Context: an optimization exercise on an open-source flow, tuned for small area. The choices shown serve that exercise and are no tape-out recipe.
RTL that was checked went through simulation tests only; none was proved equivalent to the original.
The series may have gaps, and a smaller design here may also do less where the tests do not look.
For runs 2 to 6, only the layout was checked, not whether the RTL still works.
No driver is modelled on the clock port, so clocking that relies on it looks cheaper here than on a real chip.
Power and IR drop assume default switching activity.

<file path="config.mk">
export PLATFORM = sky130hd
export DESIGN_NAME = spiCommMaster
export DESIGN_NICKNAME = spiCommMaster
export VERILOG_FILES = /design/flow/design.v
export SDC_FILE = /design/flow/constraint.sdc
export NUM_CORES = 4
export LEC_CHECK = 0
export CAP_MARGIN = 20
export CORE_MARGIN = 2
export CORE_UTILIZATION = 40
export SLEW_MARGIN = 20
</file>
<file path="design.v">
`timescale 1ns / 1ps
module spiCommMaster(
    input cpuClock,
    input enable,
    input reset,
    input spiClockEn,
    input spiClockBS,
    output errorInterrupt,
    output [3:0] errorType,
    output [3:0] errorState,
    input cmdTransmitBit,
    input [5:0] cmdIndex,
    input [31:0] cmdArgument,
    input [1:0] readMode,
    output [39:0] readResponse,
    input commStart,
    output commFinish,
    input SD_MISO,
    input SD_CD,
    input SD_WP,
    output SD_SCLK,
    output SD_MOSI,
    output SD_CS
);
localparam ST_IDLE  = 3'b000;
localparam ST_GEN   = 3'b001;   
localparam ST_SEND  = 3'b010;   
localparam ST_READ  = 3'b101;   
localparam ST_INPUT = 3'b011;   
localparam ST_COOL  = 3'b110;   
localparam ST_FIN   = 3'b100;
localparam ST_ERR   = 3'b111;
reg [2:0] st;
wire isErr  = (st == ST_ERR);
wire isRead = (st == ST_READ);
wire rdAct  = (st == ST_INPUT) | isErr;      
wire wcAct  = (st == ST_SEND) | (st == ST_COOL);
assign errorInterrupt = isErr;
assign errorType  = {2'b00, isErr, 1'b0};
assign errorState = {isErr, 3'b000};
assign commFinish = (st == ST_FIN);
reg [8:0] div;
wire spiRise = ~div[8] & (&div[7:0]);
wire spiFall = &div;
reg [3:0] bsCnt;
reg       bsStop;
reg [1:0] bsBuf;
wire byteSync = spiClockBS ? ~bsCnt[3] : 1'b1;
wire spiGate  = spiClockEn & enable & byteSync;
wire gFall    = spiFall & spiGate;
wire gRise    = spiRise & spiGate;
assign SD_SCLK = spiClockEn ? (byteSync & div[8]) : 1'b1;
reg [3:0] wc;           
reg [8:0] to;           
wire wcOv = &wc;
wire [8:0] toVal = (readMode == 2'b00) ? 9'd100 : (readMode == 2'b01) ? 9'd200 : 9'd500;
wire toI = (to >= toVal);
reg [5:0]  idx;         
reg        run;         
reg        sDone;       
reg [1:0]  rDone;       
reg [6:0]  crc;
reg [38:0] sh;          
reg [38:0] resp;
reg        cs;
assign readResponse = {1'b0, resp};
assign SD_CS = cs;
wire [1:0] sel = {readMode[1] | readMode[0], readMode[1] | ~readMode[0]};
wire rFin = (rDone == sel);
wire [5:0] rLen = readMode[1] ? 6'd39 : readMode[0] ? 6'd15 : 6'd7;
wire [47:0] cmd = {1'b0, cmdTransmitBit, cmdIndex, cmdArgument, 8'b0};
wire idxHi = |idx[5:3];
wire sBit  = idxHi ? cmd[idx] : crc[6];
wire sRun  = isRead & run & (|idx);
assign SD_MOSI = sRun ? sBit : 1'b1;
wire crcIn  = (idx == 6'd8) ? 1'b0 : sBit;    
wire crcInv = crcIn ^ crc[6];
always @(posedge cpuClock) begin
    if (reset) div <= 0;
    else       div <= div + 1'b1;
end
always @(posedge cpuClock) begin
    if (reset) begin
        bsStop <= 1'b1;
        bsBuf  <= 2'b00;
        bsCnt  <= 4'd0;
    end else begin
        if (spiFall) begin
            if ({bsBuf, spiClockBS} == 3'b001)      bsStop <= 1'b0;
            else if ({bsBuf, spiClockBS} == 3'b010) bsStop <= 1'b1;
            bsBuf <= {bsBuf[0], spiClockBS};
        end
        if (spiRise) begin
            if (bsStop | bsCnt[3]) bsCnt <= 4'd0;
            else                   bsCnt <= bsCnt + 1'b1;
        end
    end
end
always @(posedge cpuClock) begin
    if (reset) begin
        wc <= 4'd0;
        to <= 9'd0;
    end else if (spiRise) begin
        wc <= wcAct ? wc + 1'b1 : 4'd0;
        to <= rdAct ? to + 1'b1 : 9'd0;
    end
end
always @(posedge cpuClock) begin
    if (gFall & isRead) begin
        if (~run & ~sDone) begin
            idx <= 6'd47;
            crc <= 7'd0;
        end else if (sRun) begin
            idx <= idx - 1'b1;
            crc <= {crc[5:3], crc[2] ^ crcInv, crc[1:0], crcInv};
        end
    end else if (gRise & rdAct & ~rFin) begin
        if (~run) idx <= rLen;
        else      idx <= idx - 1'b1;
    end
end
always @(posedge cpuClock) begin
    if (gRise & rdAct & ~rFin & (run | ~SD_MISO))
        sh <= {sh[37:0], SD_MISO};
end
always @(posedge cpuClock) begin
    if (reset) begin
        run   <= 1'b0;
        sDone <= 1'b0;
        rDone <= 2'd0;
    end else begin
        if (gFall) begin
            if (isRead) begin
                if (~run & ~sDone)             run <= 1'b1;
                else if (run & ~(|idx)) begin  run <= 1'b0; sDone <= 1'b1; end
            end else begin
                sDone <= 1'b0;
            end
        end
        if (gRise) begin
            if (rdAct & ~rFin) begin
                if (~run) begin
                    rDone <= 2'd0;
                    if (~SD_MISO) run <= 1'b1;
                end else if (idx == 6'd1) begin
                    run   <= 1'b0;
                    rDone <= sel;
                end
            end else if (~rdAct) begin
                rDone <= 2'd0;
            end
        end
    end
end
always @(posedge cpuClock) begin
    if (reset) begin
        st   <= ST_IDLE;
        cs   <= 1'b1;
        resp <= 39'd0;
    end else begin
        case (st)
            ST_IDLE:  if (commStart) st <= ST_GEN;
            ST_GEN:   if (~wcOv) st <= ST_SEND;
            ST_SEND:  if (wcOv) begin
                          cs <= 1'b0;
                          st <= ST_READ;
                      end else cs <= ~wc[3];
            ST_READ:  if (sDone) st <= ST_INPUT;
            ST_INPUT: if (toI) st <= ST_ERR;
                      else if (rFin) begin
                          resp <= {sh[38:15] & {24{readMode[1]}},
                                   sh[14:8] & {7{readMode[1] | readMode[0]}},
                                   sh[7:0]};
                          st <= ST_COOL;
                      end
            ST_COOL:  if (wcOv) begin
                          cs <= 1'b1;
                          st <= ST_FIN;
                      end else cs <= wc[3];
            ST_FIN:   if (~commStart) st <= ST_IDLE;
            default:  ;
        endcase
    end
end
endmodule
</file>
<file path="run.sh">
#!/bin/bash
# synth_recipe.tcl (not shown) runs the flow's synth.tcl, then flattens the netlist and writes it again
# the make line also repeats each setting of config.mk as NAME=value (left out here)
make -C /OpenROAD-flow-scripts/flow DESIGN_CONFIG=/design/flow/config.mk WORK_HOME=/design/flow/orfs CLKGATE_MAP_FILE= SYNTH_SCRIPT=/design/flow/synth_recipe.tcl finish
</file>
<file path="constraint.sdc">
create_clock -name core_clock -period 10.0 [get_ports {cpuClock}]
set_input_delay 2.0000 -clock core_clock [delete_from_list [all_inputs] [get_ports {cpuClock}]]
set_output_delay 2.0000 -clock core_clock [all_outputs]
set_load 0.01 [all_outputs]
</file>
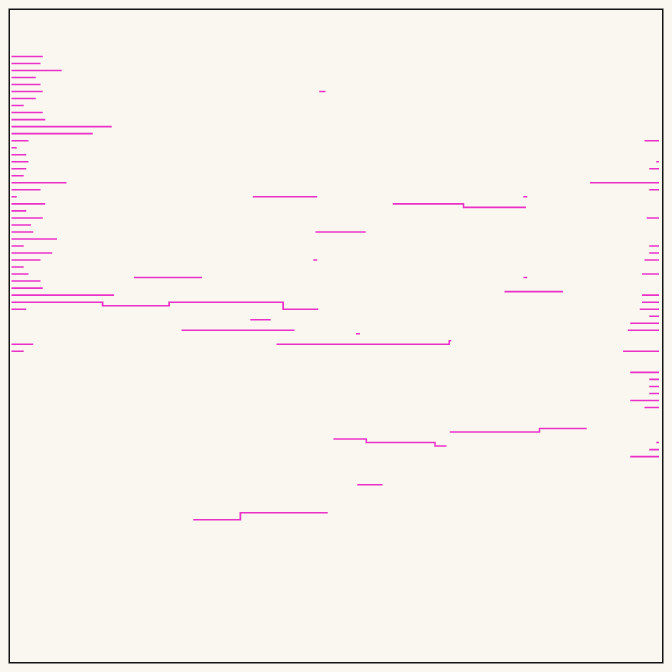
run_1/m3.png
The longest straight run is 33.4 um. The layer holds 4.9% of the routed length.
vias: 4180
DRT Wirelength: 11.5 mm
met3 Resource Use GR: 5.15%

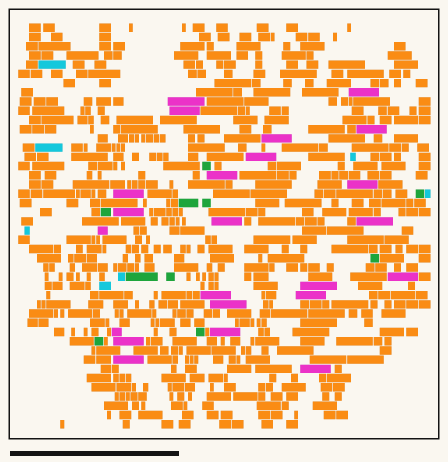
run_1/sizing.png
The bar under the picture is 50 um long.
Key: x3 and x4 = green [cells 10, share 1.6%]; x6 and larger = magenta [cells 23, share 3.6%]; x2 = cyan [cells 7, share 1.1%]; x1 and smaller = orange [cells 597, share 94%]
post-route cell area: 0.00760 sq mm
area growth from synthesis to layout: 27.0%
non-clock buffer count: 96
post-layout worst setup margin: 3420 ps

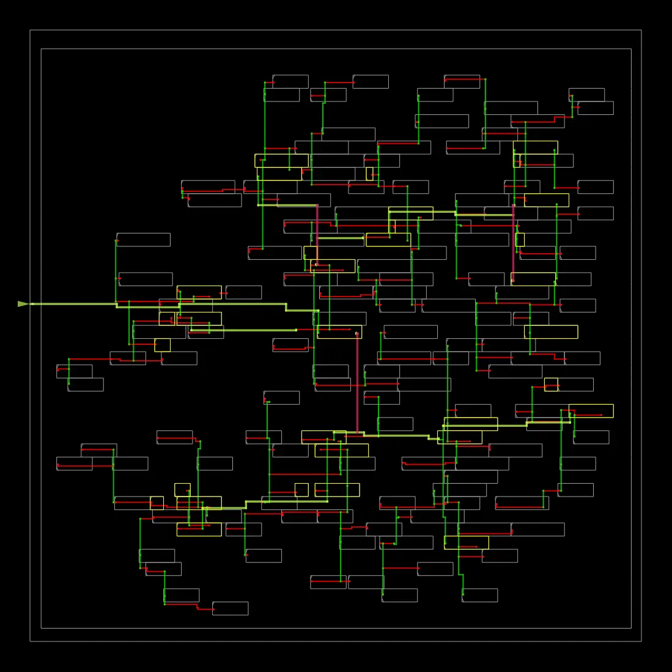
run_1/clock_nets.png
clk_skew: 10.3 ps
clk pwr: 0.644 mW
Clock Latency Late Sink: 410 ps

==> qor.txt, run 1 <==
ant diodes - 0
reg-to-reg slack, setup - 6700 ps
drt via density - 5.09
post-route ant nets - 0
Psw - 0.257 mW
Seq/total area - 40.6%
Clock power frac - 51.5%
FF+latch count, synth - 128
CP cell instances - clkdlybuf4s50_1 > mux4_1 > mux2i_1 > a2111oi_0 > and4bb_1 > or4b_1 > clkdlybuf4s50_1
IO Pins - 103
Yosys top cell by area - edfxtp_1
required time of the critical path - 8000 ps
Hold Path Origin - div[0]$_SDFF_PP0_
post-route DRC violation count - 0
CTS tree - done
Critical Setup Path Class - input pin to primary output
met2 routed WL - 5.31 mm
Clock Root Buffer - clkbuf_16
wl on met1 - 5.60 mm
Crit path depth - 7
Post-synth EDFFs - 52
Synth top cells by count - 76 x dfxtp_1, 52 x edfxtp_1, 52 x nand2b_1
maximum single-stage delay on the critical path - 520 ps
post-synthesis sequential area ratio - 51.5%
CP endpoint kind - primary output
Slew Limit Headroom - 44.1%
sw frac - 20.5%
Critical R2R Launch - div[0]$_SDFF_PP0_
HPWL after DPL - 7.63 mm
CTS Sinks - 128
Tot GR Track Use - 15.1%
Final min period - 6580 ps
H-tree depth - 4
Setup TNS - 0 ps
clock slew at reported path FFs - 60 ps
top-count cell post-synth - dfxtp_1
GR Overflow Total - 0
drt initial violations - 290
non-clk buf share - 12.4%
Highest Signal Layer - met4
final worst-path cycle share - 65.8%
most common cell after layout, fill and taps aside - clkdlybuf4s50_1
most frequent cells in the layout - 91 x clkdlybuf4s50_1, 76 x dfxtp_1, 52 x nand2b_1, 52 x edfxtp_1, 47 x mux2i_1
I/O Buffers - 93
non-clock inverter count - 17
Area-dominant class - sequential cells
Netlist cell types - 53
hold buffers post-CTS - 0
Critical Path End - SD_MOSI
footprint of the multi-input gates - 0.00266 sq mm
Critical Path Most Common Cell - clkdlybuf4s50_1
status - finished clean
vias in the first global route - 4000
Pwr Total - 1.25 mW
fraction of layout cells with a size suffix above 1 - 6.28%
die area - 0.0159 sq mm
CTS Buf Count - 17
top_reg_cell synth - dfxtp_1
routability cong. - 0.809
Int Power - 0.993 mW
Largest Pwr Group - the clock network
Yosys top cell area share - 26.1%
critical path fanouts, max - 5
Area contributors post-synth - edfxtp_1 26%, dfxtp_1 25%, mux2i_1 7.9%
Layout Nets - 689
drt first pass iters - 4
Mapped Avg Cell Area - 11.0 sq um
CLK BUF - 19
Hold Path End - div[0]$_SDFF_PP0_
metal3 WL - 568 um
VDD IR max - 0.123 mV
unrepaired setup endpoints after global routing - false
GR Util met2 - 23.9%
Setup crit start - cmdArgument[4]
Starting Density - 41.0%
Max Clk Rate - 152 MHz
Critical Path AT - 4580 ps
register area - 0.00308 sq mm
final hold vios - 0
Least-Margin Pin Slew - 839 ps
Ys Warns - 1
post-synthesis async set-or-reset flop share - 0%
max-slew violations - 0
setup violators final - 0
M1 GR Usage - 20.2%
family with the most delay on the worst path - buffers and inverters
slowest CP cell - clkdlybuf4s50_1
pin count of the biggest net entering global routing - 108
width of the die - 126 um
worst reg2reg endpoint - sh[33]$_DFFE_PP_
run 1: through the flow:
step / setup WS (ps) / instances / util [%] / hold WS (ps) / instance area (sq um)
2_1_floorplan: 4490 / 550 / - / 418 / 6000
3_3_place_gp: 3430 / 789 / 47.9 / 431 / 6990
3_5_place_dp: 3430 / 789 / 47.9 / 435 / 6980
4_1_cts: 3400 / 821 / 52.1 / 449 / 7600
5_1_grt: 3290 / 821 / 52.1 / 458 / 7600
6_report: 3420 / 821 / 52.1 / 446 / 7600
run 1: kinds of logic (layout without fill, tap and decap cells):
logic type | count (synthesis) | after routing | share of synthesized area [%]
buf+inv | 58 | 145 | 4.73
flops | 128 | 128 | 51.5
simple gates | 210 | 210 | 19.9
xor+xnor | 19 | 19 | 2.78
other cells | 1 | 7 | 0.0627
fa+ha+maj | 16 | 16 | 3.30
compound gates | 56 | 56 | 6.02
mux | 56 | 56 | 11.7
run 1: sequential cells by signal, summed over array words and instances (netlist names), 4 cells and up:
register	flops
bsCnt	4
resp	39
sh	39
wc	4
div	9
to	9
crc	7
idx	6
## Run 2: what changed since run 1
--- a/design.v
+++ b/design.v
@@ -42,4 +42,5 @@
 reg [8:0] div;
-wire spiRise = ~div[8] & (&div[7:0]);
-wire spiFall = &div;
+wire divWrap = (div[7:0] == 8'h80);
+wire spiRise = ~div[8] & divWrap;
+wire spiFall =  div[8] & divWrap;
 reg [3:0] bsCnt;
@@ -55,4 +56,4 @@
 wire wcOv = &wc;
-wire [8:0] toVal = (readMode == 2'b00) ? 9'd100 : (readMode == 2'b01) ? 9'd200 : 9'd500;
-wire toI = (to >= toVal);
+wire [8:0] toVal = (readMode == 2'b00) ? 9'h16f : (readMode == 2'b01) ? 9'h07d : 9'h0c4;
+wire toI = (to == toVal);
 reg [5:0]  idx;         
@@ -65,2 +66,3 @@
 reg        cs;
+reg        fresh;       
 assign readResponse = {1'b0, resp};
@@ -79,3 +81,4 @@
     if (reset) div <= 0;
-    else       div <= div + 1'b1;
+    else       div <= {div[8] ^ divWrap, div[6:0],
+                       div[7] ^ div[5] ^ div[4] ^ div[3] ^ (div[6:0] == 7'd0)};
 end
@@ -101,6 +104,6 @@
         wc <= 4'd0;
-        to <= 9'd0;
+        to <= 9'd1;
     end else if (spiRise) begin
         wc <= wcAct ? wc + 1'b1 : 4'd0;
-        to <= rdAct ? to + 1'b1 : 9'd0;
+        to <= rdAct ? {to[7:0], to[8] ^ to[4]} : 9'd1;
     end
@@ -122,4 +125,4 @@
 always @(posedge cpuClock) begin
-    if (gRise & rdAct & ~rFin & (run | ~SD_MISO))
-        sh <= {sh[37:0], SD_MISO};
+    if (~rdAct | (gRise & ~rFin & (run | ~SD_MISO)))
+        sh <= {sh[37:0], rdAct & SD_MISO};
 end
@@ -130,3 +133,5 @@
         rDone <= 2'd0;
+        fresh <= 1'b0;
     end else begin
+        fresh <= (st == ST_INPUT) & (fresh | (gRise & ~rFin & run & (idx == 6'd1)));
         if (gFall) begin
@@ -170,5 +175,3 @@
                       else if (rFin) begin
-                          resp <= {sh[38:15] & {24{readMode[1]}},
-                                   sh[14:8] & {7{readMode[1] | readMode[0]}},
-                                   sh[7:0]};
+                          if (fresh) resp <= sh;
                           st <= ST_COOL;
==> flow/run.sh (new file) <==
#!/bin/bash
# Standard ORFS layout, with the port buffers made from the smallest buffer
# cell and a clock tree of small buffers without dummy loads.
set -euo pipefail
export BUFFER_PORTS_ARGS="-buffer_cell sky130_fd_sc_hd__buf_1"
export CTS_ARGS="-sink_clustering_enable -repair_clock_nets -dont_use_dummy_load -buf_list sky130_fd_sc_hd__clkbuf_8 -root_buf sky130_fd_sc_hd__clkbuf_8 -sink_clustering_size 24"
bash standard.sh "BUFFER_PORTS_ARGS=$BUFFER_PORTS_ARGS" "CTS_ARGS=$CTS_ARGS" finish > flow.log 2>&1
==> standard.sh (new file) <==
#!/bin/bash
# synth_recipe.tcl (not shown) runs the flow's synth.tcl, then flattens the netlist and writes it again
# the make line also repeats each setting of config.mk as NAME=value (left out here)
make -C /OpenROAD-flow-scripts/flow DESIGN_CONFIG=/design/flow/config.mk WORK_HOME=/design/flow/orfs CLKGATE_MAP_FILE= SYNTH_SCRIPT=/design/flow/synth_recipe.tcl "${@:-finish}"
--- a/config.mk
+++ b/config.mk
@@ -7,5 +7,6 @@
 export LEC_CHECK = 0
+export ABC_AREA = 1
 export CAP_MARGIN = 20
 export CORE_MARGIN = 2
-export CORE_UTILIZATION = 40
+export CORE_UTILIZATION = 70
 export SLEW_MARGIN = 20
removed: run.sh
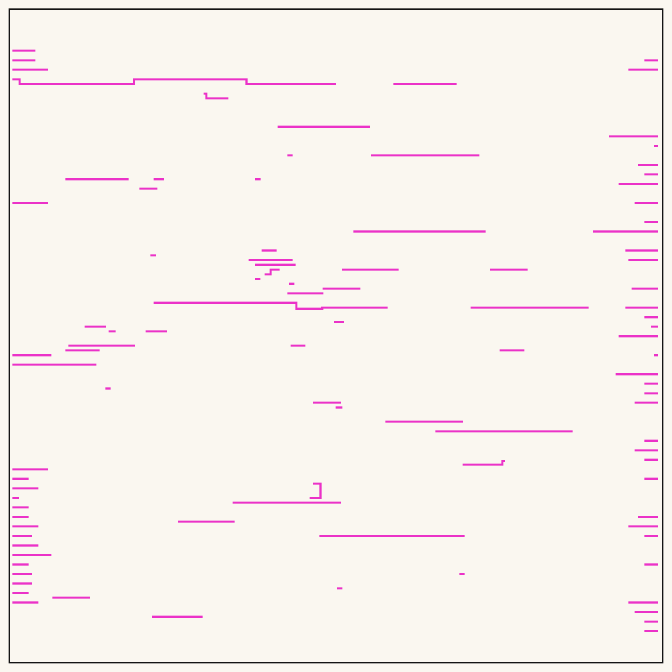
run_2/m3.png
The wires run mostly horizontal. 86 nets have wire on it. The layer holds 4.8% of the routed length. The longest straight run is 20.5 um.
vias: 4476
met3 Resource Use GR: 6.12%
DRT Wirelength: 10.7 mm

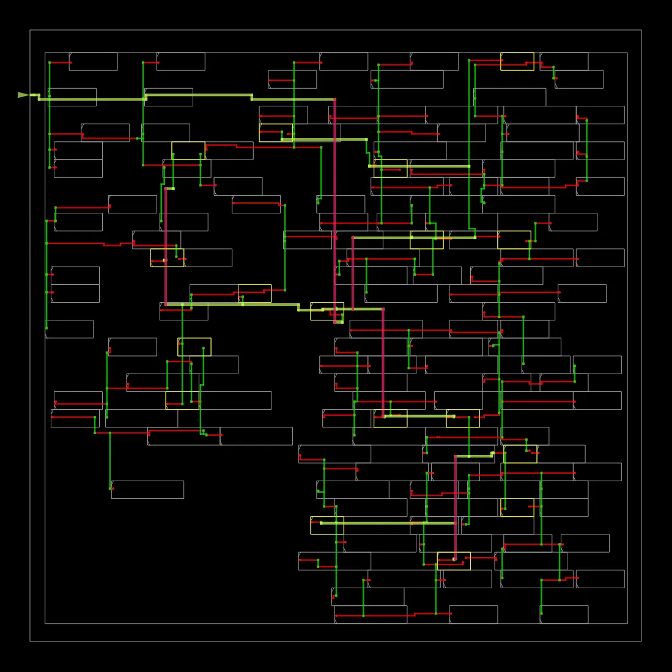
run_2/clock_nets.png
CTS Sinks: 129
CTS Buf Count: 17
clk_skew: 30.3 ps

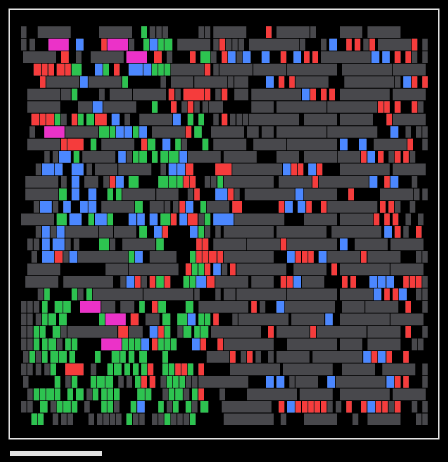
run_2/gates.png
The bar under the picture is 20 um long.
Key: nand cells = green [cells 153]; fa/ha/maj cells = magenta [cells 7]; aoi and oai cells = blue [cells 96, where all over the die]; nor cells = red [cells 153, where all over the die]
fin cells: 845
most common cell after layout, fill and taps aside: nor2_1
multi-input combinational area share: 33.0%

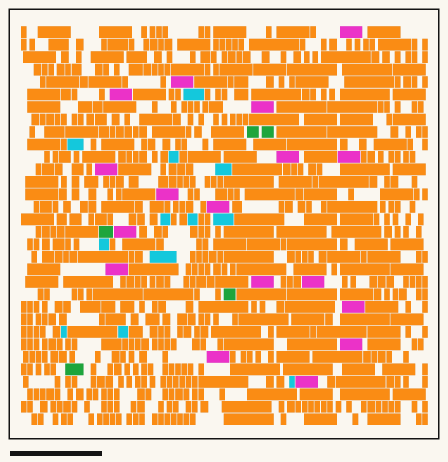
run_2/sizing.png
The bar under the picture is 20 um long.
Key: x6 and larger = magenta [cells 17, share 2.3%]; x2 = cyan [cells 12, share 1.6%]; x1 and smaller = orange [cells 709, share 95%]; x3 and x4 = green [cells 5, share 0.67%]
area growth from synthesis to layout: 10.0%
post-route cell area: 0.00613 sq mm
post-layout worst setup margin: 4990 ps

==> qor.txt, run 2 <==
clock slew at reported path FFs - 80 ps (+20 ps)
HPWL after DPL - 7.37 mm (-3.4%)
H-tree depth - 4 (unchanged)
Clock power frac - 27.7% (-24 points)
critical path fanouts, max - 3 (-2)
post-route ant nets - 0 (unchanged)
family with the most delay on the worst path - simple AND/OR/NAND/NOR gates
Hold Path End - sh[12]$_DFFE_PP_
Post-DP Area - 0.00590 sq mm (-16%)
post-synthesis mux area share - 0% (-12 points)
max-slew violations - 0 (unchanged)
hold_ws - 417 ps (-28.8 ps)
Critical Path AT - 3010 ps (-1570 ps)
worst reg2reg endpoint - sh[5]$_DFFE_PP_
I/O Buffers - 93 (unchanged)
drt initial violations - 247 (-15%)
unrepaired setup endpoints after global routing - false
top_reg_cell synth - dfxtp_1
Mapped Avg Cell Area - 8.47 sq um (-23%)
Area contributors post-synth - edfxtp_1 28%, dfxtp_1 28%, nor2_1 9.0%
vias in the first global route - 4188 (+4.7%)
pin count of the biggest net entering global routing - 41 (-62%)
Slew Limit Headroom - 45.5% (+1.4 points)
setup violators final - 0 (unchanged)
Synth top cells by count - 134 x nor2_1, 106 x nand2_1, 77 x dfxtp_1
sw frac - 24.0% (+3.5 points)
top-count cell post-synth - nor2_1
Critical Setup Path Class - input pin to primary output
Clock Root Buffer - clkbuf_8
required time of the critical path - 8000 ps (about the same)
routability cong. - 0.859 (+6.3%)
Yosys top cell area share - 28.0% (+1.9 points)
Hold Path Origin - sh[11]$_DFFE_PP_
Tot GR Track Use - 26.5% (+11 points)
largest family of logic cells by synthesized area - simple AND/OR/NAND/NOR gates
final core area utilization - 79.3% (+27 points)
Psw - 0.266 mW (+3.7%)
drt via density - 5.30 (+4.0%)
Post-Synth XOR/XNOR Area - 1.86% (-0.92 points)
Synth Area in Simple Gates - 23.1% (+3.3 points)
Largest Pwr Group - registers
reg-to-reg slack, setup - 6350 ps (-350 ps)
VDD IR max - 0.0980 mV (-20%)
Post-synth EDFFs - 52 (unchanged)
biggest regs - resp x39, sh x39
clk pwr - 0.307 mW (-52%)
CP endpoint kind - primary output
hold buffers post-CTS - 0 (unchanged)
ant diodes - 0 (unchanged)
status - finished clean
Pwr Total - 1.11 mW (-11%)
Ys Warns - 1 (unchanged)
Clock Latency Late Sink - 430 ps (+20 ps)
Critical R2R Launch - div[0]$_SDFF_PP0_
IO Pins - 103 (unchanged)
CTS tree - done
maximum single-stage delay on the critical path - 170 ps (-350 ps)
Final min period - 5010 ps (-1560 ps)
final hold vios - 0 (unchanged)
Starting Density - 72.1% (+31 points)
Max Clk Rate - 199 MHz (+31%)
final worst-path cycle share - 50.1% (-16 points)
GR Overflow Total - 0 (unchanged)
GR Util met2 - 44.8% (+21 points)
run 2: routing by layer:
| metal | vias up | part of all wire [%] |
|---|---|---|
| li1 | 2291 | - |
| met1 | 2028 | 45 |
| met2 | 135 | 49 |
| met3 | 22 | 4.8 |
| met4 | 0 | 1.6 |
| met5 | - | 0 |
run 2: layout make-up:
| cell class | count | area (sq um) | share of cell area [%] |
|---|---|---|---|
| flip-flops and latches | 129 | 3100 | 50.6 |
| multi-input cells | 429 | 2020 | 33.0 |
| inverters | 72 | 270 | 4.41 |
| clock buffers | 17 | 234 | 3.82 |
| well taps | 102 | 128 | 2.08 |
| repair buffers | 96 | 372 | 6.06 |
run 2: how the worst max path moves through the flow:
stage	slack, ps	endpoint	startpoint	depth (start not counted)
after detailed placement	4970	SD_MOSI	cmdArgument[28]	12
after global routing	4790	SD_MOSI	cmdArgument[9]	10
after global placement	5000	SD_MOSI	cmdArgument[9]	10
final	4990	SD_MOSI	cmdArgument[15]	10
after floorplan	4880	sh[0]$_DFFE_PP_	readMode[1]	7
after CTS	4970	SD_MOSI	cmdArgument[28]	12
## Run 3: what changed since run 2
==> flow/run.sh (replaced) <==
#!/bin/bash
# Standard ORFS layout, with the port buffers made from the smallest buffer
# cell and a clock tree of small buffers without dummy loads.
set -euo pipefail
export BUFFER_PORTS_ARGS="-buffer_cell sky130_fd_sc_hd__buf_1"
export CTS_ARGS="-sink_clustering_enable -repair_clock_nets -dont_use_dummy_load -buf_list sky130_fd_sc_hd__clkbuf_4 -root_buf sky130_fd_sc_hd__clkbuf_8"
bash standard.sh "BUFFER_PORTS_ARGS=$BUFFER_PORTS_ARGS" "CTS_ARGS=$CTS_ARGS" finish > flow.log 2>&1
--- a/config.mk
+++ b/config.mk
@@ -10,3 +10,3 @@
 export CORE_MARGIN = 2
-export CORE_UTILIZATION = 70
+export CORE_UTILIZATION = 60
 export SLEW_MARGIN = 20
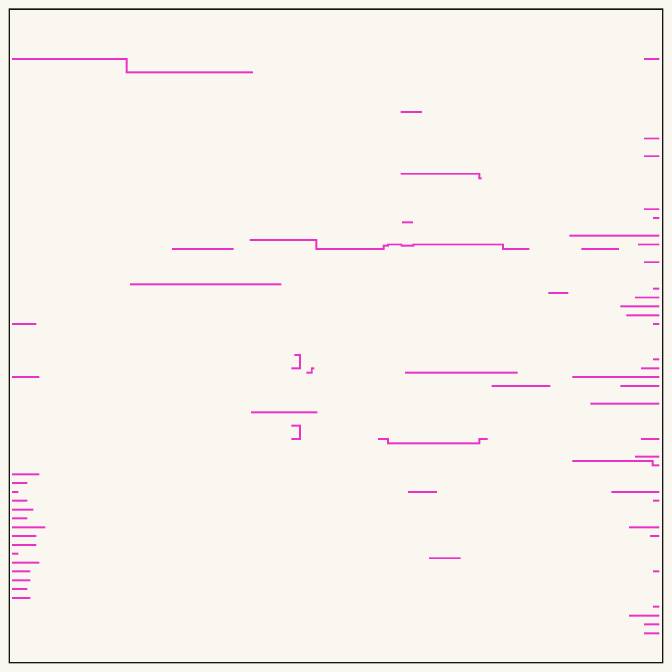
run_3/m3.png
58 nets have wire on it. The layer carries 380 um of wire. The longest straight run is 23.0 um.
DRT Wirelength: 10.4 mm
vias: 4384
met3 Resource Use GR: 5.08%

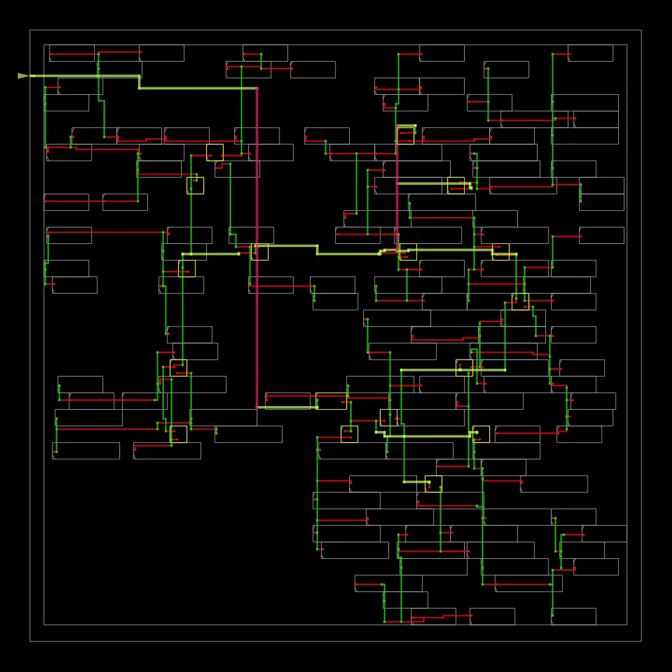
run_3/clock_nets.png
CLK BUF: 17
Clock Latency Late Sink: 400 ps
total number of sequential cells: 129
clk pwr: 0.231 mW

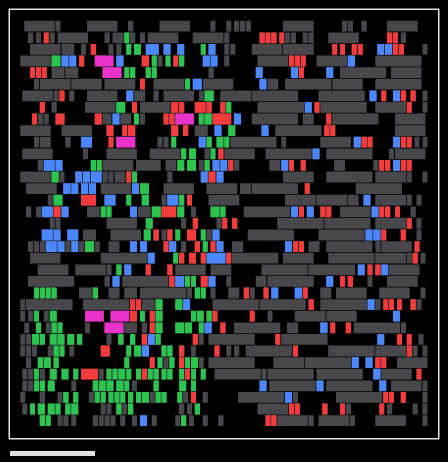
run_3/gates.png
The bar under the picture is 20 um long.
Key: fa/ha/maj cells = magenta [cells 7]; nor cells = red [cells 153, where all over the die]; aoi and oai cells = blue [cells 96, where all over the die]; nand cells = green [cells 153]
fin cells: 855
multi-input combinational area share: 33.5%

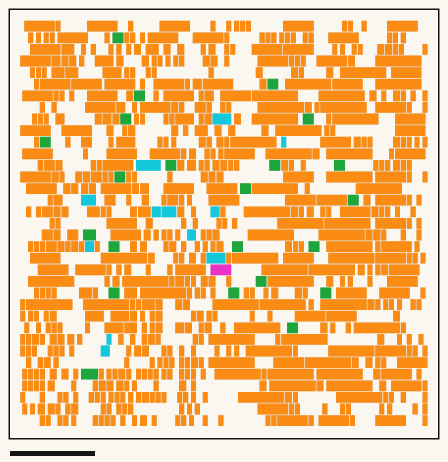
run_3/sizing.png
The bar under the picture is 20 um long.
Key: x2 = cyan [cells 12, share 1.6%]; x3 and x4 = green [cells 22, share 3.0%]; x6 and larger = magenta [cells 1, share 0.13%]; x1 and smaller = orange [cells 709, share 95%]
area growth from synthesis to layout: 8.58%
post-route cell area: 0.00605 sq mm
non-clock buffer count: 97

==> qor.txt, run 3 <==
pin count of the biggest net entering global routing - 56 (+37%)
post-layout worst setup margin - 4980 ps (-6.84 ps)
IO Pins - 103 (unchanged)
clock-cell share of area - 2.21% (-1.6 points)
Clock Root Buffer - clkbuf_8
I/O Buffers - 93 (unchanged)
Max Clk Rate - 199 MHz (-0.14%)
Seq/total area - 51.3% (+0.68 points)
final core area utilization - 66.4% (-13 points)
required time of the critical path - 8000 ps (about the same)
status - finished clean
unrepaired setup endpoints after global routing - false
routability cong. - 0.856 (-0.40%)
Area contributors post-synth - edfxtp_1 28%, dfxtp_1 28%, nor2_1 9.0%
reg-to-reg slack, setup - 6620 ps (+270 ps)
H-tree depth - 4 (unchanged)
max-slew violations - 0 (unchanged)
Post-DP Area - 0.00591 sq mm (+0.32%)
non-clock inverter count - 72 (unchanged)
Critical R2R Launch - div[0]$_SDFF_PP0_
CTS tree - done
multi-input gates - 429 (unchanged)
Tot GR Track Use - 21.9% (-4.6 points)
clk_skew - 42.7 ps (+12.5 ps)
hold_ws - 426 ps (+8.72 ps)
Starting Density - 61.2% (-11 points)
worst slack, placed - 4980 ps
Ys Warns - 1 (unchanged)
VDD IR max - 0.0808 mV (-17%)
CTS Buf Count - 17 (unchanged)
final hold vios - 0 (unchanged)
footprint of the multi-input gates - 0.00202 sq mm (unchanged)
maximum single-stage delay on the critical path - 160 ps (about the same)
Yosys top cell area share - 28.0% (unchanged)
top_reg_cell synth - dfxtp_1
non-clk buf share - 6.27% (+0.21 points)
CTS Sinks - 129 (unchanged)
Hold Path End - div[3]$_SDFF_PP0_
first-pass GRT wire length - 17.5 mm
Post-synth EDFFs - 52 (unchanged)
Mapped Avg Cell Area - 8.47 sq um (unchanged)
GR Overflow Total - 0 (unchanged)
drt initial violations - 219 (-11%)
Slew Limit Headroom - 44.8% (-0.68 points)
top-count cell post-synth - nor2_1
Synth top cells by count - 134 x nor2_1, 106 x nand2_1, 77 x dfxtp_1
hold buffers post-CTS - 0 (unchanged)
Cell Area, Synth - 0.00557 sq mm
ant diodes - 0 (unchanged)
num tapcells - 111 (+8.8%)
vias in the first global route - 3990 (-4.7%)
register area - 0.00310 sq mm (unchanged)
Critical Path End - SD_MOSI
Final min period - 5020 ps (+6.84 ps)
post-route ant nets - 0 (unchanged)
Hold Path Origin - div[2]$_SDFF_PP0_
drt via density - 5.13 (-3.2%)
critical path fanouts, max - 3 (unchanged)
Critical Path AT - 3020 ps (about the same)
CP endpoint kind - primary output
HPWL after DPL - 7.15 mm (-2.9%)
## run 3: cell types whose count changed in the layout (fill, tap and decap cells not counted)
cell,before,now
buf_4,3,4
clkbuf_4,0,16
clkbuf_8,17,1
## run 3: critical path: cells and delay by family
kind | cells | cell delay, ps
simple gates | 6 | 490
compound gates | 2 | 310
buf+inv | 2 | 220
## run 3: kinds of logic (layout without fill, tap and decap cells)
group | after synthesis | in the layout | synth area share [%]
simple gates | 308 | 308 | 23.1
flops | 129 | 129 | 55.7
buf+inv | 106 | 186 | 8.47
compound gates | 96 | 96 | 9.19
xor+xnor | 11 | 11 | 1.86
fa+ha+maj | 7 | 7 | 1.57
other cells | 1 | 7 | 0.0673
## run 3: per-layer routing
metal | vias to the layer above | routed length [um] | part of all wire [%] | track usage, %
li1 | 2283 | - | - | -
met1 | 2014 | 5000 | 48 | 27.4
met2 | 82 | 4990 | 48 | 36.9
met3 | 5 | 380 | 3.6 | 5.08
met4 | 0 | 72 | 0.69 | 8.22
met5 | - | 0 | 0 | 0
## run 3: where the power goes
group	internal [mW]	switching, mW	total, mW
sequential	0.660	0.0475	0.708
clock	0.0834	0.148	0.231
combinational	0.0304	0.0585	0.0889
total	0.774	0.254	1.03
## Run 4: what changed since run 3
==> flow/run.sh (replaced) <==
#!/bin/bash
# The standard ORFS layout (standard.sh), with three changes:
#  - ABC maps the logic with an area-oriented script (flow/area.abc); the rest of
#    the standard synthesis, and so every register, is unchanged;
#  - the port buffers are the smallest buffer cell (buf_1);
#  - the clock tree uses clkbuf_8 at the root and clkbuf_4 at the leaves, with
#    no dummy loads.
set -euo pipefail
W=$PWD
{
  echo "proc abc {args} {"
  echo "  foreach opt {-script -constr -D} {"
  echo "    set i [lsearch -exact \$args \$opt]"
  echo "    if {\$i >= 0} { set args [lreplace \$args \$i [expr {\$i + 1}]] }"
  echo "  }"
  echo "  yosys abc -script $W/flow/area.abc {*}\$args"
  echo "}"
  cat "$W/synth_recipe.tcl"
} > "$W/flow_synth.tcl"
BUF="-buffer_cell sky130_fd_sc_hd__buf_1"
CTS="-sink_clustering_enable -repair_clock_nets -dont_use_dummy_load -buf_list \"sky130_fd_sc_hd__clkbuf_4 sky130_fd_sc_hd__clkbuf_8\" -root_buf sky130_fd_sc_hd__clkbuf_16"
export BUFFER_PORTS_ARGS="$BUF" CTS_ARGS="$CTS"
bash standard.sh "SYNTH_SCRIPT=$W/flow_synth.tcl" "BUFFER_PORTS_ARGS=$BUF" "CTS_ARGS=$CTS" finish > "$W/flow.log" 2>&1
==> flow/area.abc (new file) <==
strash
ifraig
scorr
dc2
strash
dch -f
amap
==> qor.txt, run 4 <==
Fail Step - clock tree synthesis
routability cong. - 0.827 (-3.4%)
post-synthesis async set-or-reset flop share - 0%
Yosys top cell by area - edfxtp_1
I/O Buffers - 93 (unchanged)
Starting Density - 62.2% (+1.0 points)
Synth top cells by count - 77 x dfxtp_1, 60 x nor2_1, 52 x edfxtp_1
Core Rows - 33
IO Pins - 103 (unchanged)
gate count of the mapped netlist - 460
top_reg_cell synth - dfxtp_1
Netlist cell types - 34
worst slack, placed - 4680 ps (-305 ps)
Die Y - 96.5 um
Post-synth EDFFs - 52 (unchanged)
Mapped Avg Cell Area - 11.2 sq um (+32%)
post-synthesis sequential area ratio - 60.5%
Yosys top cell area share - 30.4% (+2.4 points)
Area contributors post-synth - edfxtp_1 30%, dfxtp_1 30%, o221a_1 8.8%
width of the die - 96.5 um
HPWL after DPL - 7.07 mm (-1.2%)
status - aborted with a tool error
Ys Warns - 1 (unchanged)
Cell Area, Synth - 0.00513 sq mm (-7.9%)
Log Error - [ERROR STA-0564] clock_tree_synthesis positional arguments not supported.
FF+latch count, synth - 129
top-count cell post-synth - dfxtp_1
## run 4: cell types whose count changed after synthesis, moves of 9 or more
cell      change
nand2_1      -83
nor2_1       -74
inv_1        -69
clkinv_1     +43
o221a_1      +40
nand3_1      -33
o21ai_0      -32
nor2b_1      +15
o21ai_1      -13
o22ai_1      +13
clkbuf_1     -12
a22oi_1       +9
o22a_1        +9
## run 4: how the worst min path moves through the flow
stage	from	endpoint	slack, ps	cells after the start
3_5_place_dp	div[6]$_SDFF_PP0_	div[7]$_SDFF_PP0_	420	2
3_3_place_gp	div[6]$_SDFF_PP0_	div[7]$_SDFF_PP0_	410	2
2_1_floorplan	div[2]$_SDFF_PP0_	div[3]$_SDFF_PP0_	400	2
## run 4: cell families after synthesis
logic type      share of synthesized area, %
compound gates                          21.7
fa+ha+maj                               1.71
buf+inv                                 4.53
flops                                   60.5
other cells                           0.0731
simple gates                            11.5
## run 4: stage by stage
stage	utilization (%)	hold slack [ps]	power (mW)	area [sq um]	cells
after detailed placement	68.2	416	0.845	5640	660
after global placement	67.9	414	0.840	5610	659
after floorplan	-	400	0.796	5150	466
## Run 5: what changed since run 4
--- a/flow/run.sh
+++ b/flow/run.sh
@@ -20,3 +20,3 @@
 BUF="-buffer_cell sky130_fd_sc_hd__buf_1"
-CTS="-sink_clustering_enable -repair_clock_nets -dont_use_dummy_load -buf_list \"sky130_fd_sc_hd__clkbuf_4 sky130_fd_sc_hd__clkbuf_8\" -root_buf sky130_fd_sc_hd__clkbuf_16"
+CTS="-sink_clustering_enable -repair_clock_nets -dont_use_dummy_load -buf_list {sky130_fd_sc_hd__clkbuf_4 sky130_fd_sc_hd__clkbuf_8} -root_buf sky130_fd_sc_hd__clkbuf_16"
 export BUFFER_PORTS_ARGS="$BUF" CTS_ARGS="$CTS"
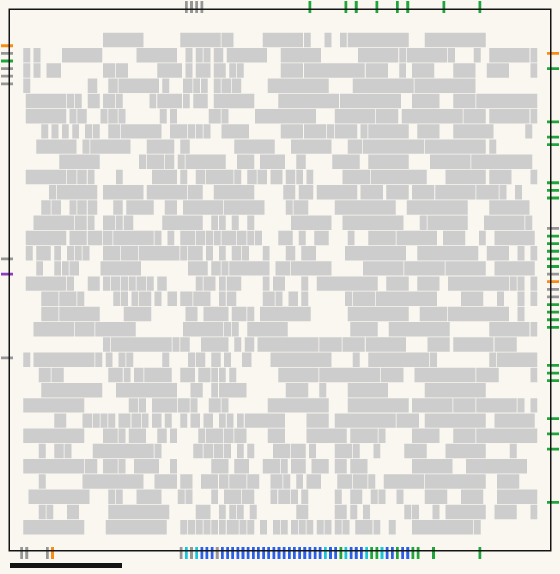
run_5/pinout.png
The bar under the picture is 20 um long. Pins as bars across the die edge, other pins in grey.
Key: cmdArgument = blue [pins 32, direction input, edge south]; errorType = orange [pins 4, direction output, edge 2 east, 1 west, 1 south]; commFinish = purple [pins 1, direction output, edge west]; readResponse = green [pins 40, direction output, edge 23 east, 8 south, 8 north, 1 west]; cmdIndex = cyan [pins 6, direction input, edge south]
I/O Buffers: 93
Die Y: 96.5 um
width of the die: 96.5 um

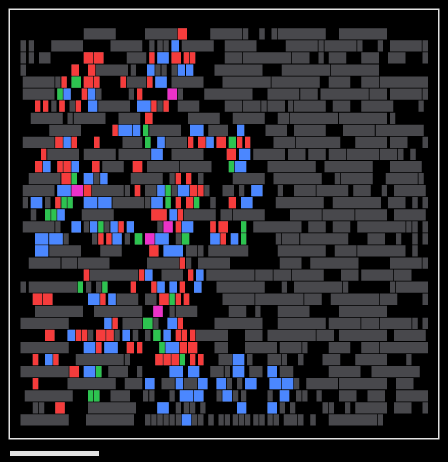
run_5/gates.png
The bar under the picture is 20 um long.
Key: and/or cells = magenta [cells 5]; nor cells = red [cells 98]; nand cells = green [cells 29]; aoi and oai cells = blue [cells 85]
multi-input combinational area share: 31.1%
most common cell after layout, fill and taps aside: buf_1

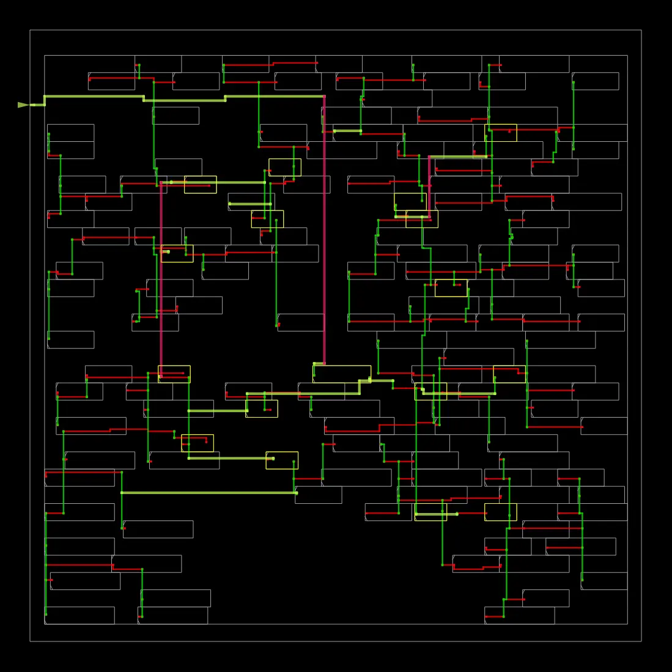
run_5/clock_nets.png
Clock Latency Late Sink: 360 ps
clk_skew: 46.9 ps

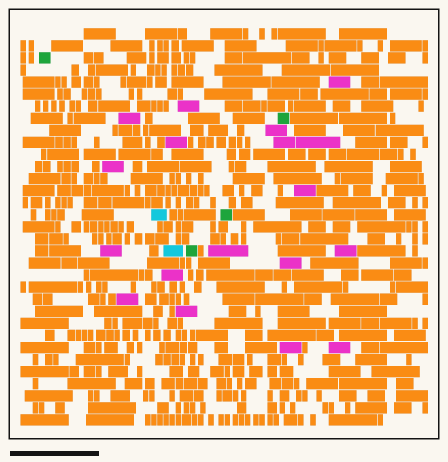
run_5/sizing.png
The bar under the picture is 20 um long.
Key: x2 = cyan [cells 2, share 0.35%]; x1 and smaller = orange [cells 548, share 96%]; x6 and larger = magenta [cells 18, share 3.1%]; x3 and x4 = green [cells 4, share 0.70%]
non-clock buffer count: 98
area growth from synthesis to layout: 14.6%

==> qor.txt, run 5 <==
HP Class - register to register
Hold Path Origin - div[6]$_SDFF_PP0_
routability cong. - 0.827 (unchanged)
hold buffers post-CTS - 0
Synth Area in Simple Gates - 11.5% (unchanged)
Core Rows - 33 (unchanged)
Highest Signal Layer - met4
Adder-Cell Fraction of Synth Area - 1.71% (unchanged)
first-pass GRT wire length - 16.4 mm
max-slew violations - 0
top_reg_cell synth - dfxtp_1
maximum single-stage delay on the critical path - 340 ps
Ys Warns - 1 (unchanged)
fin cells - 677
Int Power - 0.867 mW
VDD IR max - 0.115 mV
footprint of the multi-input gates - 0.00183 sq mm
clock slew at reported path FFs - 70 ps
final hold vios - 0
CP Buf/Inv Count - 2
Synth top cells by count - 77 x dfxtp_1, 60 x nor2_1, 52 x edfxtp_1
largest family of logic cells by synthesized area - compound AO/OA/AOI/OAI gates
routed len/inst - 15.4 um
post-synthesis mux area share - 0% (unchanged)
gate count of the mapped netlist - 460 (unchanged)
post-route cell area - 0.00588 sq mm
FF+latch count, synth - 129 (unchanged)
post-synthesis sequential area ratio - 60.5% (unchanged)
Netlist cell types - 34 (unchanged)
Cell Area, Synth - 0.00513 sq mm (unchanged)
vias - 3951
Post-synth EDFFs - 52 (unchanged)
HPWL after DPL - 7.07 mm (unchanged)
Core Region - 0.00826 sq mm
required time of the critical path - 8000 ps
IO Pins - 103 (unchanged)
unrepaired setup endpoints after global routing - false
Post-DP Area - 0.00564 sq mm (unchanged)
P_leak - 2.01 nW
Yosys top cell area share - 30.4% (unchanged)
biggest regs - resp x39, sh x39
placed cells - 660 (unchanged)
Yosys top cell by area - edfxtp_1
Slew Limit Headroom - 42.7%
worst slack, placed - 4680 ps (unchanged)
post-route DRC violation count - 0
Post-Synth XOR/XNOR Area - 0% (unchanged)
family with the most delay on the worst path - compound AO/OA/AOI/OAI gates
max-cap viol count - 0
register area - 0.00310 sq mm
hold_ws - 429 ps
die area - 0.00931 sq mm
status - finished clean
Resized Gates After CTS - 0
drt first pass iters - 5
CP cell instances - buf_1 > o221a_1 > a31oi_1 > nor3_1 > o41ai_1 > a31oi_1 > nor2_1 > nand2_1 > buf_1
post-synthesis async set-or-reset flop share - 0% (unchanged)
drt via density - 5.84
critical path fanouts, max - 2
post-layout worst setup margin - 4680 ps
CP endpoint kind - primary output
Pwr per Cell Area - 197 mW/mm^2
vias in the first global route - 3624
Least-Margin Pin Slew - 857 ps
Starting Density - 62.2% (unchanged)
Area contributors post-synth - edfxtp_1 30%, dfxtp_1 30%, o221a_1 8.8%
Tot GR Track Use - 23.0%
Setup TNS - 0 ps
Layout Nets - 631
number of fillers in the final layout - 646
Critical Setup Path Class - input pin to primary output
initial antenna violation count - 0
Mapped Avg Cell Area - 11.2 sq um (unchanged)
met2 routed WL - 4.91 mm
sequential share of power - 62.3%
post-route ant nets - 0
top-count cell post-synth - dfxtp_1
drt initial violations - 177
final core area utilization - 71.2%
ant diodes - 0
compound-cell area share of the yosys netlist - 21.7% (unchanged)
metal3 WL - 491 um
-- run 5: cell counts after synthesis --
No cell type changed its count.
-- run 5: power groups by stage --
| stage | combinational, mW | sequential, mW | clock (mW) |
|---|---|---|---|
| after floorplan | 0.0829 | 0.713 | 0 |
| after global placement | 0.115 | 0.725 | 0 |
| after detailed placement | 0.116 | 0.729 | 0 |
| after CTS | 0.116 | 0.721 | 0.329 |
| after global routing | 0.134 | 0.730 | 0.349 |
| final | 0.116 | 0.722 | 0.320 |
-- run 5: final timing paths --
check / slack [ps] / cells after the start / endpoint
setup / recovery: 4680 / 9 / SD_MOSI
hold / removal: 430 / 2 / div[7]$_SDFF_PP0_
setup reg to reg: 6170 / 10 / resp[1]$_SDFFE_PP0P_
hold reg to reg: 430 / 2 / div[7]$_SDFF_PP0_
-- run 5: routing by layer --
metal / vias up / global-route usage (%)
met4: 0 / 9.15
met2: 94 / 37.2
met5: - / 0
met1: 1886 / 29.8
met3: 11 / 5.66
li1: 1960 / -
-- run 5: cell type report --
cell class,count,area share (%)
repair buffers,98,6.91
inverters,44,2.81
clock buffers,17,4.17
well taps,105,2.23
multi-input cells,284,31.1
flip-flops and latches,129,52.8
## Run 6: what changed since run 5
--- a/flow/run.sh
+++ b/flow/run.sh
@@ -6,3 +6,4 @@
 #  - the clock tree uses clkbuf_8 at the root and clkbuf_4 at the leaves, with
-#    no dummy loads.
+#    no dummy loads; after CTS, flow/clkfix.tcl sizes each leaf buffer to the
+#    smallest clkbuf whose estimated slew at the flip-flops is under 115 ps.
 set -euo pipefail
@@ -20,4 +21,8 @@
 BUF="-buffer_cell sky130_fd_sc_hd__buf_1"
-CTS="-sink_clustering_enable -repair_clock_nets -dont_use_dummy_load -buf_list {sky130_fd_sc_hd__clkbuf_4 sky130_fd_sc_hd__clkbuf_8} -root_buf sky130_fd_sc_hd__clkbuf_16"
+CTS="-sink_clustering_enable -repair_clock_nets -dont_use_dummy_load -buf_list sky130_fd_sc_hd__clkbuf_4 -root_buf sky130_fd_sc_hd__clkbuf_8"
 export BUFFER_PORTS_ARGS="$BUF" CTS_ARGS="$CTS"
-bash standard.sh "SYNTH_SCRIPT=$W/flow_synth.tcl" "BUFFER_PORTS_ARGS=$BUF" "CTS_ARGS=$CTS" finish > "$W/flow.log" 2>&1
+ARGS=("SYNTH_SCRIPT=$W/flow_synth.tcl" "BUFFER_PORTS_ARGS=$BUF" "CTS_ARGS=$CTS")
+bash standard.sh "${ARGS[@]}" cts > "$W/flow_to_cts.log" 2>&1
+RES="$W/orfs/results/$FLOW_PLATFORM/spiCommMaster/base" CLK_SLEW_TARGET=0.115 \
+  openroad -no_init -exit "$W/flow/clkfix.tcl" > "$W/clkfix.log" 2>&1
+bash standard.sh "${ARGS[@]}" finish > "$W/flow.log" 2>&1
==> flow/clkfix.tcl (new file) <==
# Size each clock-tree buffer that drives flip-flops to the smallest clkbuf
# whose estimated output slew is under the target, then re-legalize.
set lib $::env(FLOW_HOME)/platforms/sky130hd/lib/sky130_fd_sc_hd__tt_025C_1v80.lib
set R $::env(RES)
read_liberty $lib
read_db $R/4_cts.odb
read_sdc $R/4_cts.sdc
source $::env(FLOW_HOME)/platforms/sky130hd/setRC.tcl
set_propagated_clock [all_clocks]
estimate_parasitics -placement
set target $::env(CLK_SLEW_TARGET)
proc outslew {inst} {
  set out [get_pins -of_objects $inst -filter "direction == output"]
  return [get_property $out slew_max_rise]
}
foreach inst [get_cells -filter "ref_name =~ sky130_fd_sc_hd__clkbuf_*"] {
  set out [get_pins -of_objects $inst -filter "direction == output"]
  set loads [get_pins -of_objects [get_nets -of_objects $out] -filter "direction == input"]
  set ff 0
  foreach l $loads { if {[get_property $l is_clock]} { incr ff } }
  if {$ff == 0} { continue }
  set name [get_full_name $inst]
  set orig [get_property $inst ref_name]
  set s0 [outslew $inst]
  foreach size {1 2 4 8 16} {
    replace_cell $inst sky130_fd_sc_hd__clkbuf_$size
    estimate_parasitics -placement
    set s [outslew $inst]
    if {$s <= $target} { break }
  }
  puts "clkfix: $name $orig -> sky130_fd_sc_hd__clkbuf_$size fanout $ff slew [format %.1f [expr $s * 1e3]] ps (was [format %.1f [expr $s0 * 1e3]])"
}
# second pass: the later changes move the earlier estimates a little
foreach inst [get_cells -filter "ref_name =~ sky130_fd_sc_hd__clkbuf_*"] {
  set out [get_pins -of_objects $inst -filter "direction == output"]
  set ff 0
  foreach l [get_pins -of_objects [get_nets -of_objects $out] -filter "direction == input"] {
    if {[get_property $l is_clock]} { incr ff }
  }
  if {$ff == 0} { continue }
  regexp {clkbuf_([0-9]+)$} [get_property $inst ref_name] -> size
  while {[outslew $inst] > $target && $size < 16} {
    set size [expr {$size * 2}]
    replace_cell $inst sky130_fd_sc_hd__clkbuf_$size
    estimate_parasitics -placement
    puts "clkfix: second pass [get_full_name $inst] -> sky130_fd_sc_hd__clkbuf_$size"
  }
}
detailed_placement
check_placement -verbose
estimate_parasitics -placement
write_db $R/4_cts.odb
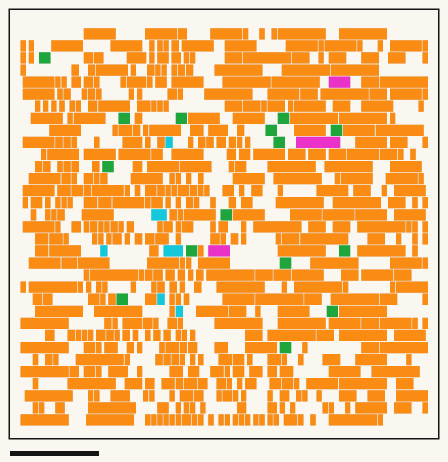
run_6/sizing.png
The bar under the picture is 20 um long.
Key: x2 = cyan [cells 6, share 1.0%]; x6 and larger = magenta [cells 3, share 0.52%]; x1 and smaller = orange [cells 548, share 96%]; x3 and x4 = green [cells 15, share 2.6%]
post-layout worst setup margin: 4640 ps
post-route cell area: 0.00577 sq mm
area growth from synthesis to layout: 12.3%

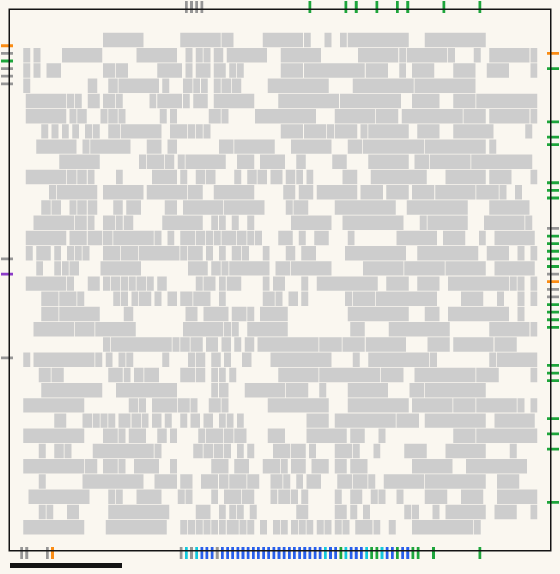
run_6/pinout.png
The bar under the picture is 20 um long. Pins as bars across the die edge, other pins in grey.
Key: readResponse = green [pins 40, direction output, edge 23 east, 8 south, 8 north, 1 west]; commFinish = purple [pins 1, direction output, edge west]; cmdIndex = cyan [pins 6, direction input, edge south]; cmdArgument = blue [pins 32, direction input, edge south]; errorType = orange [pins 4, direction output, edge 2 east, 1 west, 1 south]
All pins by edge: 53 south, 29 east, 12 north, 9 west.

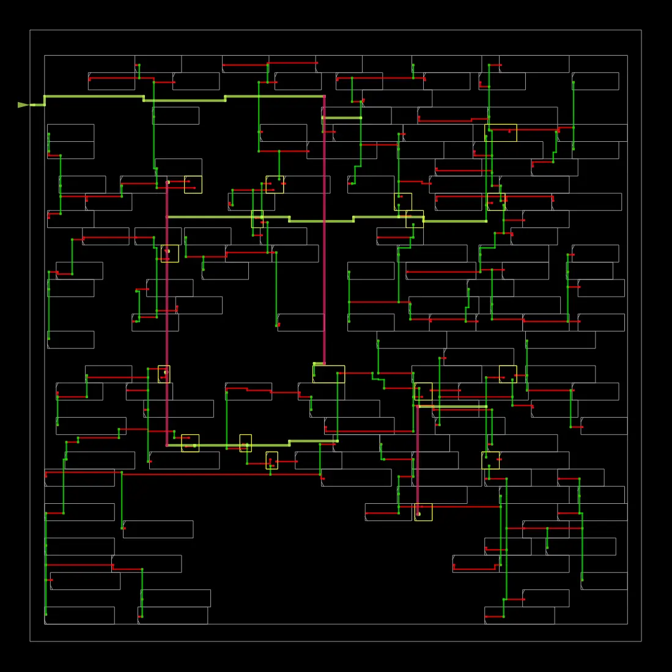
run_6/clock_nets.png
Clock Latency Late Sink: 390 ps
clk_skew: 62.1 ps

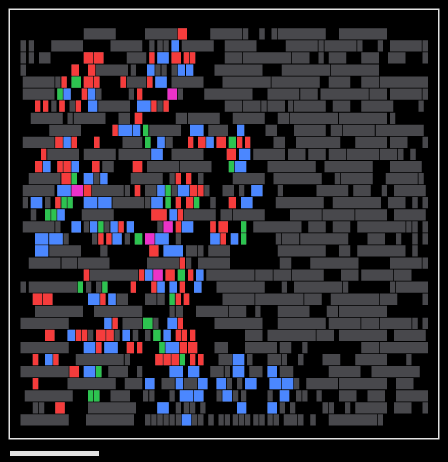
run_6/gates.png
The bar under the picture is 20 um long.
Key: nand cells = green [cells 29]; aoi and oai cells = blue [cells 85]; nor cells = red [cells 98]; and/or cells = magenta [cells 5]
multi-input combinational area share: 31.7%
fin cells: 677

==> qor.txt, run 6 <==
vias in the first global route - 3652 (+0.77%)
number of fillers in the final layout - 656 (+1.5%)
final hold vios - 0 (unchanged)
VDD IR max - 0.0918 mV (-20%)
required time of the critical path - 8000 ps (about the same)
Crit path depth - 9 (unchanged)
HP Class - register to register
post-synthesis sequential area ratio - 60.5% (unchanged)
Least-Margin Pin Slew - 848 ps (-8.50 ps)
Pwr per Cell Area - 185 mW/mm^2 (-6.0%)
Mapped Avg Cell Area - 11.2 sq um (unchanged)
first-pass GRT wire length - 16.3 mm (-0.92%)
Resized Gates After CTS - 0 (unchanged)
Die Y - 96.5 um (unchanged)
Synth top cells by count - 77 x dfxtp_1, 60 x nor2_1, 52 x edfxtp_1
final core area utilization - 69.8% (-1.4 points)
status - finished clean
die area - 0.00931 sq mm (unchanged)
post-route ant nets - 0 (unchanged)
hold_ws - 428 ps (-1.43 ps)
width of the die - 96.5 um (unchanged)
Post-synth EDFFs - 52 (unchanged)
P_leak - 1.97 nW (-2.3%)
Netlist cell types - 34 (unchanged)
compound-cell area share of the yosys netlist - 21.7% (unchanged)
max-slew violations - 0 (unchanged)
HPWL after DPL - 7.07 mm (unchanged)
CP cell instances - clkinv_1 > o221a_1 > a31oi_1 > nor3_1 > o41ai_1 > a31oi_1 > nor2_1 > nand2_1 > buf_1
critical path fanouts, max - 23 (+21)
post-synthesis async set-or-reset flop share - 0% (unchanged)
CP Buf/Inv Count - 2 (unchanged)
Setup TNS - 0 ps (unchanged)
vias - 4010 (+1.5%)
GR Util met2 - 36.9% (-0.35 points)
Core Rows - 33 (unchanged)
worst slack, placed - 4680 ps (unchanged)
top-count cell post-synth - dfxtp_1
Post-Synth XOR/XNOR Area - 0% (unchanged)
busiest grt layer - met2
ant diodes - 0 (unchanged)
Worst R2R Path Depth - 10 (unchanged)
gate count of the mapped netlist - 460 (unchanged)
Adder-Cell Fraction of Synth Area - 1.71% (unchanged)
Cell Area, Synth - 0.00513 sq mm (unchanged)
routed len/inst - 15.2 um (-1.2%)
Post-DP Area - 0.00564 sq mm (unchanged)
family with the most delay on the worst path - compound AO/OA/AOI/OAI gates
largest family of logic cells by synthesized area - compound AO/OA/AOI/OAI gates
M1 GR Usage - 29.6% (-0.15 points)
met2 routed WL - 4.84 mm (-1.4%)
Critical Path End - SD_MOSI
Tot GR Track Use - 22.7% (-0.27 points)
met3 Resource Use GR - 5.59% (-0.078 points)
Yosys top cell area share - 30.4% (unchanged)
Starting Density - 62.2% (unchanged)
Highest Signal Layer - met4
placed cells - 660 (unchanged)
==> run 6: how the worst min path moves through the flow <==
| stage | end | slack [ps] | cells past startpoint |
|---|---|---|---|
| 6_report | sh[1]$_DFFE_PP_ | 430 | 0 |
| 5_1_grt | sh[1]$_DFFE_PP_ | 430 | 0 |
| 4_1_cts | div[7]$_SDFF_PP0_ | 430 | 2 |
| 3_5_place_dp | div[7]$_SDFF_PP0_ | 420 | 2 |
| 3_3_place_gp | div[7]$_SDFF_PP0_ | 410 | 2 |
| 2_1_floorplan | div[3]$_SDFF_PP0_ | 400 | 2 |
==> run 6: report_power, final <==
part | internal [mW] | total (mW) | switching (mW)
combinational | 0.0367 | 0.116 | 0.0794
clock | 0.0799 | 0.231 | 0.151
sequential | 0.669 | 0.720 | 0.0507
total | 0.786 | 1.07 | 0.281
==> run 6: area by class of cell <==
| type | instances | area, sq um | share of cell area (%) |
|---|---|---|---|
| timing repair buffer | 98 | 407 | 7.05 |
| sequential | 129 | 3100 | 53.8 |
| clock buffer | 17 | 130 | 2.26 |
| inverter | 44 | 165 | 2.86 |
| multi-input combinational | 284 | 1830 | 31.7 |
| tap | 105 | 131 | 2.28 |
## Run 7: what changed since run 6
--- a/design.v
+++ b/design.v
@@ -102,23 +102,19 @@
 always @(posedge cpuClock) begin
-    if (reset) begin
-        wc <= 4'd0;
-        to <= 9'd1;
-    end else if (spiRise) begin
-        wc <= wcAct ? wc + 1'b1 : 4'd0;
-        to <= rdAct ? {to[7:0], to[8] ^ to[4]} : 9'd1;
-    end
+    if (~rdAct)       to <= 9'd1;
+    else if (spiRise) to <= {to[7:0], to[8] ^ to[4]};
 end
 always @(posedge cpuClock) begin
-    if (gFall & isRead) begin
-        if (~run & ~sDone) begin
-            idx <= 6'd47;
-            crc <= 7'd0;
-        end else if (sRun) begin
-            idx <= idx - 1'b1;
-            crc <= {crc[5:3], crc[2] ^ crcInv, crc[1:0], crcInv};
-        end
-    end else if (gRise & rdAct & ~rFin) begin
-        if (~run) idx <= rLen;
-        else      idx <= idx - 1'b1;
-    end
+    if (reset)        wc <= 4'd0;
+    else if (wcAct)   wc <= wc + spiRise;
+    else if (spiRise) wc <= 4'd0;
+end
+wire sLoad = gFall & isRead & ~run & ~sDone;     
+wire sStep = gFall & sRun;                       
+wire rAct  = gRise & rdAct & ~rFin;              
+always @(posedge cpuClock) begin
+    idx <= sLoad ? 6'd47 : (rAct & ~run) ? rLen : idx - ((sStep | rAct) & run);
+end
+always @(posedge cpuClock) begin
+    if (sLoad)      crc <= 7'd0;
+    else if (sStep) crc <= {crc[5:3], crc[2] ^ crcInv, crc[1:0], crcInv};
 end
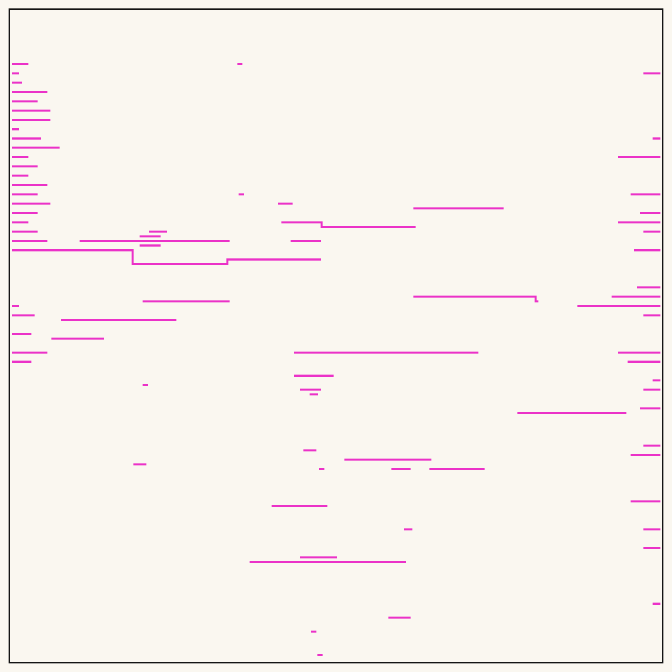
run_7/m3.png
The longest straight run is 26.7 um. The wires run mostly horizontal.
vias: 3873
met3 Resource Use GR: 6.32%
DRT Wirelength: 9.91 mm

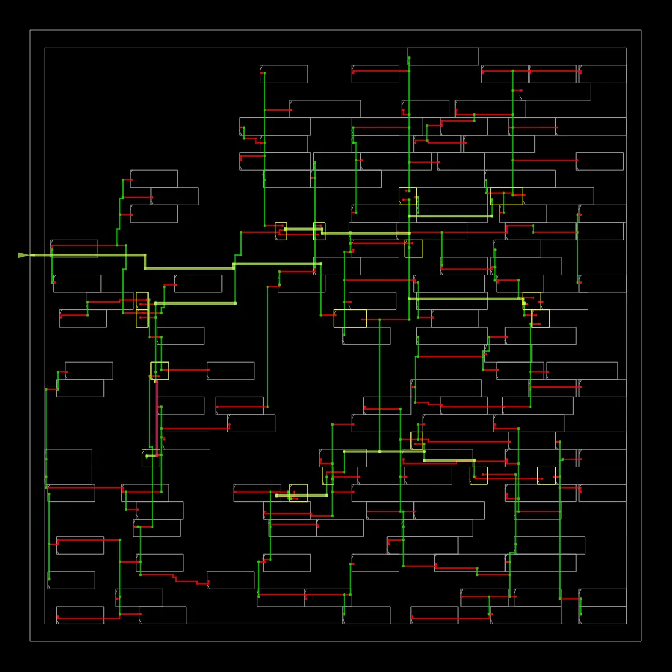
run_7/clock_nets.png
clk_skew: 53.6 ps
clk pwr: 0.225 mW

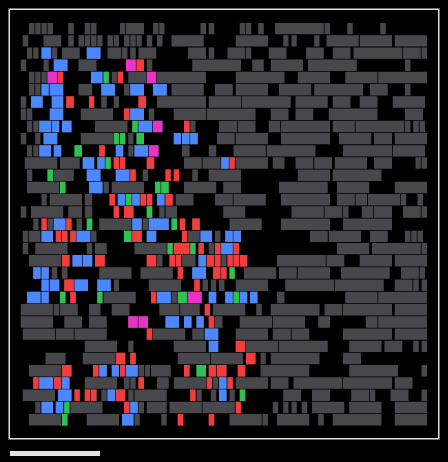
run_7/gates.png
The bar under the picture is 20 um long.
Key: and/or cells = magenta [cells 8]; nor cells = red [cells 80]; nand cells = green [cells 27]; aoi and oai cells = blue [cells 79]
multi-input combinational area share: 32.8%
fin cells: 658

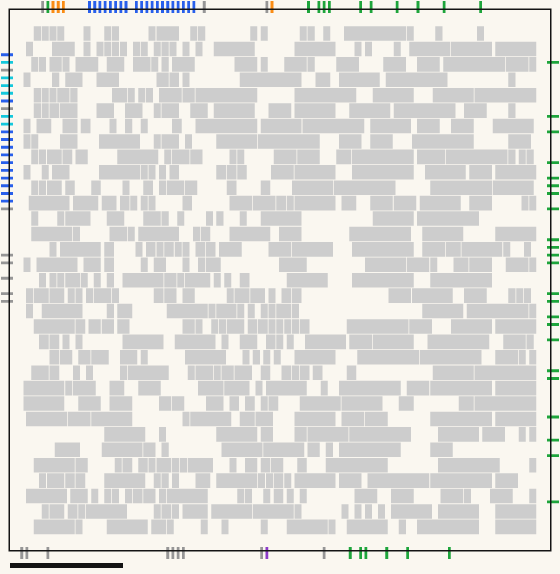
run_7/pinout.png
The bar under the picture is 20 um long. Pins as bars across the die edge, other pins in grey.
Key: commFinish = purple [pins 1, direction output, edge south]; errorType = orange [pins 4, direction output, edge north]; readResponse = green [pins 40, direction output, edge 23 east, 11 north, 6 south]; cmdArgument = blue [pins 32, direction input, edge 20 north, 12 west]; cmdIndex = cyan [pins 6, direction input, edge west]
All pins by edge: 38 north, 26 west, 23 east, 16 south.
Die Y: 95.3 um
width of the die: 95.3 um

==> qor.txt, run 7 <==
worst slack, placed - 4340 ps (-335 ps)
max-slew violations - 0 (unchanged)
Mapped Avg Cell Area - 11.3 sq um (+1.6%)
Netlist cell types - 37 (+8.8%)
final core area utilization - 68.9% (-0.89 points)
final hold vios - 0 (unchanged)
total number of sequential cells - 129 (unchanged)
Resized Gates After CTS - 0 (unchanged)
Slew Limit Headroom - 40.0%
Hold Path Depth - 0 (unchanged)
top_reg_cell synth - dfxtp_1
Pwr per Cell Area - 183 mW/mm^2 (-1.3%)
num tapcells - 105 (unchanged)
post-route DRC violation count - 0
Critical Setup Path Class - input pin to primary output
post-synthesis async set-or-reset flop share - 0% (unchanged)
setup violators final - 0
Core Rows - 33 (unchanged)
pin count of the biggest net entering global routing - 42
Post-DP Area - 0.00548 sq mm (-2.7%)
Post-synth EDFFs - 39 (-25%)
Cell Area, Synth - 0.00500 sq mm (-2.6%)
die area - 0.00908 sq mm (-2.5%)
Clock Latency Late Sink - 390 ps (about the same)
footprint of the multi-input gates - 0.00184 sq mm (+0.62%)
CP Buf/Inv Count - 2 (unchanged)
HPWL after DPL - 6.50 mm (-8.0%)
GR Overflow Total - 0
hold_ws - 414 ps (-13.5 ps)
number of fillers in the final layout - 659 (+0.46%)
non-clock inverter count - 40 (-9.1%)
crit start category - input pin
routed len/inst - 15.1 um (-0.82%)
Setup TNS - 0 ps (unchanged)
gate count of the mapped netlist - 441 (-4.1%)
CLK BUF - 17 (unchanged)
non-clock buffer count - 98 (unchanged)
FF+latch count, synth - 129
first-pass GRT wire length - 16.0 mm (-1.9%)
P_leak - 1.94 nW (-1.6%)
vias in the first global route - 3467 (-5.1%)
post-synthesis sequential area ratio - 59.5% (-0.98 points)
Setup Buffers After CTS - 0
clock-cell share of area - 2.23% (-0.025 points)
Seq/total area - 53.0% (-0.80 points)
post-route ant nets - 0 (unchanged)
Tot GR Track Use - 22.5% (-0.18 points)
Critical Path AT - 3660 ps
Area-dominant class - sequential cells
area growth from synthesis to layout - 12.2%
Least-Margin Pin Slew - 897 ps (+48.9 ps)
Synth top cells by count - 90 x dfxtp_1, 57 x o221a_1, 55 x nor2_1
maximum single-stage delay on the critical path - 380 ps
Crit path depth - 8 (-1)
ant diodes - 0 (unchanged)
Starting Density - 61.5% (-0.70 points)
required time of the critical path - 8000 ps (about the same)
Yosys top cell area share - 36.0% (+5.6 points)
most common cell after layout, fill and taps aside - buf_1
IO Pins - 103
VDD IR max - 0.0798 mV (-13%)
register area - 0.00297 sq mm (-4.2%)
HP Class - register to register
family with the most delay on the worst path - compound AO/OA/AOI/OAI gates
non-clk buf share - 6.90% (-0.16 points)
status - finished clean
CP cell instances - buf_1 > o221a_1 > a2111oi_0 > o32ai_1 > a221oi_1 > o32ai_1 > or2_0 > buf_1
critical path fanouts, max - 2 (-91%)
post-layout worst setup margin - 4340 ps (-296 ps)
top-count cell post-synth - dfxtp_1
post-route cell area - 0.00561 sq mm (-2.8%)
placed cells - 641 (-2.9%)
drt via density - 5.89
Core Region - 0.00813 sq mm
multi-input gates - 269 (-5.3%)
Worst R2R Path Depth - 17 (+7)
## run 7: logic make-up (layout without fill, tap and decap cells)
group / after synthesis / in the layout / share of synthesized area (%)
buf+inv: 49 / 155 / 4.36
other cells: 1 / 7 / 0.0750
flops: 129 / 129 / 59.5
xor+xnor: 1 / 1 / 0.175
fa+ha+maj: 7 / 7 / 1.75
simple gates: 115 / 115 / 10.2
compound gates: 139 / 139 / 24.0
## run 7: path summary, 6_finish.rpt
| kind | start | endpoint | slack [ps] |
|---|---|---|---|
| max | cmdArgument[18] | SD_MOSI | 4340 |
| min | sh[16]$_DFFE_PP_ | sh[17]$_DFFE_PP_ | 410 |
| max reg2reg | div[5]$_SDFF_PP0_ | idx[4]$_SDFF_PP0_ | 5930 |
| min reg2reg | sh[16]$_DFFE_PP_ | sh[17]$_DFFE_PP_ | 410 |
## run 7: per-layer routing
layer  routed length (um)  global-route usage [%]  vias to the layer above
li1                     -                       -                     1924
met1                 4670                    31.3                     1831
met2                 4680                    34.9                      108
met3                  454                    6.32                       10
met4                  106                    6.04                        0
met5                    0                       0                        -
## run 7: power by group
group	internal, mW	switching, mW
clock	0.0760	0.149
combinational	0.0292	0.0589
sequential	0.659	0.0513
## Run 8: what changed since run 7
--- a/design.v
+++ b/design.v
@@ -53,8 +53,10 @@
 assign SD_SCLK = spiClockEn ? (byteSync & div[8]) : 1'b1;
-reg [3:0] wc;           
-reg [8:0] to;           
-wire wcOv = &wc;
-wire [8:0] toVal = (readMode == 2'b00) ? 9'h16f : (readMode == 2'b01) ? 9'h07d : 9'h0c4;
-wire toI = (to == toVal);
-reg [5:0]  idx;         
+reg [1:0] toHi;
+wire [8:0] to = {toHi, crc};
+wire [8:0] toInit = {1'b0, readMode[1], 2'b00, readMode[1] | ~readMode[0],
+                     readMode[1] | readMode[0], 2'b00, 1'b1};
+wire toI = (to == 9'h193);
+reg [6:0]  crc;
+reg [5:0]  idx;
+wire wcOv = (idx == 6'd15);
 reg        run;         
@@ -62,3 +64,2 @@
 reg [1:0]  rDone;       
-reg [6:0]  crc;
 reg [38:0] sh;          
@@ -71,9 +72,17 @@
 wire rFin = (rDone == sel);
-wire [5:0] rLen = readMode[1] ? 6'd39 : readMode[0] ? 6'd15 : 6'd7;
+wire [5:0] rLoad = readMode[1] ? 6'd25 : readMode[0] ? 6'd49 : 6'd57;
 wire [47:0] cmd = {1'b0, cmdTransmitBit, cmdIndex, cmdArgument, 8'b0};
-wire idxHi = |idx[5:3];
-wire sBit  = idxHi ? cmd[idx] : crc[6];
+wire [63:0] cmdU;       
+genvar gi;
+generate
+    for (gi = 0; gi < 64; gi = gi + 1) begin : g_cmd
+        if (gi >= 17 && gi <= 56) assign cmdU[gi] = cmd[64 - gi];
+        else                      assign cmdU[gi] = 1'b0;
+    end
+endgenerate
+wire crcPh = (&idx[5:3]) & (|idx[2:0]);       
+wire sBit  = crcPh ? crc[6] : cmdU[idx];
 wire sRun  = isRead & run & (|idx);
 assign SD_MOSI = sRun ? sBit : 1'b1;
-wire crcIn  = (idx == 6'd8) ? 1'b0 : sBit;    
+wire crcIn  = (idx == 6'd56) ? 1'b0 : sBit;   
 wire crcInv = crcIn ^ crc[6];
@@ -101,11 +110,2 @@
 end
-always @(posedge cpuClock) begin
-    if (~rdAct)       to <= 9'd1;
-    else if (spiRise) to <= {to[7:0], to[8] ^ to[4]};
-end
-always @(posedge cpuClock) begin
-    if (reset)        wc <= 4'd0;
-    else if (wcAct)   wc <= wc + spiRise;
-    else if (spiRise) wc <= 4'd0;
-end
 wire sLoad = gFall & isRead & ~run & ~sDone;     
@@ -114,7 +114,14 @@
 always @(posedge cpuClock) begin
-    idx <= sLoad ? 6'd47 : (rAct & ~run) ? rLen : idx - ((sStep | rAct) & run);
+    if (reset)                       idx <= 6'd0;
+    else if (sLoad)                  idx <= 6'd17;
+    else if (rAct & ~run)            idx <= rLoad;
+    else if (spiRise & ~wcAct & ~run) idx <= 6'd0;
+    else idx <= idx + (sStep | (rAct & run) | (spiRise & wcAct));
 end
 always @(posedge cpuClock) begin
-    if (sLoad)      crc <= 7'd0;
-    else if (sStep) crc <= {crc[5:3], crc[2] ^ crcInv, crc[1:0], crcInv};
+    if (isRead & sDone)       {toHi, crc} <= toInit;
+    else if (rdAct) begin
+        if (spiRise)          {toHi, crc} <= {to[7:0], to[8] ^ to[4]};
+    end else if (sLoad)       crc <= 7'd0;
+    else if (sStep)           crc <= {crc[5:3], crc[2] ^ crcInv, crc[1:0], crcInv};
 end
@@ -131,3 +138,3 @@
     end else begin
-        fresh <= (st == ST_INPUT) & (fresh | (gRise & ~rFin & run & (idx == 6'd1)));
+        fresh <= (st == ST_INPUT) & (fresh | (gRise & ~rFin & run & (&idx)));
         if (gFall) begin
@@ -145,3 +152,3 @@
                     if (~SD_MISO) run <= 1'b1;
-                end else if (idx == 6'd1) begin
+                end else if (&idx) begin
                     run   <= 1'b0;
@@ -167,3 +174,3 @@
                           st <= ST_READ;
-                      end else cs <= ~wc[3];
+                      end else cs <= ~idx[3];
             ST_READ:  if (sDone) st <= ST_INPUT;
@@ -177,3 +184,3 @@
                           st <= ST_FIN;
-                      end else cs <= wc[3];
+                      end else cs <= idx[3];
             ST_FIN:   if (~commStart) st <= ST_IDLE;
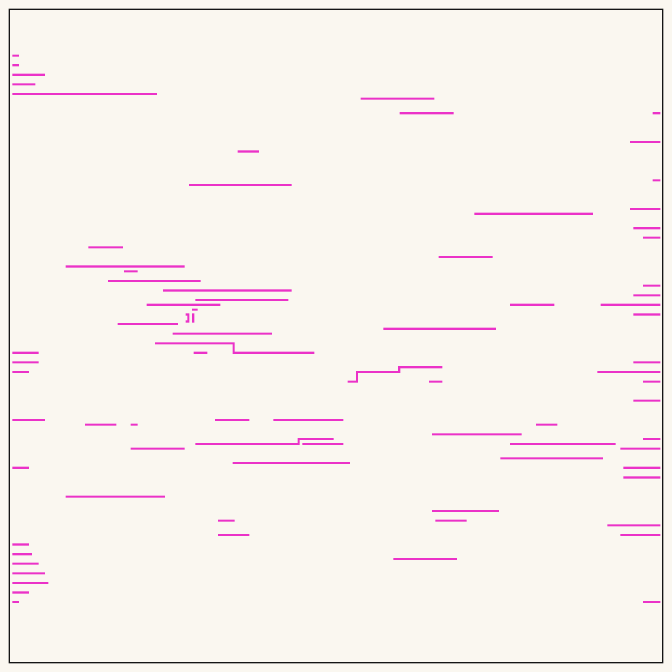
run_8/m3.png
66 nets have wire on it. The wires run mostly horizontal.
DRT Wirelength: 10.0 mm
met3 Resource Use GR: 5.45%
vias: 3779

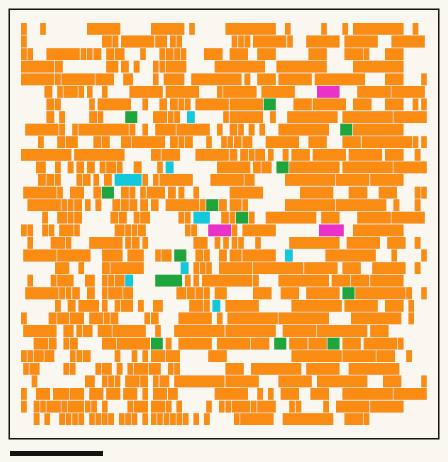
run_8/sizing.png
The bar under the picture is 20 um long.
Key: x6 and larger = magenta [cells 3, share 0.55%]; x2 = cyan [cells 8, share 1.5%]; x3 and x4 = green [cells 13, share 2.4%]; x1 and smaller = orange [cells 518, share 96%]
post-layout worst setup margin: 4380 ps
post-route cell area: 0.00532 sq mm
area growth from synthesis to layout: 13.2%

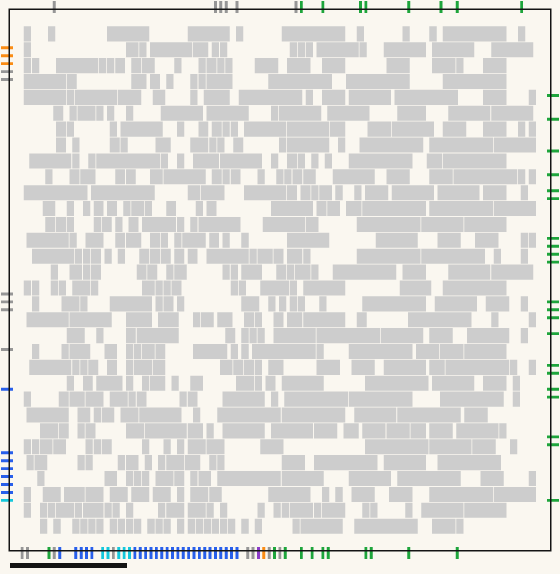
run_8/pinout.png
The bar under the picture is 20 um long. Pins as bars across the die edge, other pins in grey.
Key: readResponse = green [pins 40, direction output, edge 21 east, 11 south, 8 north]; cmdIndex = cyan [pins 6, direction input, edge 5 south, 1 west]; cmdArgument = blue [pins 32, direction input, edge 25 south, 7 west]; commFinish = purple [pins 1, direction output, edge south]; errorType = orange [pins 4, direction output, edge 3 west, 1 south]
All pins by edge: 51 south, 21 east, 17 west, 14 north.
width of the die: 92.5 um
Die Y: 92.5 um

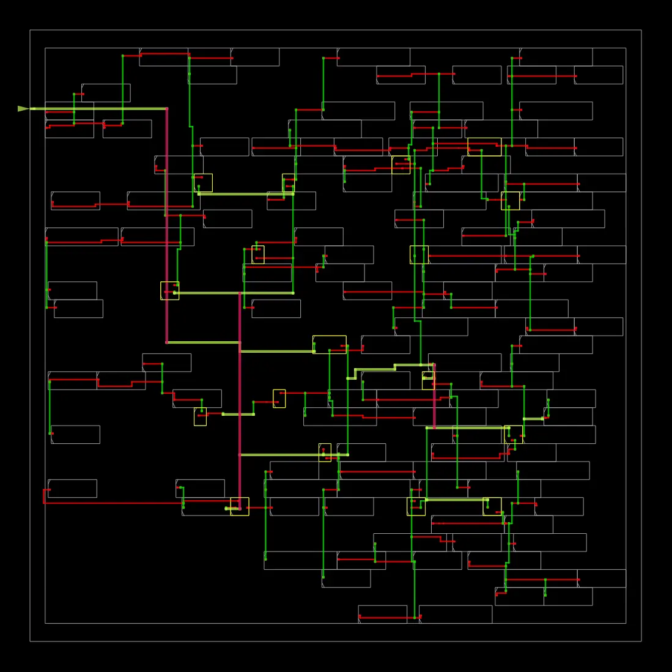
run_8/clock_nets.png
clk pwr: 0.214 mW
clk_skew: 52.9 ps
total number of sequential cells: 118

==> qor.txt, run 8 <==
required time of the critical path - 8000 ps (about the same)
max-slew violations - 0 (unchanged)
largest family of logic cells by synthesized area - compound AO/OA/AOI/OAI gates
top_reg_cell synth - dfxtp_1
Hold Path Depth - 2 (+2)
worst reg2reg endpoint - resp[5]$_SDFFE_PP0P_
Pwr Total - 1.06 mW
sw frac - 28.1% (+2.8 points)
top-count cell post-synth - dfxtp_1
Setup Buffers After CTS - 0 (unchanged)
Critical R2R Launch - st[0]$_SDFFE_PP0P_
max-cap viol count - 0
placed cells - 627 (-2.2%)
Int Power - 0.760 mW (-0.50%)
Hold Path End - div[6]$_SDFF_PP0_
routed len/inst - 15.5 um (+3.2%)
post-synthesis sequential area ratio - 59.2% (-0.25 points)
fraction of layout cells with a size suffix above 1 - 4.43%
met2 routed WL - 4.92 mm (+5.0%)
vias in the first global route - 3651 (+5.3%)
Area contributors post-synth - dfxtp_1 32%, edfxtp_1 27%, o221a_1 10%
setup violators final - 0 (unchanged)
Clock Latency Late Sink - 400 ps (about the same)
busiest grt layer - met2
Starting Density - 61.4% (about the same)
routability cong. - 0.895
Pwr per Cell Area - 199 mW/mm^2 (+9.0%)
ant diodes - 0 (unchanged)
post-route ant nets - 0 (unchanged)
Critical Setup Path Class - input pin to primary output
Tot GR Track Use - 24.8% (+2.3 points)
GR Overflow Total - 0 (unchanged)
VDD IR max - 0.112 mV (+40%)
Mapped Avg Cell Area - 10.9 sq um (-3.8%)
P_leak - 1.86 nW (-4.2%)
sequential share of power - 65.5% (-3.9 points)
most common cell after layout, fill and taps aside - buf_1
Critical Path AT - 3620 ps (-40 ps)
I/O Buffers - 93
Setup crit start - cmdArgument[31]
Post-DP Area - 0.00518 sq mm (-5.4%)
drt via density - 5.87 (-0.31%)
Cell Area, Synth - 0.00470 sq mm (-6.0%)
reg-to-reg slack, setup - 6100 ps (+170 ps)
final core area utilization - 69.5% (+0.59 points)
status - finished clean
post-synthesis mux area share - 0% (unchanged)
critical path fanouts, max - 2 (unchanged)
most frequent cells in the layout - 93 x buf_1, 76 x dfxtp_1, 53 x nor2_1
Highest Signal Layer - met4
final worst-path cycle share - 56.2%
die area - 0.00855 sq mm (-5.8%)
Resized Gates After CTS - 0 (unchanged)
Netlist cell types - 36 (-2.7%)
pin count of the biggest net entering global routing - 41 (-2.4%)
final hold vios - 0 (unchanged)
compound-cell area share of the yosys netlist - 22.7% (-1.3 points)
CTS tree - done
Synth top cells by count - 76 x dfxtp_1, 53 x nor2_1, 47 x clkinv_1
Core Region - 0.00765 sq mm (-6.0%)
post-synthesis async set-or-reset flop share - 0% (unchanged)
worst slack, placed - 4440 ps (+95.6 ps)
hold buffers post-CTS - 0
metal3 WL - 525 um (+16%)
CP endpoint kind - primary output
Core Rows - 32 (-3.0%)
first-pass GRT wire length - 16.8 mm (+4.8%)
M1 GR Usage - 31.8% (+0.55 points)
Clock power frac - 20.3% (-1.7 points)
CTS Buf Count - 17
crit start category - input pin
post-route DRC violation count - 0 (unchanged)
Hold Path Origin - div[5]$_SDFF_PP0_
Layout Nets - 599
FF+latch count, synth - 118 (-8.5%)
Adder-Cell Fraction of Synth Area - 1.33% (-0.42 points)
fin cells - 644 (-2.1%)
wl on met1 - 4.46 mm (-4.4%)
Post-synth EDFFs - 42 (+7.7%)
Post-Synth XOR/XNOR Area - 0.186% (+0.011 points)
hold_ws - 407 ps (-7.91 ps)
Final min period - 5620 ps
drt initial violations - 190
Setup TNS - 0 ps (unchanged)
Least-Margin Pin Slew - 1010 ps (+116 ps)
IO Pins - 103 (unchanged)
Slew Limit Headroom - 32.5% (-7.5 points)
HP Class - register to register
combinational power share - 14.2% (+5.6 points)
Clock Path Buffers - 2
maximum single-stage delay on the critical path - 290 ps (-90 ps)
Max Clk Rate - 178 MHz
Clock Root Buffer - clkbuf_8
gate count of the mapped netlist - 431 (-2.3%)
Psw - 0.297 mW (+15%)
HPWL after DPL - 6.87 mm (+5.8%)
GR Util met2 - 41.4% (+6.4 points)
Synth Area in Simple Gates - 11.3% (+1.1 points)
CP cell instances - buf_1 > a22o_1 > a222oi_1 > clkinv_1 > a221oi_1 > or3_1 > o2111ai_1 > or2_0 > buf_1
Worst R2R Path Depth - 10 (-7)
drt first pass iters - 5
Yosys top cell by area - dfxtp_1
Yosys top cell area share - 32.4% (-3.7 points)
[run 8: changes by cell type after synthesis, moves of 4 or more]
cell / previous run / this run
o221a_1: 57 / 42
nand2_1: 21 / 25
clkinv_1: 40 / 47
nand3_1: 4 / 9
dfxtp_1: 90 / 76
[run 8: worst max path at each step]
stage                                end  cells past startpoint
finish                           SD_MOSI                      9
global route                     SD_MOSI                      9
CTS                              SD_MOSI                      9
detailed placement               SD_MOSI                      9
global placement                 SD_MOSI                      9
floorplan           resp[0]$_SDFFE_PP0P_                      6
[run 8: power groups by stage]
stage          sequential [mW]  clock [mW]  combinational [mW]
6_report                 0.693       0.214               0.150
3_5_place_dp             0.702           0               0.150
5_1_grt                  0.706       0.242               0.171
2_1_floorplan            0.683           0               0.109
4_1_cts                  0.693       0.229               0.150
3_3_place_gp             0.698           0               0.144
[run 8: layout make-up]
type | instances | area (sq um)
flip-flops and latches | 118 | 2780
fillers | 636 | 2330
repair buffers | 97 | 387
inverters | 47 | 176
well taps | 102 | 128
multi-input cells | 263 | 1720
clock buffers | 17 | 125
[run 8: critical path, delay by kind of cell]
| family | cells | cell delay [ps] |
|---|---|---|
| simple gates | 2 | 390 |
| compound gates | 4 | 880 |
| buf+inv | 3 | 340 |
## Run 9: what changed since run 8
--- a/flow/run.sh
+++ b/flow/run.sh
@@ -23,3 +23,3 @@
 export BUFFER_PORTS_ARGS="$BUF" CTS_ARGS="$CTS"
-ARGS=("SYNTH_SCRIPT=$W/flow_synth.tcl" "BUFFER_PORTS_ARGS=$BUF" "CTS_ARGS=$CTS")
+ARGS=("SKIP_REPAIR_TIE_FANOUT=1" "SYNTH_SCRIPT=$W/flow_synth.tcl" "BUFFER_PORTS_ARGS=$BUF" "CTS_ARGS=$CTS")
 bash standard.sh "${ARGS[@]}" cts > "$W/flow_to_cts.log" 2>&1
--- a/config.mk
+++ b/config.mk
@@ -8,5 +8,5 @@
 export ABC_AREA = 1
-export CAP_MARGIN = 20
+export CAP_MARGIN = 10
 export CORE_MARGIN = 2
 export CORE_UTILIZATION = 60
-export SLEW_MARGIN = 20
+export SLEW_MARGIN = 10
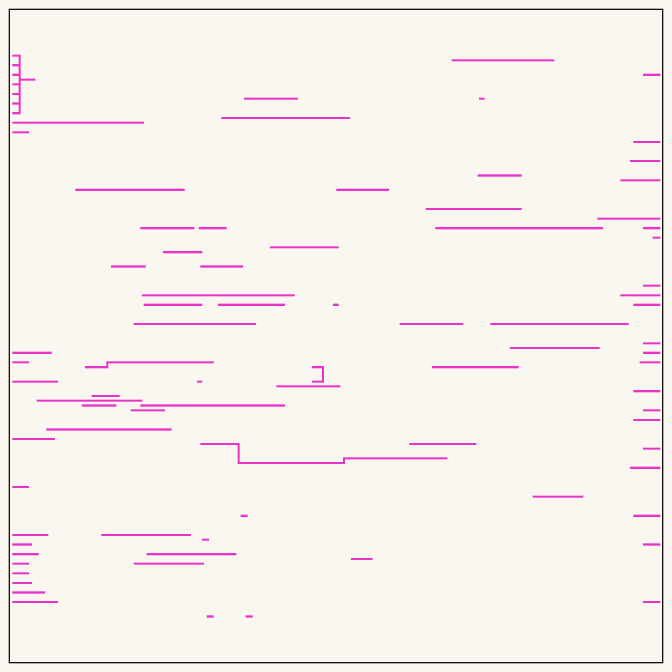
run_9/m3.png
64 nets have wire on it. The layer carries 596 um of wire. The wires run mostly horizontal. The layer holds 6.1% of the routed length.
DRT Wirelength: 9.83 mm
met3 Resource Use GR: 6.18%

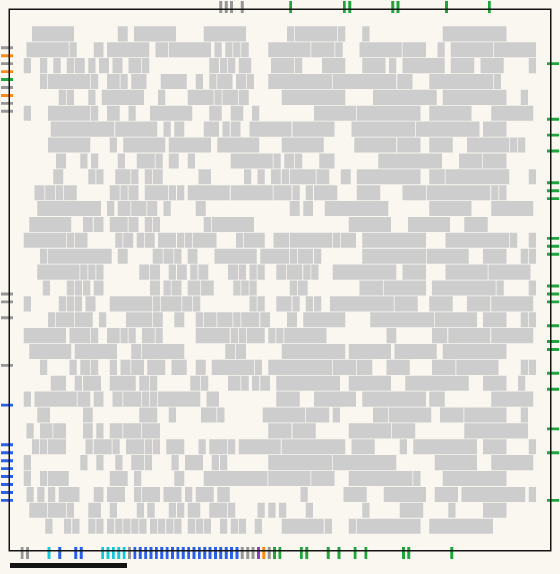
run_9/pinout.png
The bar under the picture is 20 um long. Pins as bars across the die edge, other pins in grey.
Key: commFinish = purple [pins 1, direction output, edge south]; readResponse = green [pins 40, direction output, edge 21 east, 11 south, 7 north, 1 west]; errorType = orange [pins 4, direction output, edge 3 west, 1 south]; cmdArgument = blue [pins 32, direction input, edge 23 south, 9 west]; cmdIndex = cyan [pins 6, direction input, edge south]
All pins by edge: 49 south, 22 west, 21 east, 11 north.

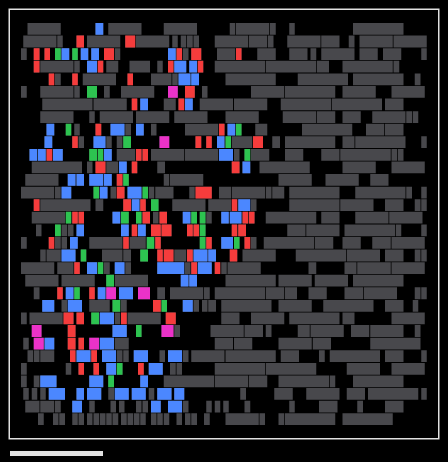
run_9/gates.png
The bar under the picture is 20 um long.
Key: nand cells = green [cells 35]; nor cells = red [cells 77]; and/or cells = magenta [cells 8]; aoi and oai cells = blue [cells 82]
fin cells: 638
multi-input combinational area share: 32.0%

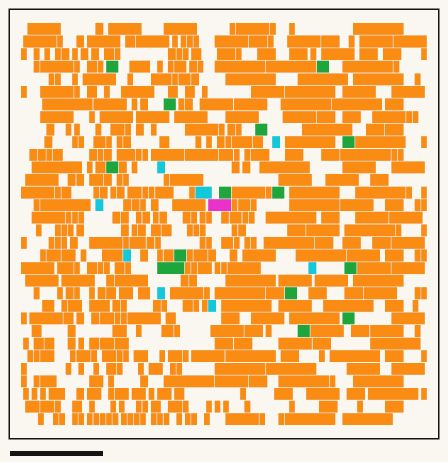
run_9/sizing.png
The bar under the picture is 20 um long.
Key: x6 and larger = magenta [cells 1, share 0.19%]; x2 = cyan [cells 8, share 1.5%]; x1 and smaller = orange [cells 513, share 96%]; x3 and x4 = green [cells 14, share 2.6%]
post-route cell area: 0.00527 sq mm
area growth from synthesis to layout: 12.2%
post-layout worst setup margin: 4420 ps

==> qor.txt, run 9 <==
CTS tree - done
Tot GR Track Use - 24.4% (-0.43 points)
P_comb - 0.148 mW (about the same)
Slew Limit Headroom - 23.3% (-9.2 points)
worst reg2reg endpoint - crc[2]$_SDFFE_PP0P_
Worst R2R Path Depth - 14 (+4)
Largest Pwr Group - registers
I/O Buffers - 93 (unchanged)
placed cells - 621 (-0.96%)
most frequent cells in the layout - 93 x buf_1, 76 x dfxtp_1, 53 x nor2_1
post-synthesis async set-or-reset flop share - 0% (unchanged)
Setup crit start - cmdArgument[31]
post-route DRC violation count - 0 (unchanged)
family with the most delay on the worst path - compound AO/OA/AOI/OAI gates
status - finished clean
Clock Path Buffers - 2 (unchanged)
final worst-path cycle share - 55.8% (-0.38 points)
Setup Buffers After CTS - 0 (unchanged)
number of fillers in the final layout - 634 (-0.31%)
die area - 0.00855 sq mm (unchanged)
combinational power share - 14.2% (about the same)
IO Pins - 103 (unchanged)
vias in the first global route - 3555 (-2.6%)
top_reg_cell synth - dfxtp_1
initial antenna violation count - 0
Least-Margin Pin Slew - 1150 ps (+135 ps)
CP endpoint kind - primary output
Critical Path End - SD_MOSI
drt via density - 5.92 (+0.94%)
sequential share of power - 66.3% (+0.8 points)
Core Rows - 32 (unchanged)
Critical R2R Launch - div[5]$_SDFF_PP0_
sw frac - 27.8% (-0.36 points)
Setup TNS - 0 ps (unchanged)
Ys Warns - 1
Starting Density - 61.4% (unchanged)
Layout Nets - 593 (-1.0%)
Final min period - 5580 ps (-38.2 ps)
Post-DP Area - 0.00515 sq mm (-0.58%)
Core Region - 0.00765 sq mm (unchanged)
HP Class - register to register
final hold vios - 0 (unchanged)
P_leak - 1.83 nW (-1.5%)
Clock Root Buffer - clkbuf_8
vias - 3779 (unchanged)
gate count of the mapped netlist - 431 (unchanged)
Area contributors post-synth - dfxtp_1 32%, edfxtp_1 27%, o221a_1 10%
final core area utilization - 68.9% (-0.61 points)
post-synthesis sequential area ratio - 59.2% (unchanged)
compound-cell area share of the yosys netlist - 22.7% (unchanged)
drt first pass iters - 4 (-1)
Seq power - 0.692 mW (about the same)
HPWL after DPL - 6.69 mm (-2.6%)
Pwr per Cell Area - 198 mW/mm^2 (-0.53%)
Crit path depth - 9 (unchanged)
Int Power - 0.753 mW (-0.91%)
Post-Synth XOR/XNOR Area - 0.186% (unchanged)
hold buffers post-CTS - 0 (unchanged)
setup violators final - 0 (unchanged)
Netlist cell types - 36 (unchanged)
CP Buf/Inv Count - 3 (unchanged)
Post-synth EDFFs - 42 (unchanged)
Max Clk Rate - 179 MHz (+0.69%)
Clock power frac - 19.5% (-0.8 points)
Psw - 0.289 mW (-2.6%)
VDD IR max - 0.0933 mV (-17%)
top-count cell post-synth - dfxtp_1
Hold Path Origin - sh[29]$_DFFE_PP_
Hold Path Depth - 0 (-2)
fraction of layout cells with a size suffix above 1 - 4.29% (-0.14 points)
crit start category - input pin
clk_skew - 54.1 ps (+1.21 ps)
Pwr Total - 1.04 mW (-1.4%)
CP cell instances - buf_1 > a22o_1 > a222oi_1 > clkinv_1 > a221oi_1 > or3_1 > o2111ai_1 > or2_0 > buf_1
critical path fanouts, max - 2 (unchanged)
GR Overflow Total - 0 (unchanged)
most common cell after layout, fill and taps aside - buf_1
Clock Latency Late Sink - 380 ps (-20 ps)
post-synthesis mux area share - 0% (unchanged)
width of the die - 92.5 um (unchanged)
routed len/inst - 15.4 um (-0.87%)
largest family of logic cells by synthesized area - compound AO/OA/AOI/OAI gates
ant diodes - 0 (unchanged)
post-route ant nets - 0 (unchanged)
Yosys top cell by area - dfxtp_1
hold_ws - 425 ps (+18.1 ps)
routability cong. - 0.925 (+3.4%)
max-cap viol count - 0 (unchanged)
Cell Area, Synth - 0.00470 sq mm (unchanged)
reg-to-reg slack, setup - 6450 ps (+350 ps)
Critical Path AT - 3580 ps (-40 ps)
maximum single-stage delay on the critical path - 290 ps (about the same)
max-slew violations - 0 (unchanged)
Hold Path End - sh[30]$_DFFE_PP_
Synth Area in Simple Gates - 11.3% (unchanged)
Critical Setup Path Class - input pin to primary output
Synth top cells by count - 76 x dfxtp_1, 53 x nor2_1, 47 x clkinv_1
CTS Buf Count - 17 (unchanged)
pin count of the biggest net entering global routing - 48 (+17%)
drt initial violations - 305 (+61%)
Yosys top cell area share - 32.4% (unchanged)
clk pwr - 0.203 mW (-5%)
Mapped Avg Cell Area - 10.9 sq um (unchanged)
first-pass GRT wire length - 16.5 mm (-1.4%)
Die Y - 92.5 um (unchanged)
worst slack, placed - 4450 ps (+7.80 ps)
Adder-Cell Fraction of Synth Area - 1.33% (unchanged)
Resized Gates After CTS - 0 (unchanged)
[run 9: cell types whose count changed in the layout (fill, tap and decap cells not counted)]
| cell | before | now |
|---|---|---|
| buf_4 | 3 | 4 |
| clkbuf_2 | 6 | 7 |
| clkbuf_8 | 2 | 1 |
| buf_8 | 1 | 0 |
| o32ai_2 | 1 | 0 |
| conb_1 | 7 | 1 |
| o32ai_1 | 2 | 3 |
[run 9: layer usage]
metal / track usage, % / up-vias / wire length (um) / share of wire [%]
met3: 6.18 / 16 / 595 / 6.1
met2: 39.4 / 122 / 4750 / 48
met1: 33.0 / 1794 / 4380 / 45
met4: 6.47 / 0 / 108 / 1.1
met5: 0 / - / 0 / 0
li1: - / 1847 / - / -
[run 9: final cells by class]
type / instances / area (sq um) / area share [%]
Inverter: 47 / 176 / 3.35
Tap cell: 102 / 128 / 2.42
Sequential cell: 118 / 2780 / 52.8
Timing Repair Buffer: 97 / 379 / 7.19
Clock buffer: 17 / 116 / 2.21
Multi-Input combinational cell: 257 / 1690 / 32.0
## Run 10: what changed since run 9
--- a/design.v
+++ b/design.v
@@ -61,3 +61,3 @@
 wire wcOv = (idx == 6'd15);
-reg        run;         
+wire run  = idx[5] | idx[4];    
 reg        sDone;       
@@ -67,3 +67,3 @@
 reg        cs;
-reg        fresh;       
+wire afterRise = (div == 9'h100);
 assign readResponse = {1'b0, resp};
@@ -78,3 +78,3 @@
     for (gi = 0; gi < 64; gi = gi + 1) begin : g_cmd
-        if (gi >= 17 && gi <= 56) assign cmdU[gi] = cmd[64 - gi];
+        if (gi >= 16 && gi <= 55) assign cmdU[gi] = cmd[63 - gi];
         else                      assign cmdU[gi] = 1'b0;
@@ -82,7 +82,7 @@
 endgenerate
-wire crcPh = (&idx[5:3]) & (|idx[2:0]);       
+wire crcPh = &idx[5:3];                       
 wire sBit  = crcPh ? crc[6] : cmdU[idx];
-wire sRun  = isRead & run & (|idx);
+wire sRun  = isRead & run & ~(&idx);
 assign SD_MOSI = sRun ? sBit : 1'b1;
-wire crcIn  = (idx == 6'd56) ? 1'b0 : sBit;   
+wire crcIn  = (idx == 6'd55) ? 1'b0 : sBit;   
 wire crcInv = crcIn ^ crc[6];
@@ -110,3 +110,4 @@
 end
-wire sLoad = gFall & isRead & ~run & ~sDone;     
+wire sAct  = gFall & isRead & ~sDone;            
+wire sLoad = sAct & ~run;                        
 wire sStep = gFall & sRun;                       
@@ -114,7 +115,7 @@
 always @(posedge cpuClock) begin
-    if (reset)                       idx <= 6'd0;
-    else if (sLoad)                  idx <= 6'd17;
-    else if (rAct & ~run)            idx <= rLoad;
-    else if (spiRise & ~wcAct & ~run) idx <= 6'd0;
-    else idx <= idx + (sStep | (rAct & run) | (spiRise & wcAct));
+    if (reset)                          idx <= 6'd0;
+    else if (sLoad)                     idx <= 6'd16;
+    else if (rAct & ~run & ~SD_MISO)    idx <= rLoad;
+    else if (spiRise & ~wcAct & ~run)   idx <= 6'd0;
+    else idx <= idx + (((sAct | rAct) & run) | (spiRise & wcAct));
 end
@@ -128,3 +129,3 @@
 always @(posedge cpuClock) begin
-    if (~rdAct | (gRise & ~rFin & (run | ~SD_MISO)))
+    if (~rdAct | (rAct & (run | ~SD_MISO)))
         sh <= {sh[37:0], rdAct & SD_MISO};
@@ -133,12 +134,8 @@
     if (reset) begin
-        run   <= 1'b0;
         sDone <= 1'b0;
         rDone <= 2'd0;
-        fresh <= 1'b0;
     end else begin
-        fresh <= (st == ST_INPUT) & (fresh | (gRise & ~rFin & run & (&idx)));
         if (gFall) begin
             if (isRead) begin
-                if (~run & ~sDone)             run <= 1'b1;
-                else if (run & ~(|idx)) begin  run <= 1'b0; sDone <= 1'b1; end
+                if (&idx) sDone <= 1'b1;
             end else begin
@@ -149,9 +146,4 @@
             if (rdAct & ~rFin) begin
-                if (~run) begin
-                    rDone <= 2'd0;
-                    if (~SD_MISO) run <= 1'b1;
-                end else if (&idx) begin
-                    run   <= 1'b0;
-                    rDone <= sel;
-                end
+                if (~run)       rDone <= 2'd0;
+                else if (&idx)  rDone <= sel;
             end else if (~rdAct) begin
@@ -178,3 +170,3 @@
                       else if (rFin) begin
-                          if (fresh) resp <= sh;
+                          if (afterRise) resp <= sh;
                           st <= ST_COOL;
--- a/config.mk
+++ b/config.mk
@@ -11,2 +11,3 @@
 export CORE_UTILIZATION = 60
+export GPL_TIMING_DRIVEN = 0
 export SLEW_MARGIN = 10
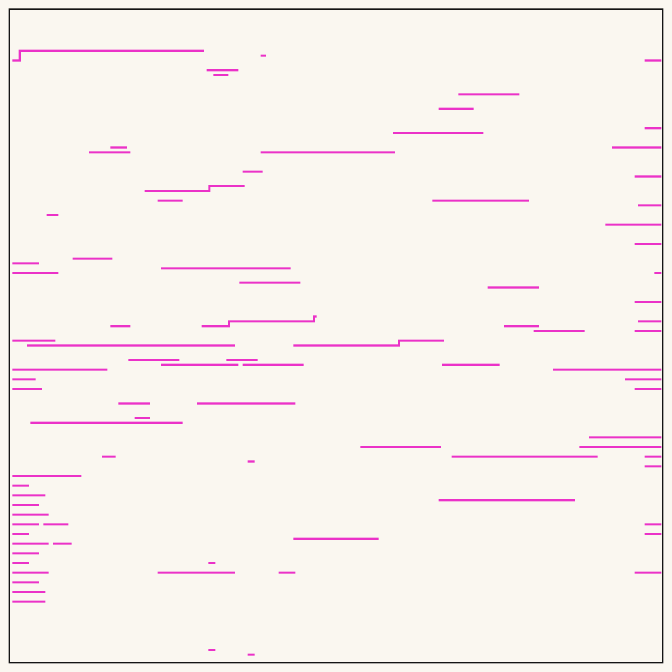
run_10/m3.png
The layer holds 6.0% of the routed length. 71 nets have wire on it. The layer carries 591 um of wire. The longest straight run is 29.0 um. The wires run mostly horizontal.
vias: 3782
met3 Resource Use GR: 7.07%

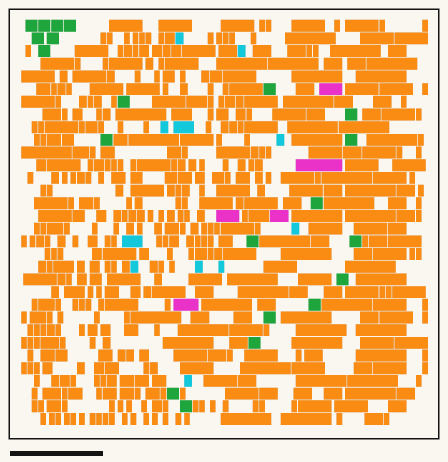
run_10/sizing.png
The bar under the picture is 20 um long.
Key: x3 and x4 = green [cells 21, share 3.9%]; x6 and larger = magenta [cells 5, share 0.92%]; x1 and smaller = orange [cells 505, share 93%]; x2 = cyan [cells 11, share 2.0%]
non-clock buffer count: 110
post-route cell area: 0.00532 sq mm
area growth from synthesis to layout: 15.1%
post-layout worst setup margin: 4260 ps

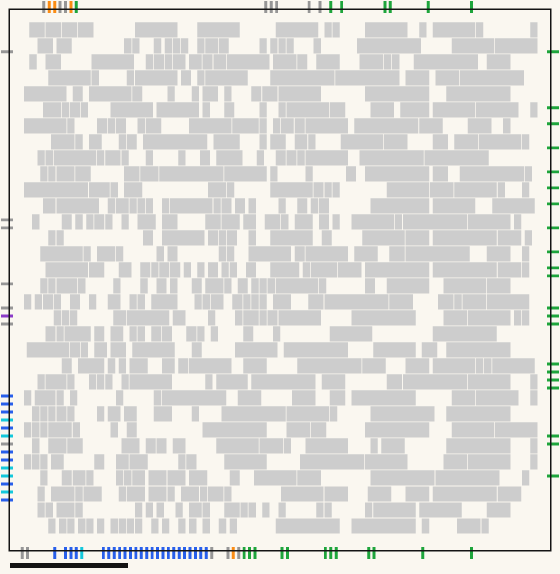
run_10/pinout.png
The bar under the picture is 20 um long. Pins as bars across the die edge, other pins in grey.
Key: errorType = orange [pins 4, direction output, edge 3 north, 1 south]; cmdIndex = cyan [pins 6, direction input, edge 5 west, 1 south]; cmdArgument = blue [pins 32, direction input, edge 24 south, 8 west]; readResponse = green [pins 40, direction output, edge 21 east, 12 south, 7 north]; commFinish = purple [pins 1, direction output, edge west]
All pins by edge: 43 south, 21 west, 21 east, 18 north.
Die Y: 91.8 um
width of the die: 91.8 um

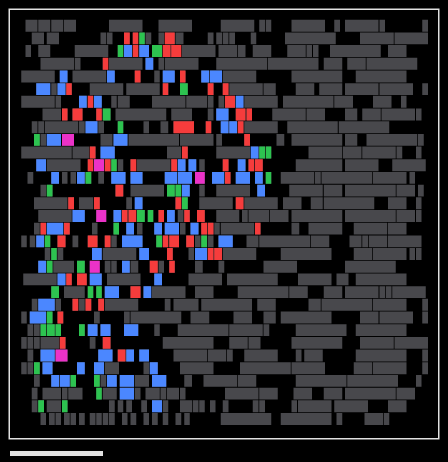
run_10/gates.png
The bar under the picture is 20 um long.
Key: and/or cells = magenta [cells 6]; aoi and oai cells = blue [cells 78]; nand cells = green [cells 39]; nor cells = red [cells 70]
multi-input combinational area share: 30.8%
fin cells: 644

==> qor.txt, run 10 <==
status - finished clean
Post-DP Area - 0.00517 sq mm (+0.34%)
Core Region - 0.00761 sq mm (-0.52%)
Post-synth EDFFs - 42 (unchanged)
multi-input gates - 250 (-2.7%)
pin count of the biggest net entering global routing - 43 (-10%)
I/O Buffers - 93 (unchanged)
Starting Density - 60.8% (-0.68 points)
Seq/total area - 51.5% (-1.3 points)
Ys Warns - 1 (unchanged)
max-slew violations - 0 (unchanged)
most frequent cells in the layout - 93 x buf_1, 74 x dfxtp_1, 48 x clkinv_1, 48 x nor2_1
Clock Root Buffer - clkbuf_8
Area contributors post-synth - dfxtp_1 32%, edfxtp_1 27%, o221a_1 10%
most common cell after layout, fill and taps aside - buf_1
DRT Wirelength - 9.83 mm (about the same)
footprint of the multi-input gates - 0.00164 sq mm (-2.9%)
Core Rows - 32 (unchanged)
CP Buf/Inv Count - 2 (-1)
CTS Buf Count - 17 (unchanged)
post-route DRC violation count - 0 (unchanged)
critical path fanouts, max - 2 (unchanged)
Layout Nets - 599 (+1.0%)
Resized Gates After CTS - 0 (unchanged)
hold buffers post-CTS - 0 (unchanged)
HP Class - register to register
reg-to-reg slack, setup - 6270 ps (-180 ps)
maximum single-stage delay on the critical path - 430 ps (+140 ps)
post-synthesis async set-or-reset flop share - 0% (unchanged)
gate count of the mapped netlist - 424 (-1.6%)
Setup Buffers After CTS - 0 (unchanged)
non-clock inverter count - 49 (+4.3%)
Final min period - 5740 ps (+156 ps)
worst slack, placed - 4260 ps (-183 ps)
Area-dominant class - sequential cells
drt initial violations - 184 (-40%)
Critical Path AT - 3740 ps (+160 ps)
routed len/inst - 15.3 um (-0.95%)
Clock Latency Late Sink - 400 ps (+20 ps)
GR Overflow Total - 0 (unchanged)
[run 10: cell families (layout without fill, tap and decap cells)]
family | count (synthesis) | after routing | share of synthesized area, %
compound gates | 128 | 128 | 22.8
xor+xnor | 1 | 1 | 0.190
fa+ha+maj | 5 | 5 | 1.35
buf+inv | 58 | 176 | 5.44
flops | 116 | 116 | 59.3
other cells | 1 | 1 | 0.0811
simple gates | 115 | 115 | 10.8
[run 10: where the power goes]
part / internal (mW) / switching [mW]
sequential: 0.627 / 0.0575
combinational: 0.0566 / 0.101
clock: 0.0738 / 0.139
total: 0.757 / 0.298
[run 10: how the worst max path moves through the flow]
stage,startpoint,to,slack [ps],cells after the start
floorplan,readMode[0],resp[0]$_SDFFE_PP0P_,1850,6
global placement,readMode[0],resp[0]$_SDFFE_PP0P_,-1520,7
detailed placement,cmdIndex[5],SD_MOSI,4260,9
CTS,cmdIndex[5],SD_MOSI,4250,9
global route,cmdIndex[5],SD_MOSI,4110,9
finish,cmdIndex[5],SD_MOSI,4260,9
[run 10: routing by layer]
layer / GRT usage, % / wire, um
met5: 0 / 0
met4: 9.33 / 160
met3: 7.07 / 591
met2: 37.7 / 4640
met1: 33.2 / 4440
## Run 11: what changed since run 10
--- a/config.mk
+++ b/config.mk
@@ -10,4 +10,3 @@
 export CORE_MARGIN = 2
-export CORE_UTILIZATION = 60
-export GPL_TIMING_DRIVEN = 0
+export CORE_UTILIZATION = 70
 export SLEW_MARGIN = 10
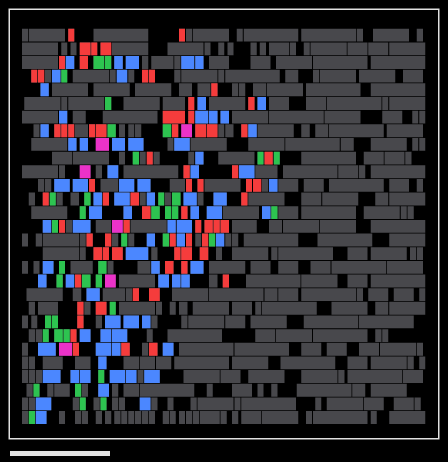
run_11/gates.png
The bar under the picture is 20 um long.
Key: aoi and oai cells = blue [cells 78]; nor cells = red [cells 70]; nand cells = green [cells 39]; and/or cells = magenta [cells 6]
fin cells: 606
multi-input combinational area share: 31.8%

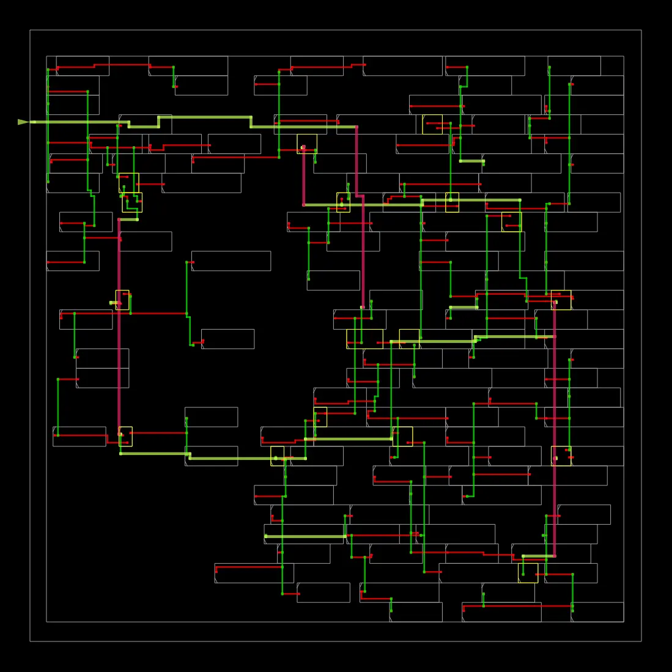
run_11/clock_nets.png
CTS Sinks: 116
clk pwr: 0.210 mW

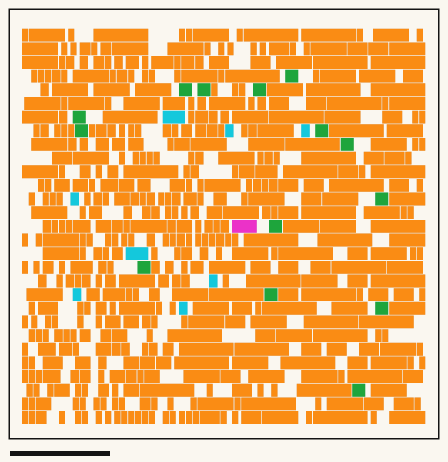
run_11/sizing.png
The bar under the picture is 20 um long.
Key: x3 and x4 = green [cells 14, share 2.6%]; x2 = cyan [cells 8, share 1.5%]; x6 and larger = magenta [cells 1, share 0.19%]; x1 and smaller = orange [cells 506, share 96%]
area growth from synthesis to layout: 11.6%
post-route cell area: 0.00516 sq mm
post-layout worst setup margin: 4250 ps
non-clock buffer count: 97

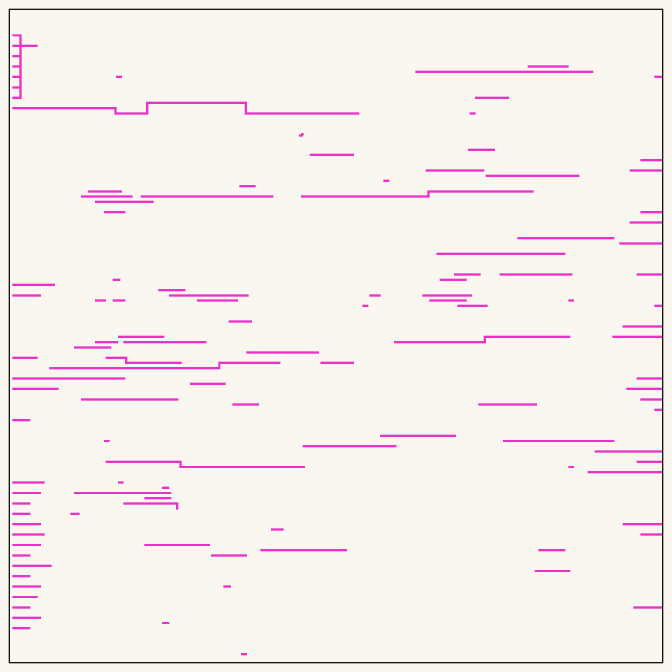
run_11/m3.png
The wires run mostly horizontal. The layer carries 688 um of wire.
DRT Wirelength: 10.1 mm
vias: 3820

==> qor.txt, run 11 <==
H-tree depth - 4
Resized Gates After CTS - 0 (unchanged)
CP cell instances - buf_1 > a221oi_1 > a31oi_1 > or4_1 > a31oi_1 > a31oi_1 > a31o_1 > or3_1 > buf_1
Max Clk Rate - 174 MHz
routability cong. - 0.966
Layout Nets - 586 (-2.2%)
P_leak - 1.83 nW
max-slew violations - 0 (unchanged)
Clock power frac - 20.0% (-0.2 points)
pin count of the biggest net entering global routing - 41 (-4.7%)
routed len/inst - 16.7 um (+9.7%)
critical path fanouts, max - 2 (unchanged)
HPWL after DPL - 6.92 mm
Least-Margin Pin Slew - 1130 ps
fraction of layout cells with a size suffix above 1 - 4.35%
wl on met1 - 4.37 mm (-1.4%)
top_reg_cell synth - dfxtp_1
Mapped Avg Cell Area - 10.9 sq um
Tot GR Track Use - 28.7%
Setup Buffers After CTS - 0 (unchanged)
post-synthesis mux area share - 0% (unchanged)
CTS Buf Count - 17 (unchanged)
sw frac - 28.8% (+0.53 points)
Int Power - 0.749 mW (-1.0%)
gate count of the mapped netlist - 424 (unchanged)
Adder-Cell Fraction of Synth Area - 1.35% (unchanged)
ant diodes - 0
Cell Area, Synth - 0.00462 sq mm
CTS tree - done
combinational power share - 14.4% (-0.5 points)
Setup TNS - 0 ps
Yosys top cell by area - dfxtp_1
Critical Path Most Common Cell - a31oi_1
slowest CP cell - or4_1
GR Util met2 - 44.2% (+6.4 points)
first-pass GRT wire length - 16.3 mm
Post-Synth XOR/XNOR Area - 0.189% (unchanged)
drt first pass iters - 5
HP Class - register to register
GR Overflow Total - 0 (unchanged)
Yosys top cell area share - 32.1%
Worst R2R Path Depth - 9
clock slew at reported path FFs - 90 ps
Netlist cell types - 39
post-route DRC violation count - 0 (unchanged)
clk_skew - 53.2 ps
post-synthesis sequential area ratio - 59.3%
Clock Root Buffer - clkbuf_8
Area contributors post-synth - dfxtp_1 32%, edfxtp_1 27%, o221a_1 10%
Pwr per Cell Area - 204 mW/mm^2
Synth top cells by count - 74 x dfxtp_1, 49 x clkinv_1, 48 x nor2_1
sequential share of power - 65.6% (+0.8 points)
worst slack, placed - 4250 ps (-12.6 ps)
hold_ws - 430 ps
Crit path depth - 9 (unchanged)
met2 routed WL - 4.84 mm (+4.4%)
most common cell after layout, fill and taps aside - buf_1
final hold vios - 0
final core area utilization - 81.3%
family with the most delay on the worst path - compound AO/OA/AOI/OAI gates
largest family of logic cells by synthesized area - compound AO/OA/AOI/OAI gates
Highest Signal Layer - met4
Synth Area in Simple Gates - 10.8% (unchanged)
busiest grt layer - met2
Clock Latency Late Sink - 400 ps (about the same)
Clock Path Buffers - 2
Final min period - 5750 ps (+19.1 ps)
CP Buf/Inv Count - 2 (unchanged)
compound-cell area share of the yosys netlist - 22.8% (unchanged)
Post-synth EDFFs - 42 (unchanged)
crit start category - input pin
drt initial violations - 225 (+22%)
vias in the first global route - 3481
Core Rows - 29 (-9.4%)
M1 GR Usage - 38.1% (+5.0 points)
setup violators final - 0
hold buffers post-CTS - 0 (unchanged)
Critical Path AT - 3750 ps (about the same)
post-route ant nets - 0
status - finished clean
biggest regs - resp x39, sh x39, div x9
Hold Path Depth - 2
CP endpoint kind - primary output
unrepaired setup endpoints after global routing - false
Ys Warns - 1 (unchanged)
required time of the critical path - 8000 ps
Slew Limit Headroom - 24.3%
metal3 WL - 687 um (+16%)
post-synthesis async set-or-reset flop share - 0% (unchanged)
Critical Setup Path Class - input pin to primary output
width of the die - 85.3 um (-7.1%)
placed cells - 589
VDD IR max - 0.176 mV
met3 Resource Use GR - 7.00% (-0.063 points)
max-cap viol count - 0
die area - 0.00727 sq mm
Core Region - 0.00635 sq mm (-17%)
Psw - 0.303 mW (+1.6%)
maximum single-stage delay on the critical path - 430 ps (about the same)
Die Y - 85.3 um (-7.1%)
Post-DP Area - 0.00504 sq mm (-2.5%)
drt via density - 6.30
top-count cell post-synth - dfxtp_1
Starting Density - 72.8% (+12 points)
IO Pins - 103
most frequent cells in the layout - 93 x buf_1, 74 x dfxtp_1, 49 x clkinv_1
initial antenna violation count - 0
FF+latch count, synth - 116
I/O Buffers - 93 (unchanged)
run 11: cell counts after synthesis:
No cell type changed its count.
run 11: power by group through the flow:
stage	Combinational (mW)	Sequential (mW)	Clock (mW)
final	0.151	0.690	0.210
after global routing	0.169	0.697	0.234
after CTS	0.149	0.688	0.226
after detailed placement	0.149	0.696	0
after global placement	0.142	0.689	0
after floorplan	0.109	0.675	0
run 11: final timing paths:
kind	slack [ps]	start	endpoint
max	4250	cmdIndex[5]	SD_MOSI
min	430	div[6]$_SDFF_PP0_	div[7]$_SDFF_PP0_
max reg2reg	5810	st[0]$_SDFFE_PP0P_	resp[18]$_SDFFE_PP0P_
min reg2reg	430	div[6]$_SDFF_PP0_	div[7]$_SDFF_PP0_
run 11: layout make-up:
cell class / count / area (sq um)
clock buffers: 17 / 119
fillers: 426 / 1190
inverters: 49 / 184
multi-input cells: 250 / 1640
flip-flops and latches: 116 / 2740
well taps: 77 / 96.3
repair buffers: 97 / 379
run 11: worst reg2reg max path: cells and delay by family, from the launching register on:
family / cells / cell delay, ps
compound gates: 1 / 650
buf+inv: 4 / 1910
flops: 1 / 370
simple gates: 4 / 1150

==> screenshots <==
Pin map.
panel A
The bar under the picture is 50 um long. Pins as bars across the die edge, other pins in grey.
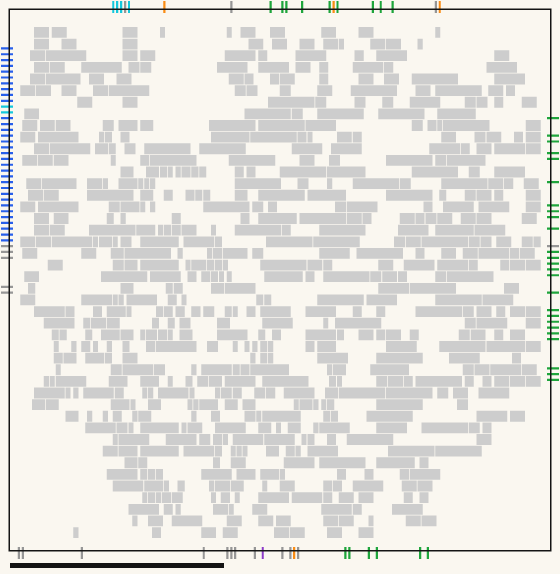
panel B
The bar under the picture is 20 um long. Pins as bars across the die edge, other pins in grey.
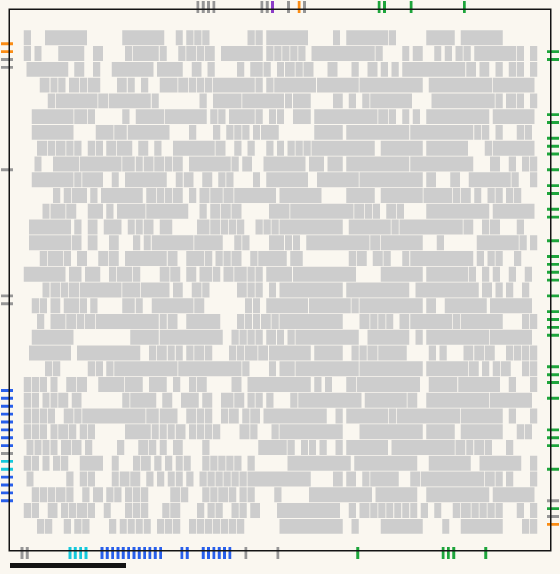
For run 2, see panel B.
For run 1, see panel A.
Of these, largest die: panel A

Key to panel B:
Key: cmdIndex = cyan [pins 6, direction input, edge 4 south, 2 west]; readResponse = green [pins 40, direction output, edge 31 east, 5 south, 4 north]; commFinish = purple [pins 1, direction output, edge north]; errorType = orange [pins 4, direction output, edge 2 west, 1 north, 1 east]; cmdArgument = blue [pins 32, direction input, edge 20 south, 12 west]
All pins by edge: 34 east, 33 south, 22 west, 14 north.

[separate check: timing with driven ports]
How much do the figures lean on ideal ports? The routed layouts below were timed once more, with nothing changed but the port constraints. Step 1 sets driving cells, clkbuf_16 on the clock port and buf_2 on the other inputs (assumed; they add their load-dependent delay and slew). Step 2, shift: input delay + t, output delay - t, t = (earliest + latest rising clock arrival at the registers) / 2. This alone moves slack from input paths to output paths. a / b / c = ideal / step 1 / step 2; a / b = the first two.
| run | t (ns) | setup slack, ns | hold WS [ns] | clock arrival spread, ns | worst slew at a driven data input, ns |
|---|---|---|---|---|---|
| run 1 | 0.440 | 3.425 / 3.404 / 3.404 | 0.446 / 0.446 / 0.446 | 0.010 / 0.010 | 0.04 |
| run 2 | 0.447 | 4.987 / 4.964 / 4.964 | 0.417 / 0.417 / 0.417 | 0.031 / 0.031 | 0.03 |
| run 3 | 0.419 | 4.980 / 4.960 / 4.960 | 0.426 / 0.426 / 0.426 | 0.043 / 0.043 | 0.04 |
| run 5 | 0.379 | 4.678 / 4.641 / 4.658 | 0.429 / 0.429 / 0.429 | 0.047 / 0.047 | 0.06 |
| run 6 | 0.396 | 4.638 / 4.604 / 4.659 | 0.428 / 0.428 / 0.428 | 0.062 / 0.063 | 0.05 |
| run 7 | 0.394 | 4.342 / 4.319 / 4.319 | 0.414 / 0.415 / 0.415 | 0.054 / 0.053 | 0.05 |
| run 8 | 0.411 | 4.382 / 4.360 / 4.360 | 0.407 / 0.407 / 0.407 | 0.053 / 0.053 | 0.05 |
| run 9 | 0.388 | 4.420 / 4.399 / 4.399 | 0.425 / 0.425 / 0.425 | 0.065 / 0.065 | 0.05 |
| run 10 | 0.406 | 4.265 / 4.244 / 4.244 | 0.409 / 0.409 / 0.409 | 0.050 / 0.050 | 0.04 |
| run 11 | 0.406 | 4.246 / 4.227 / 4.227 | 0.430 / 0.430 / 0.430 | 0.053 / 0.054 | 0.04 |
After both steps every run listed still meets setup and hold.
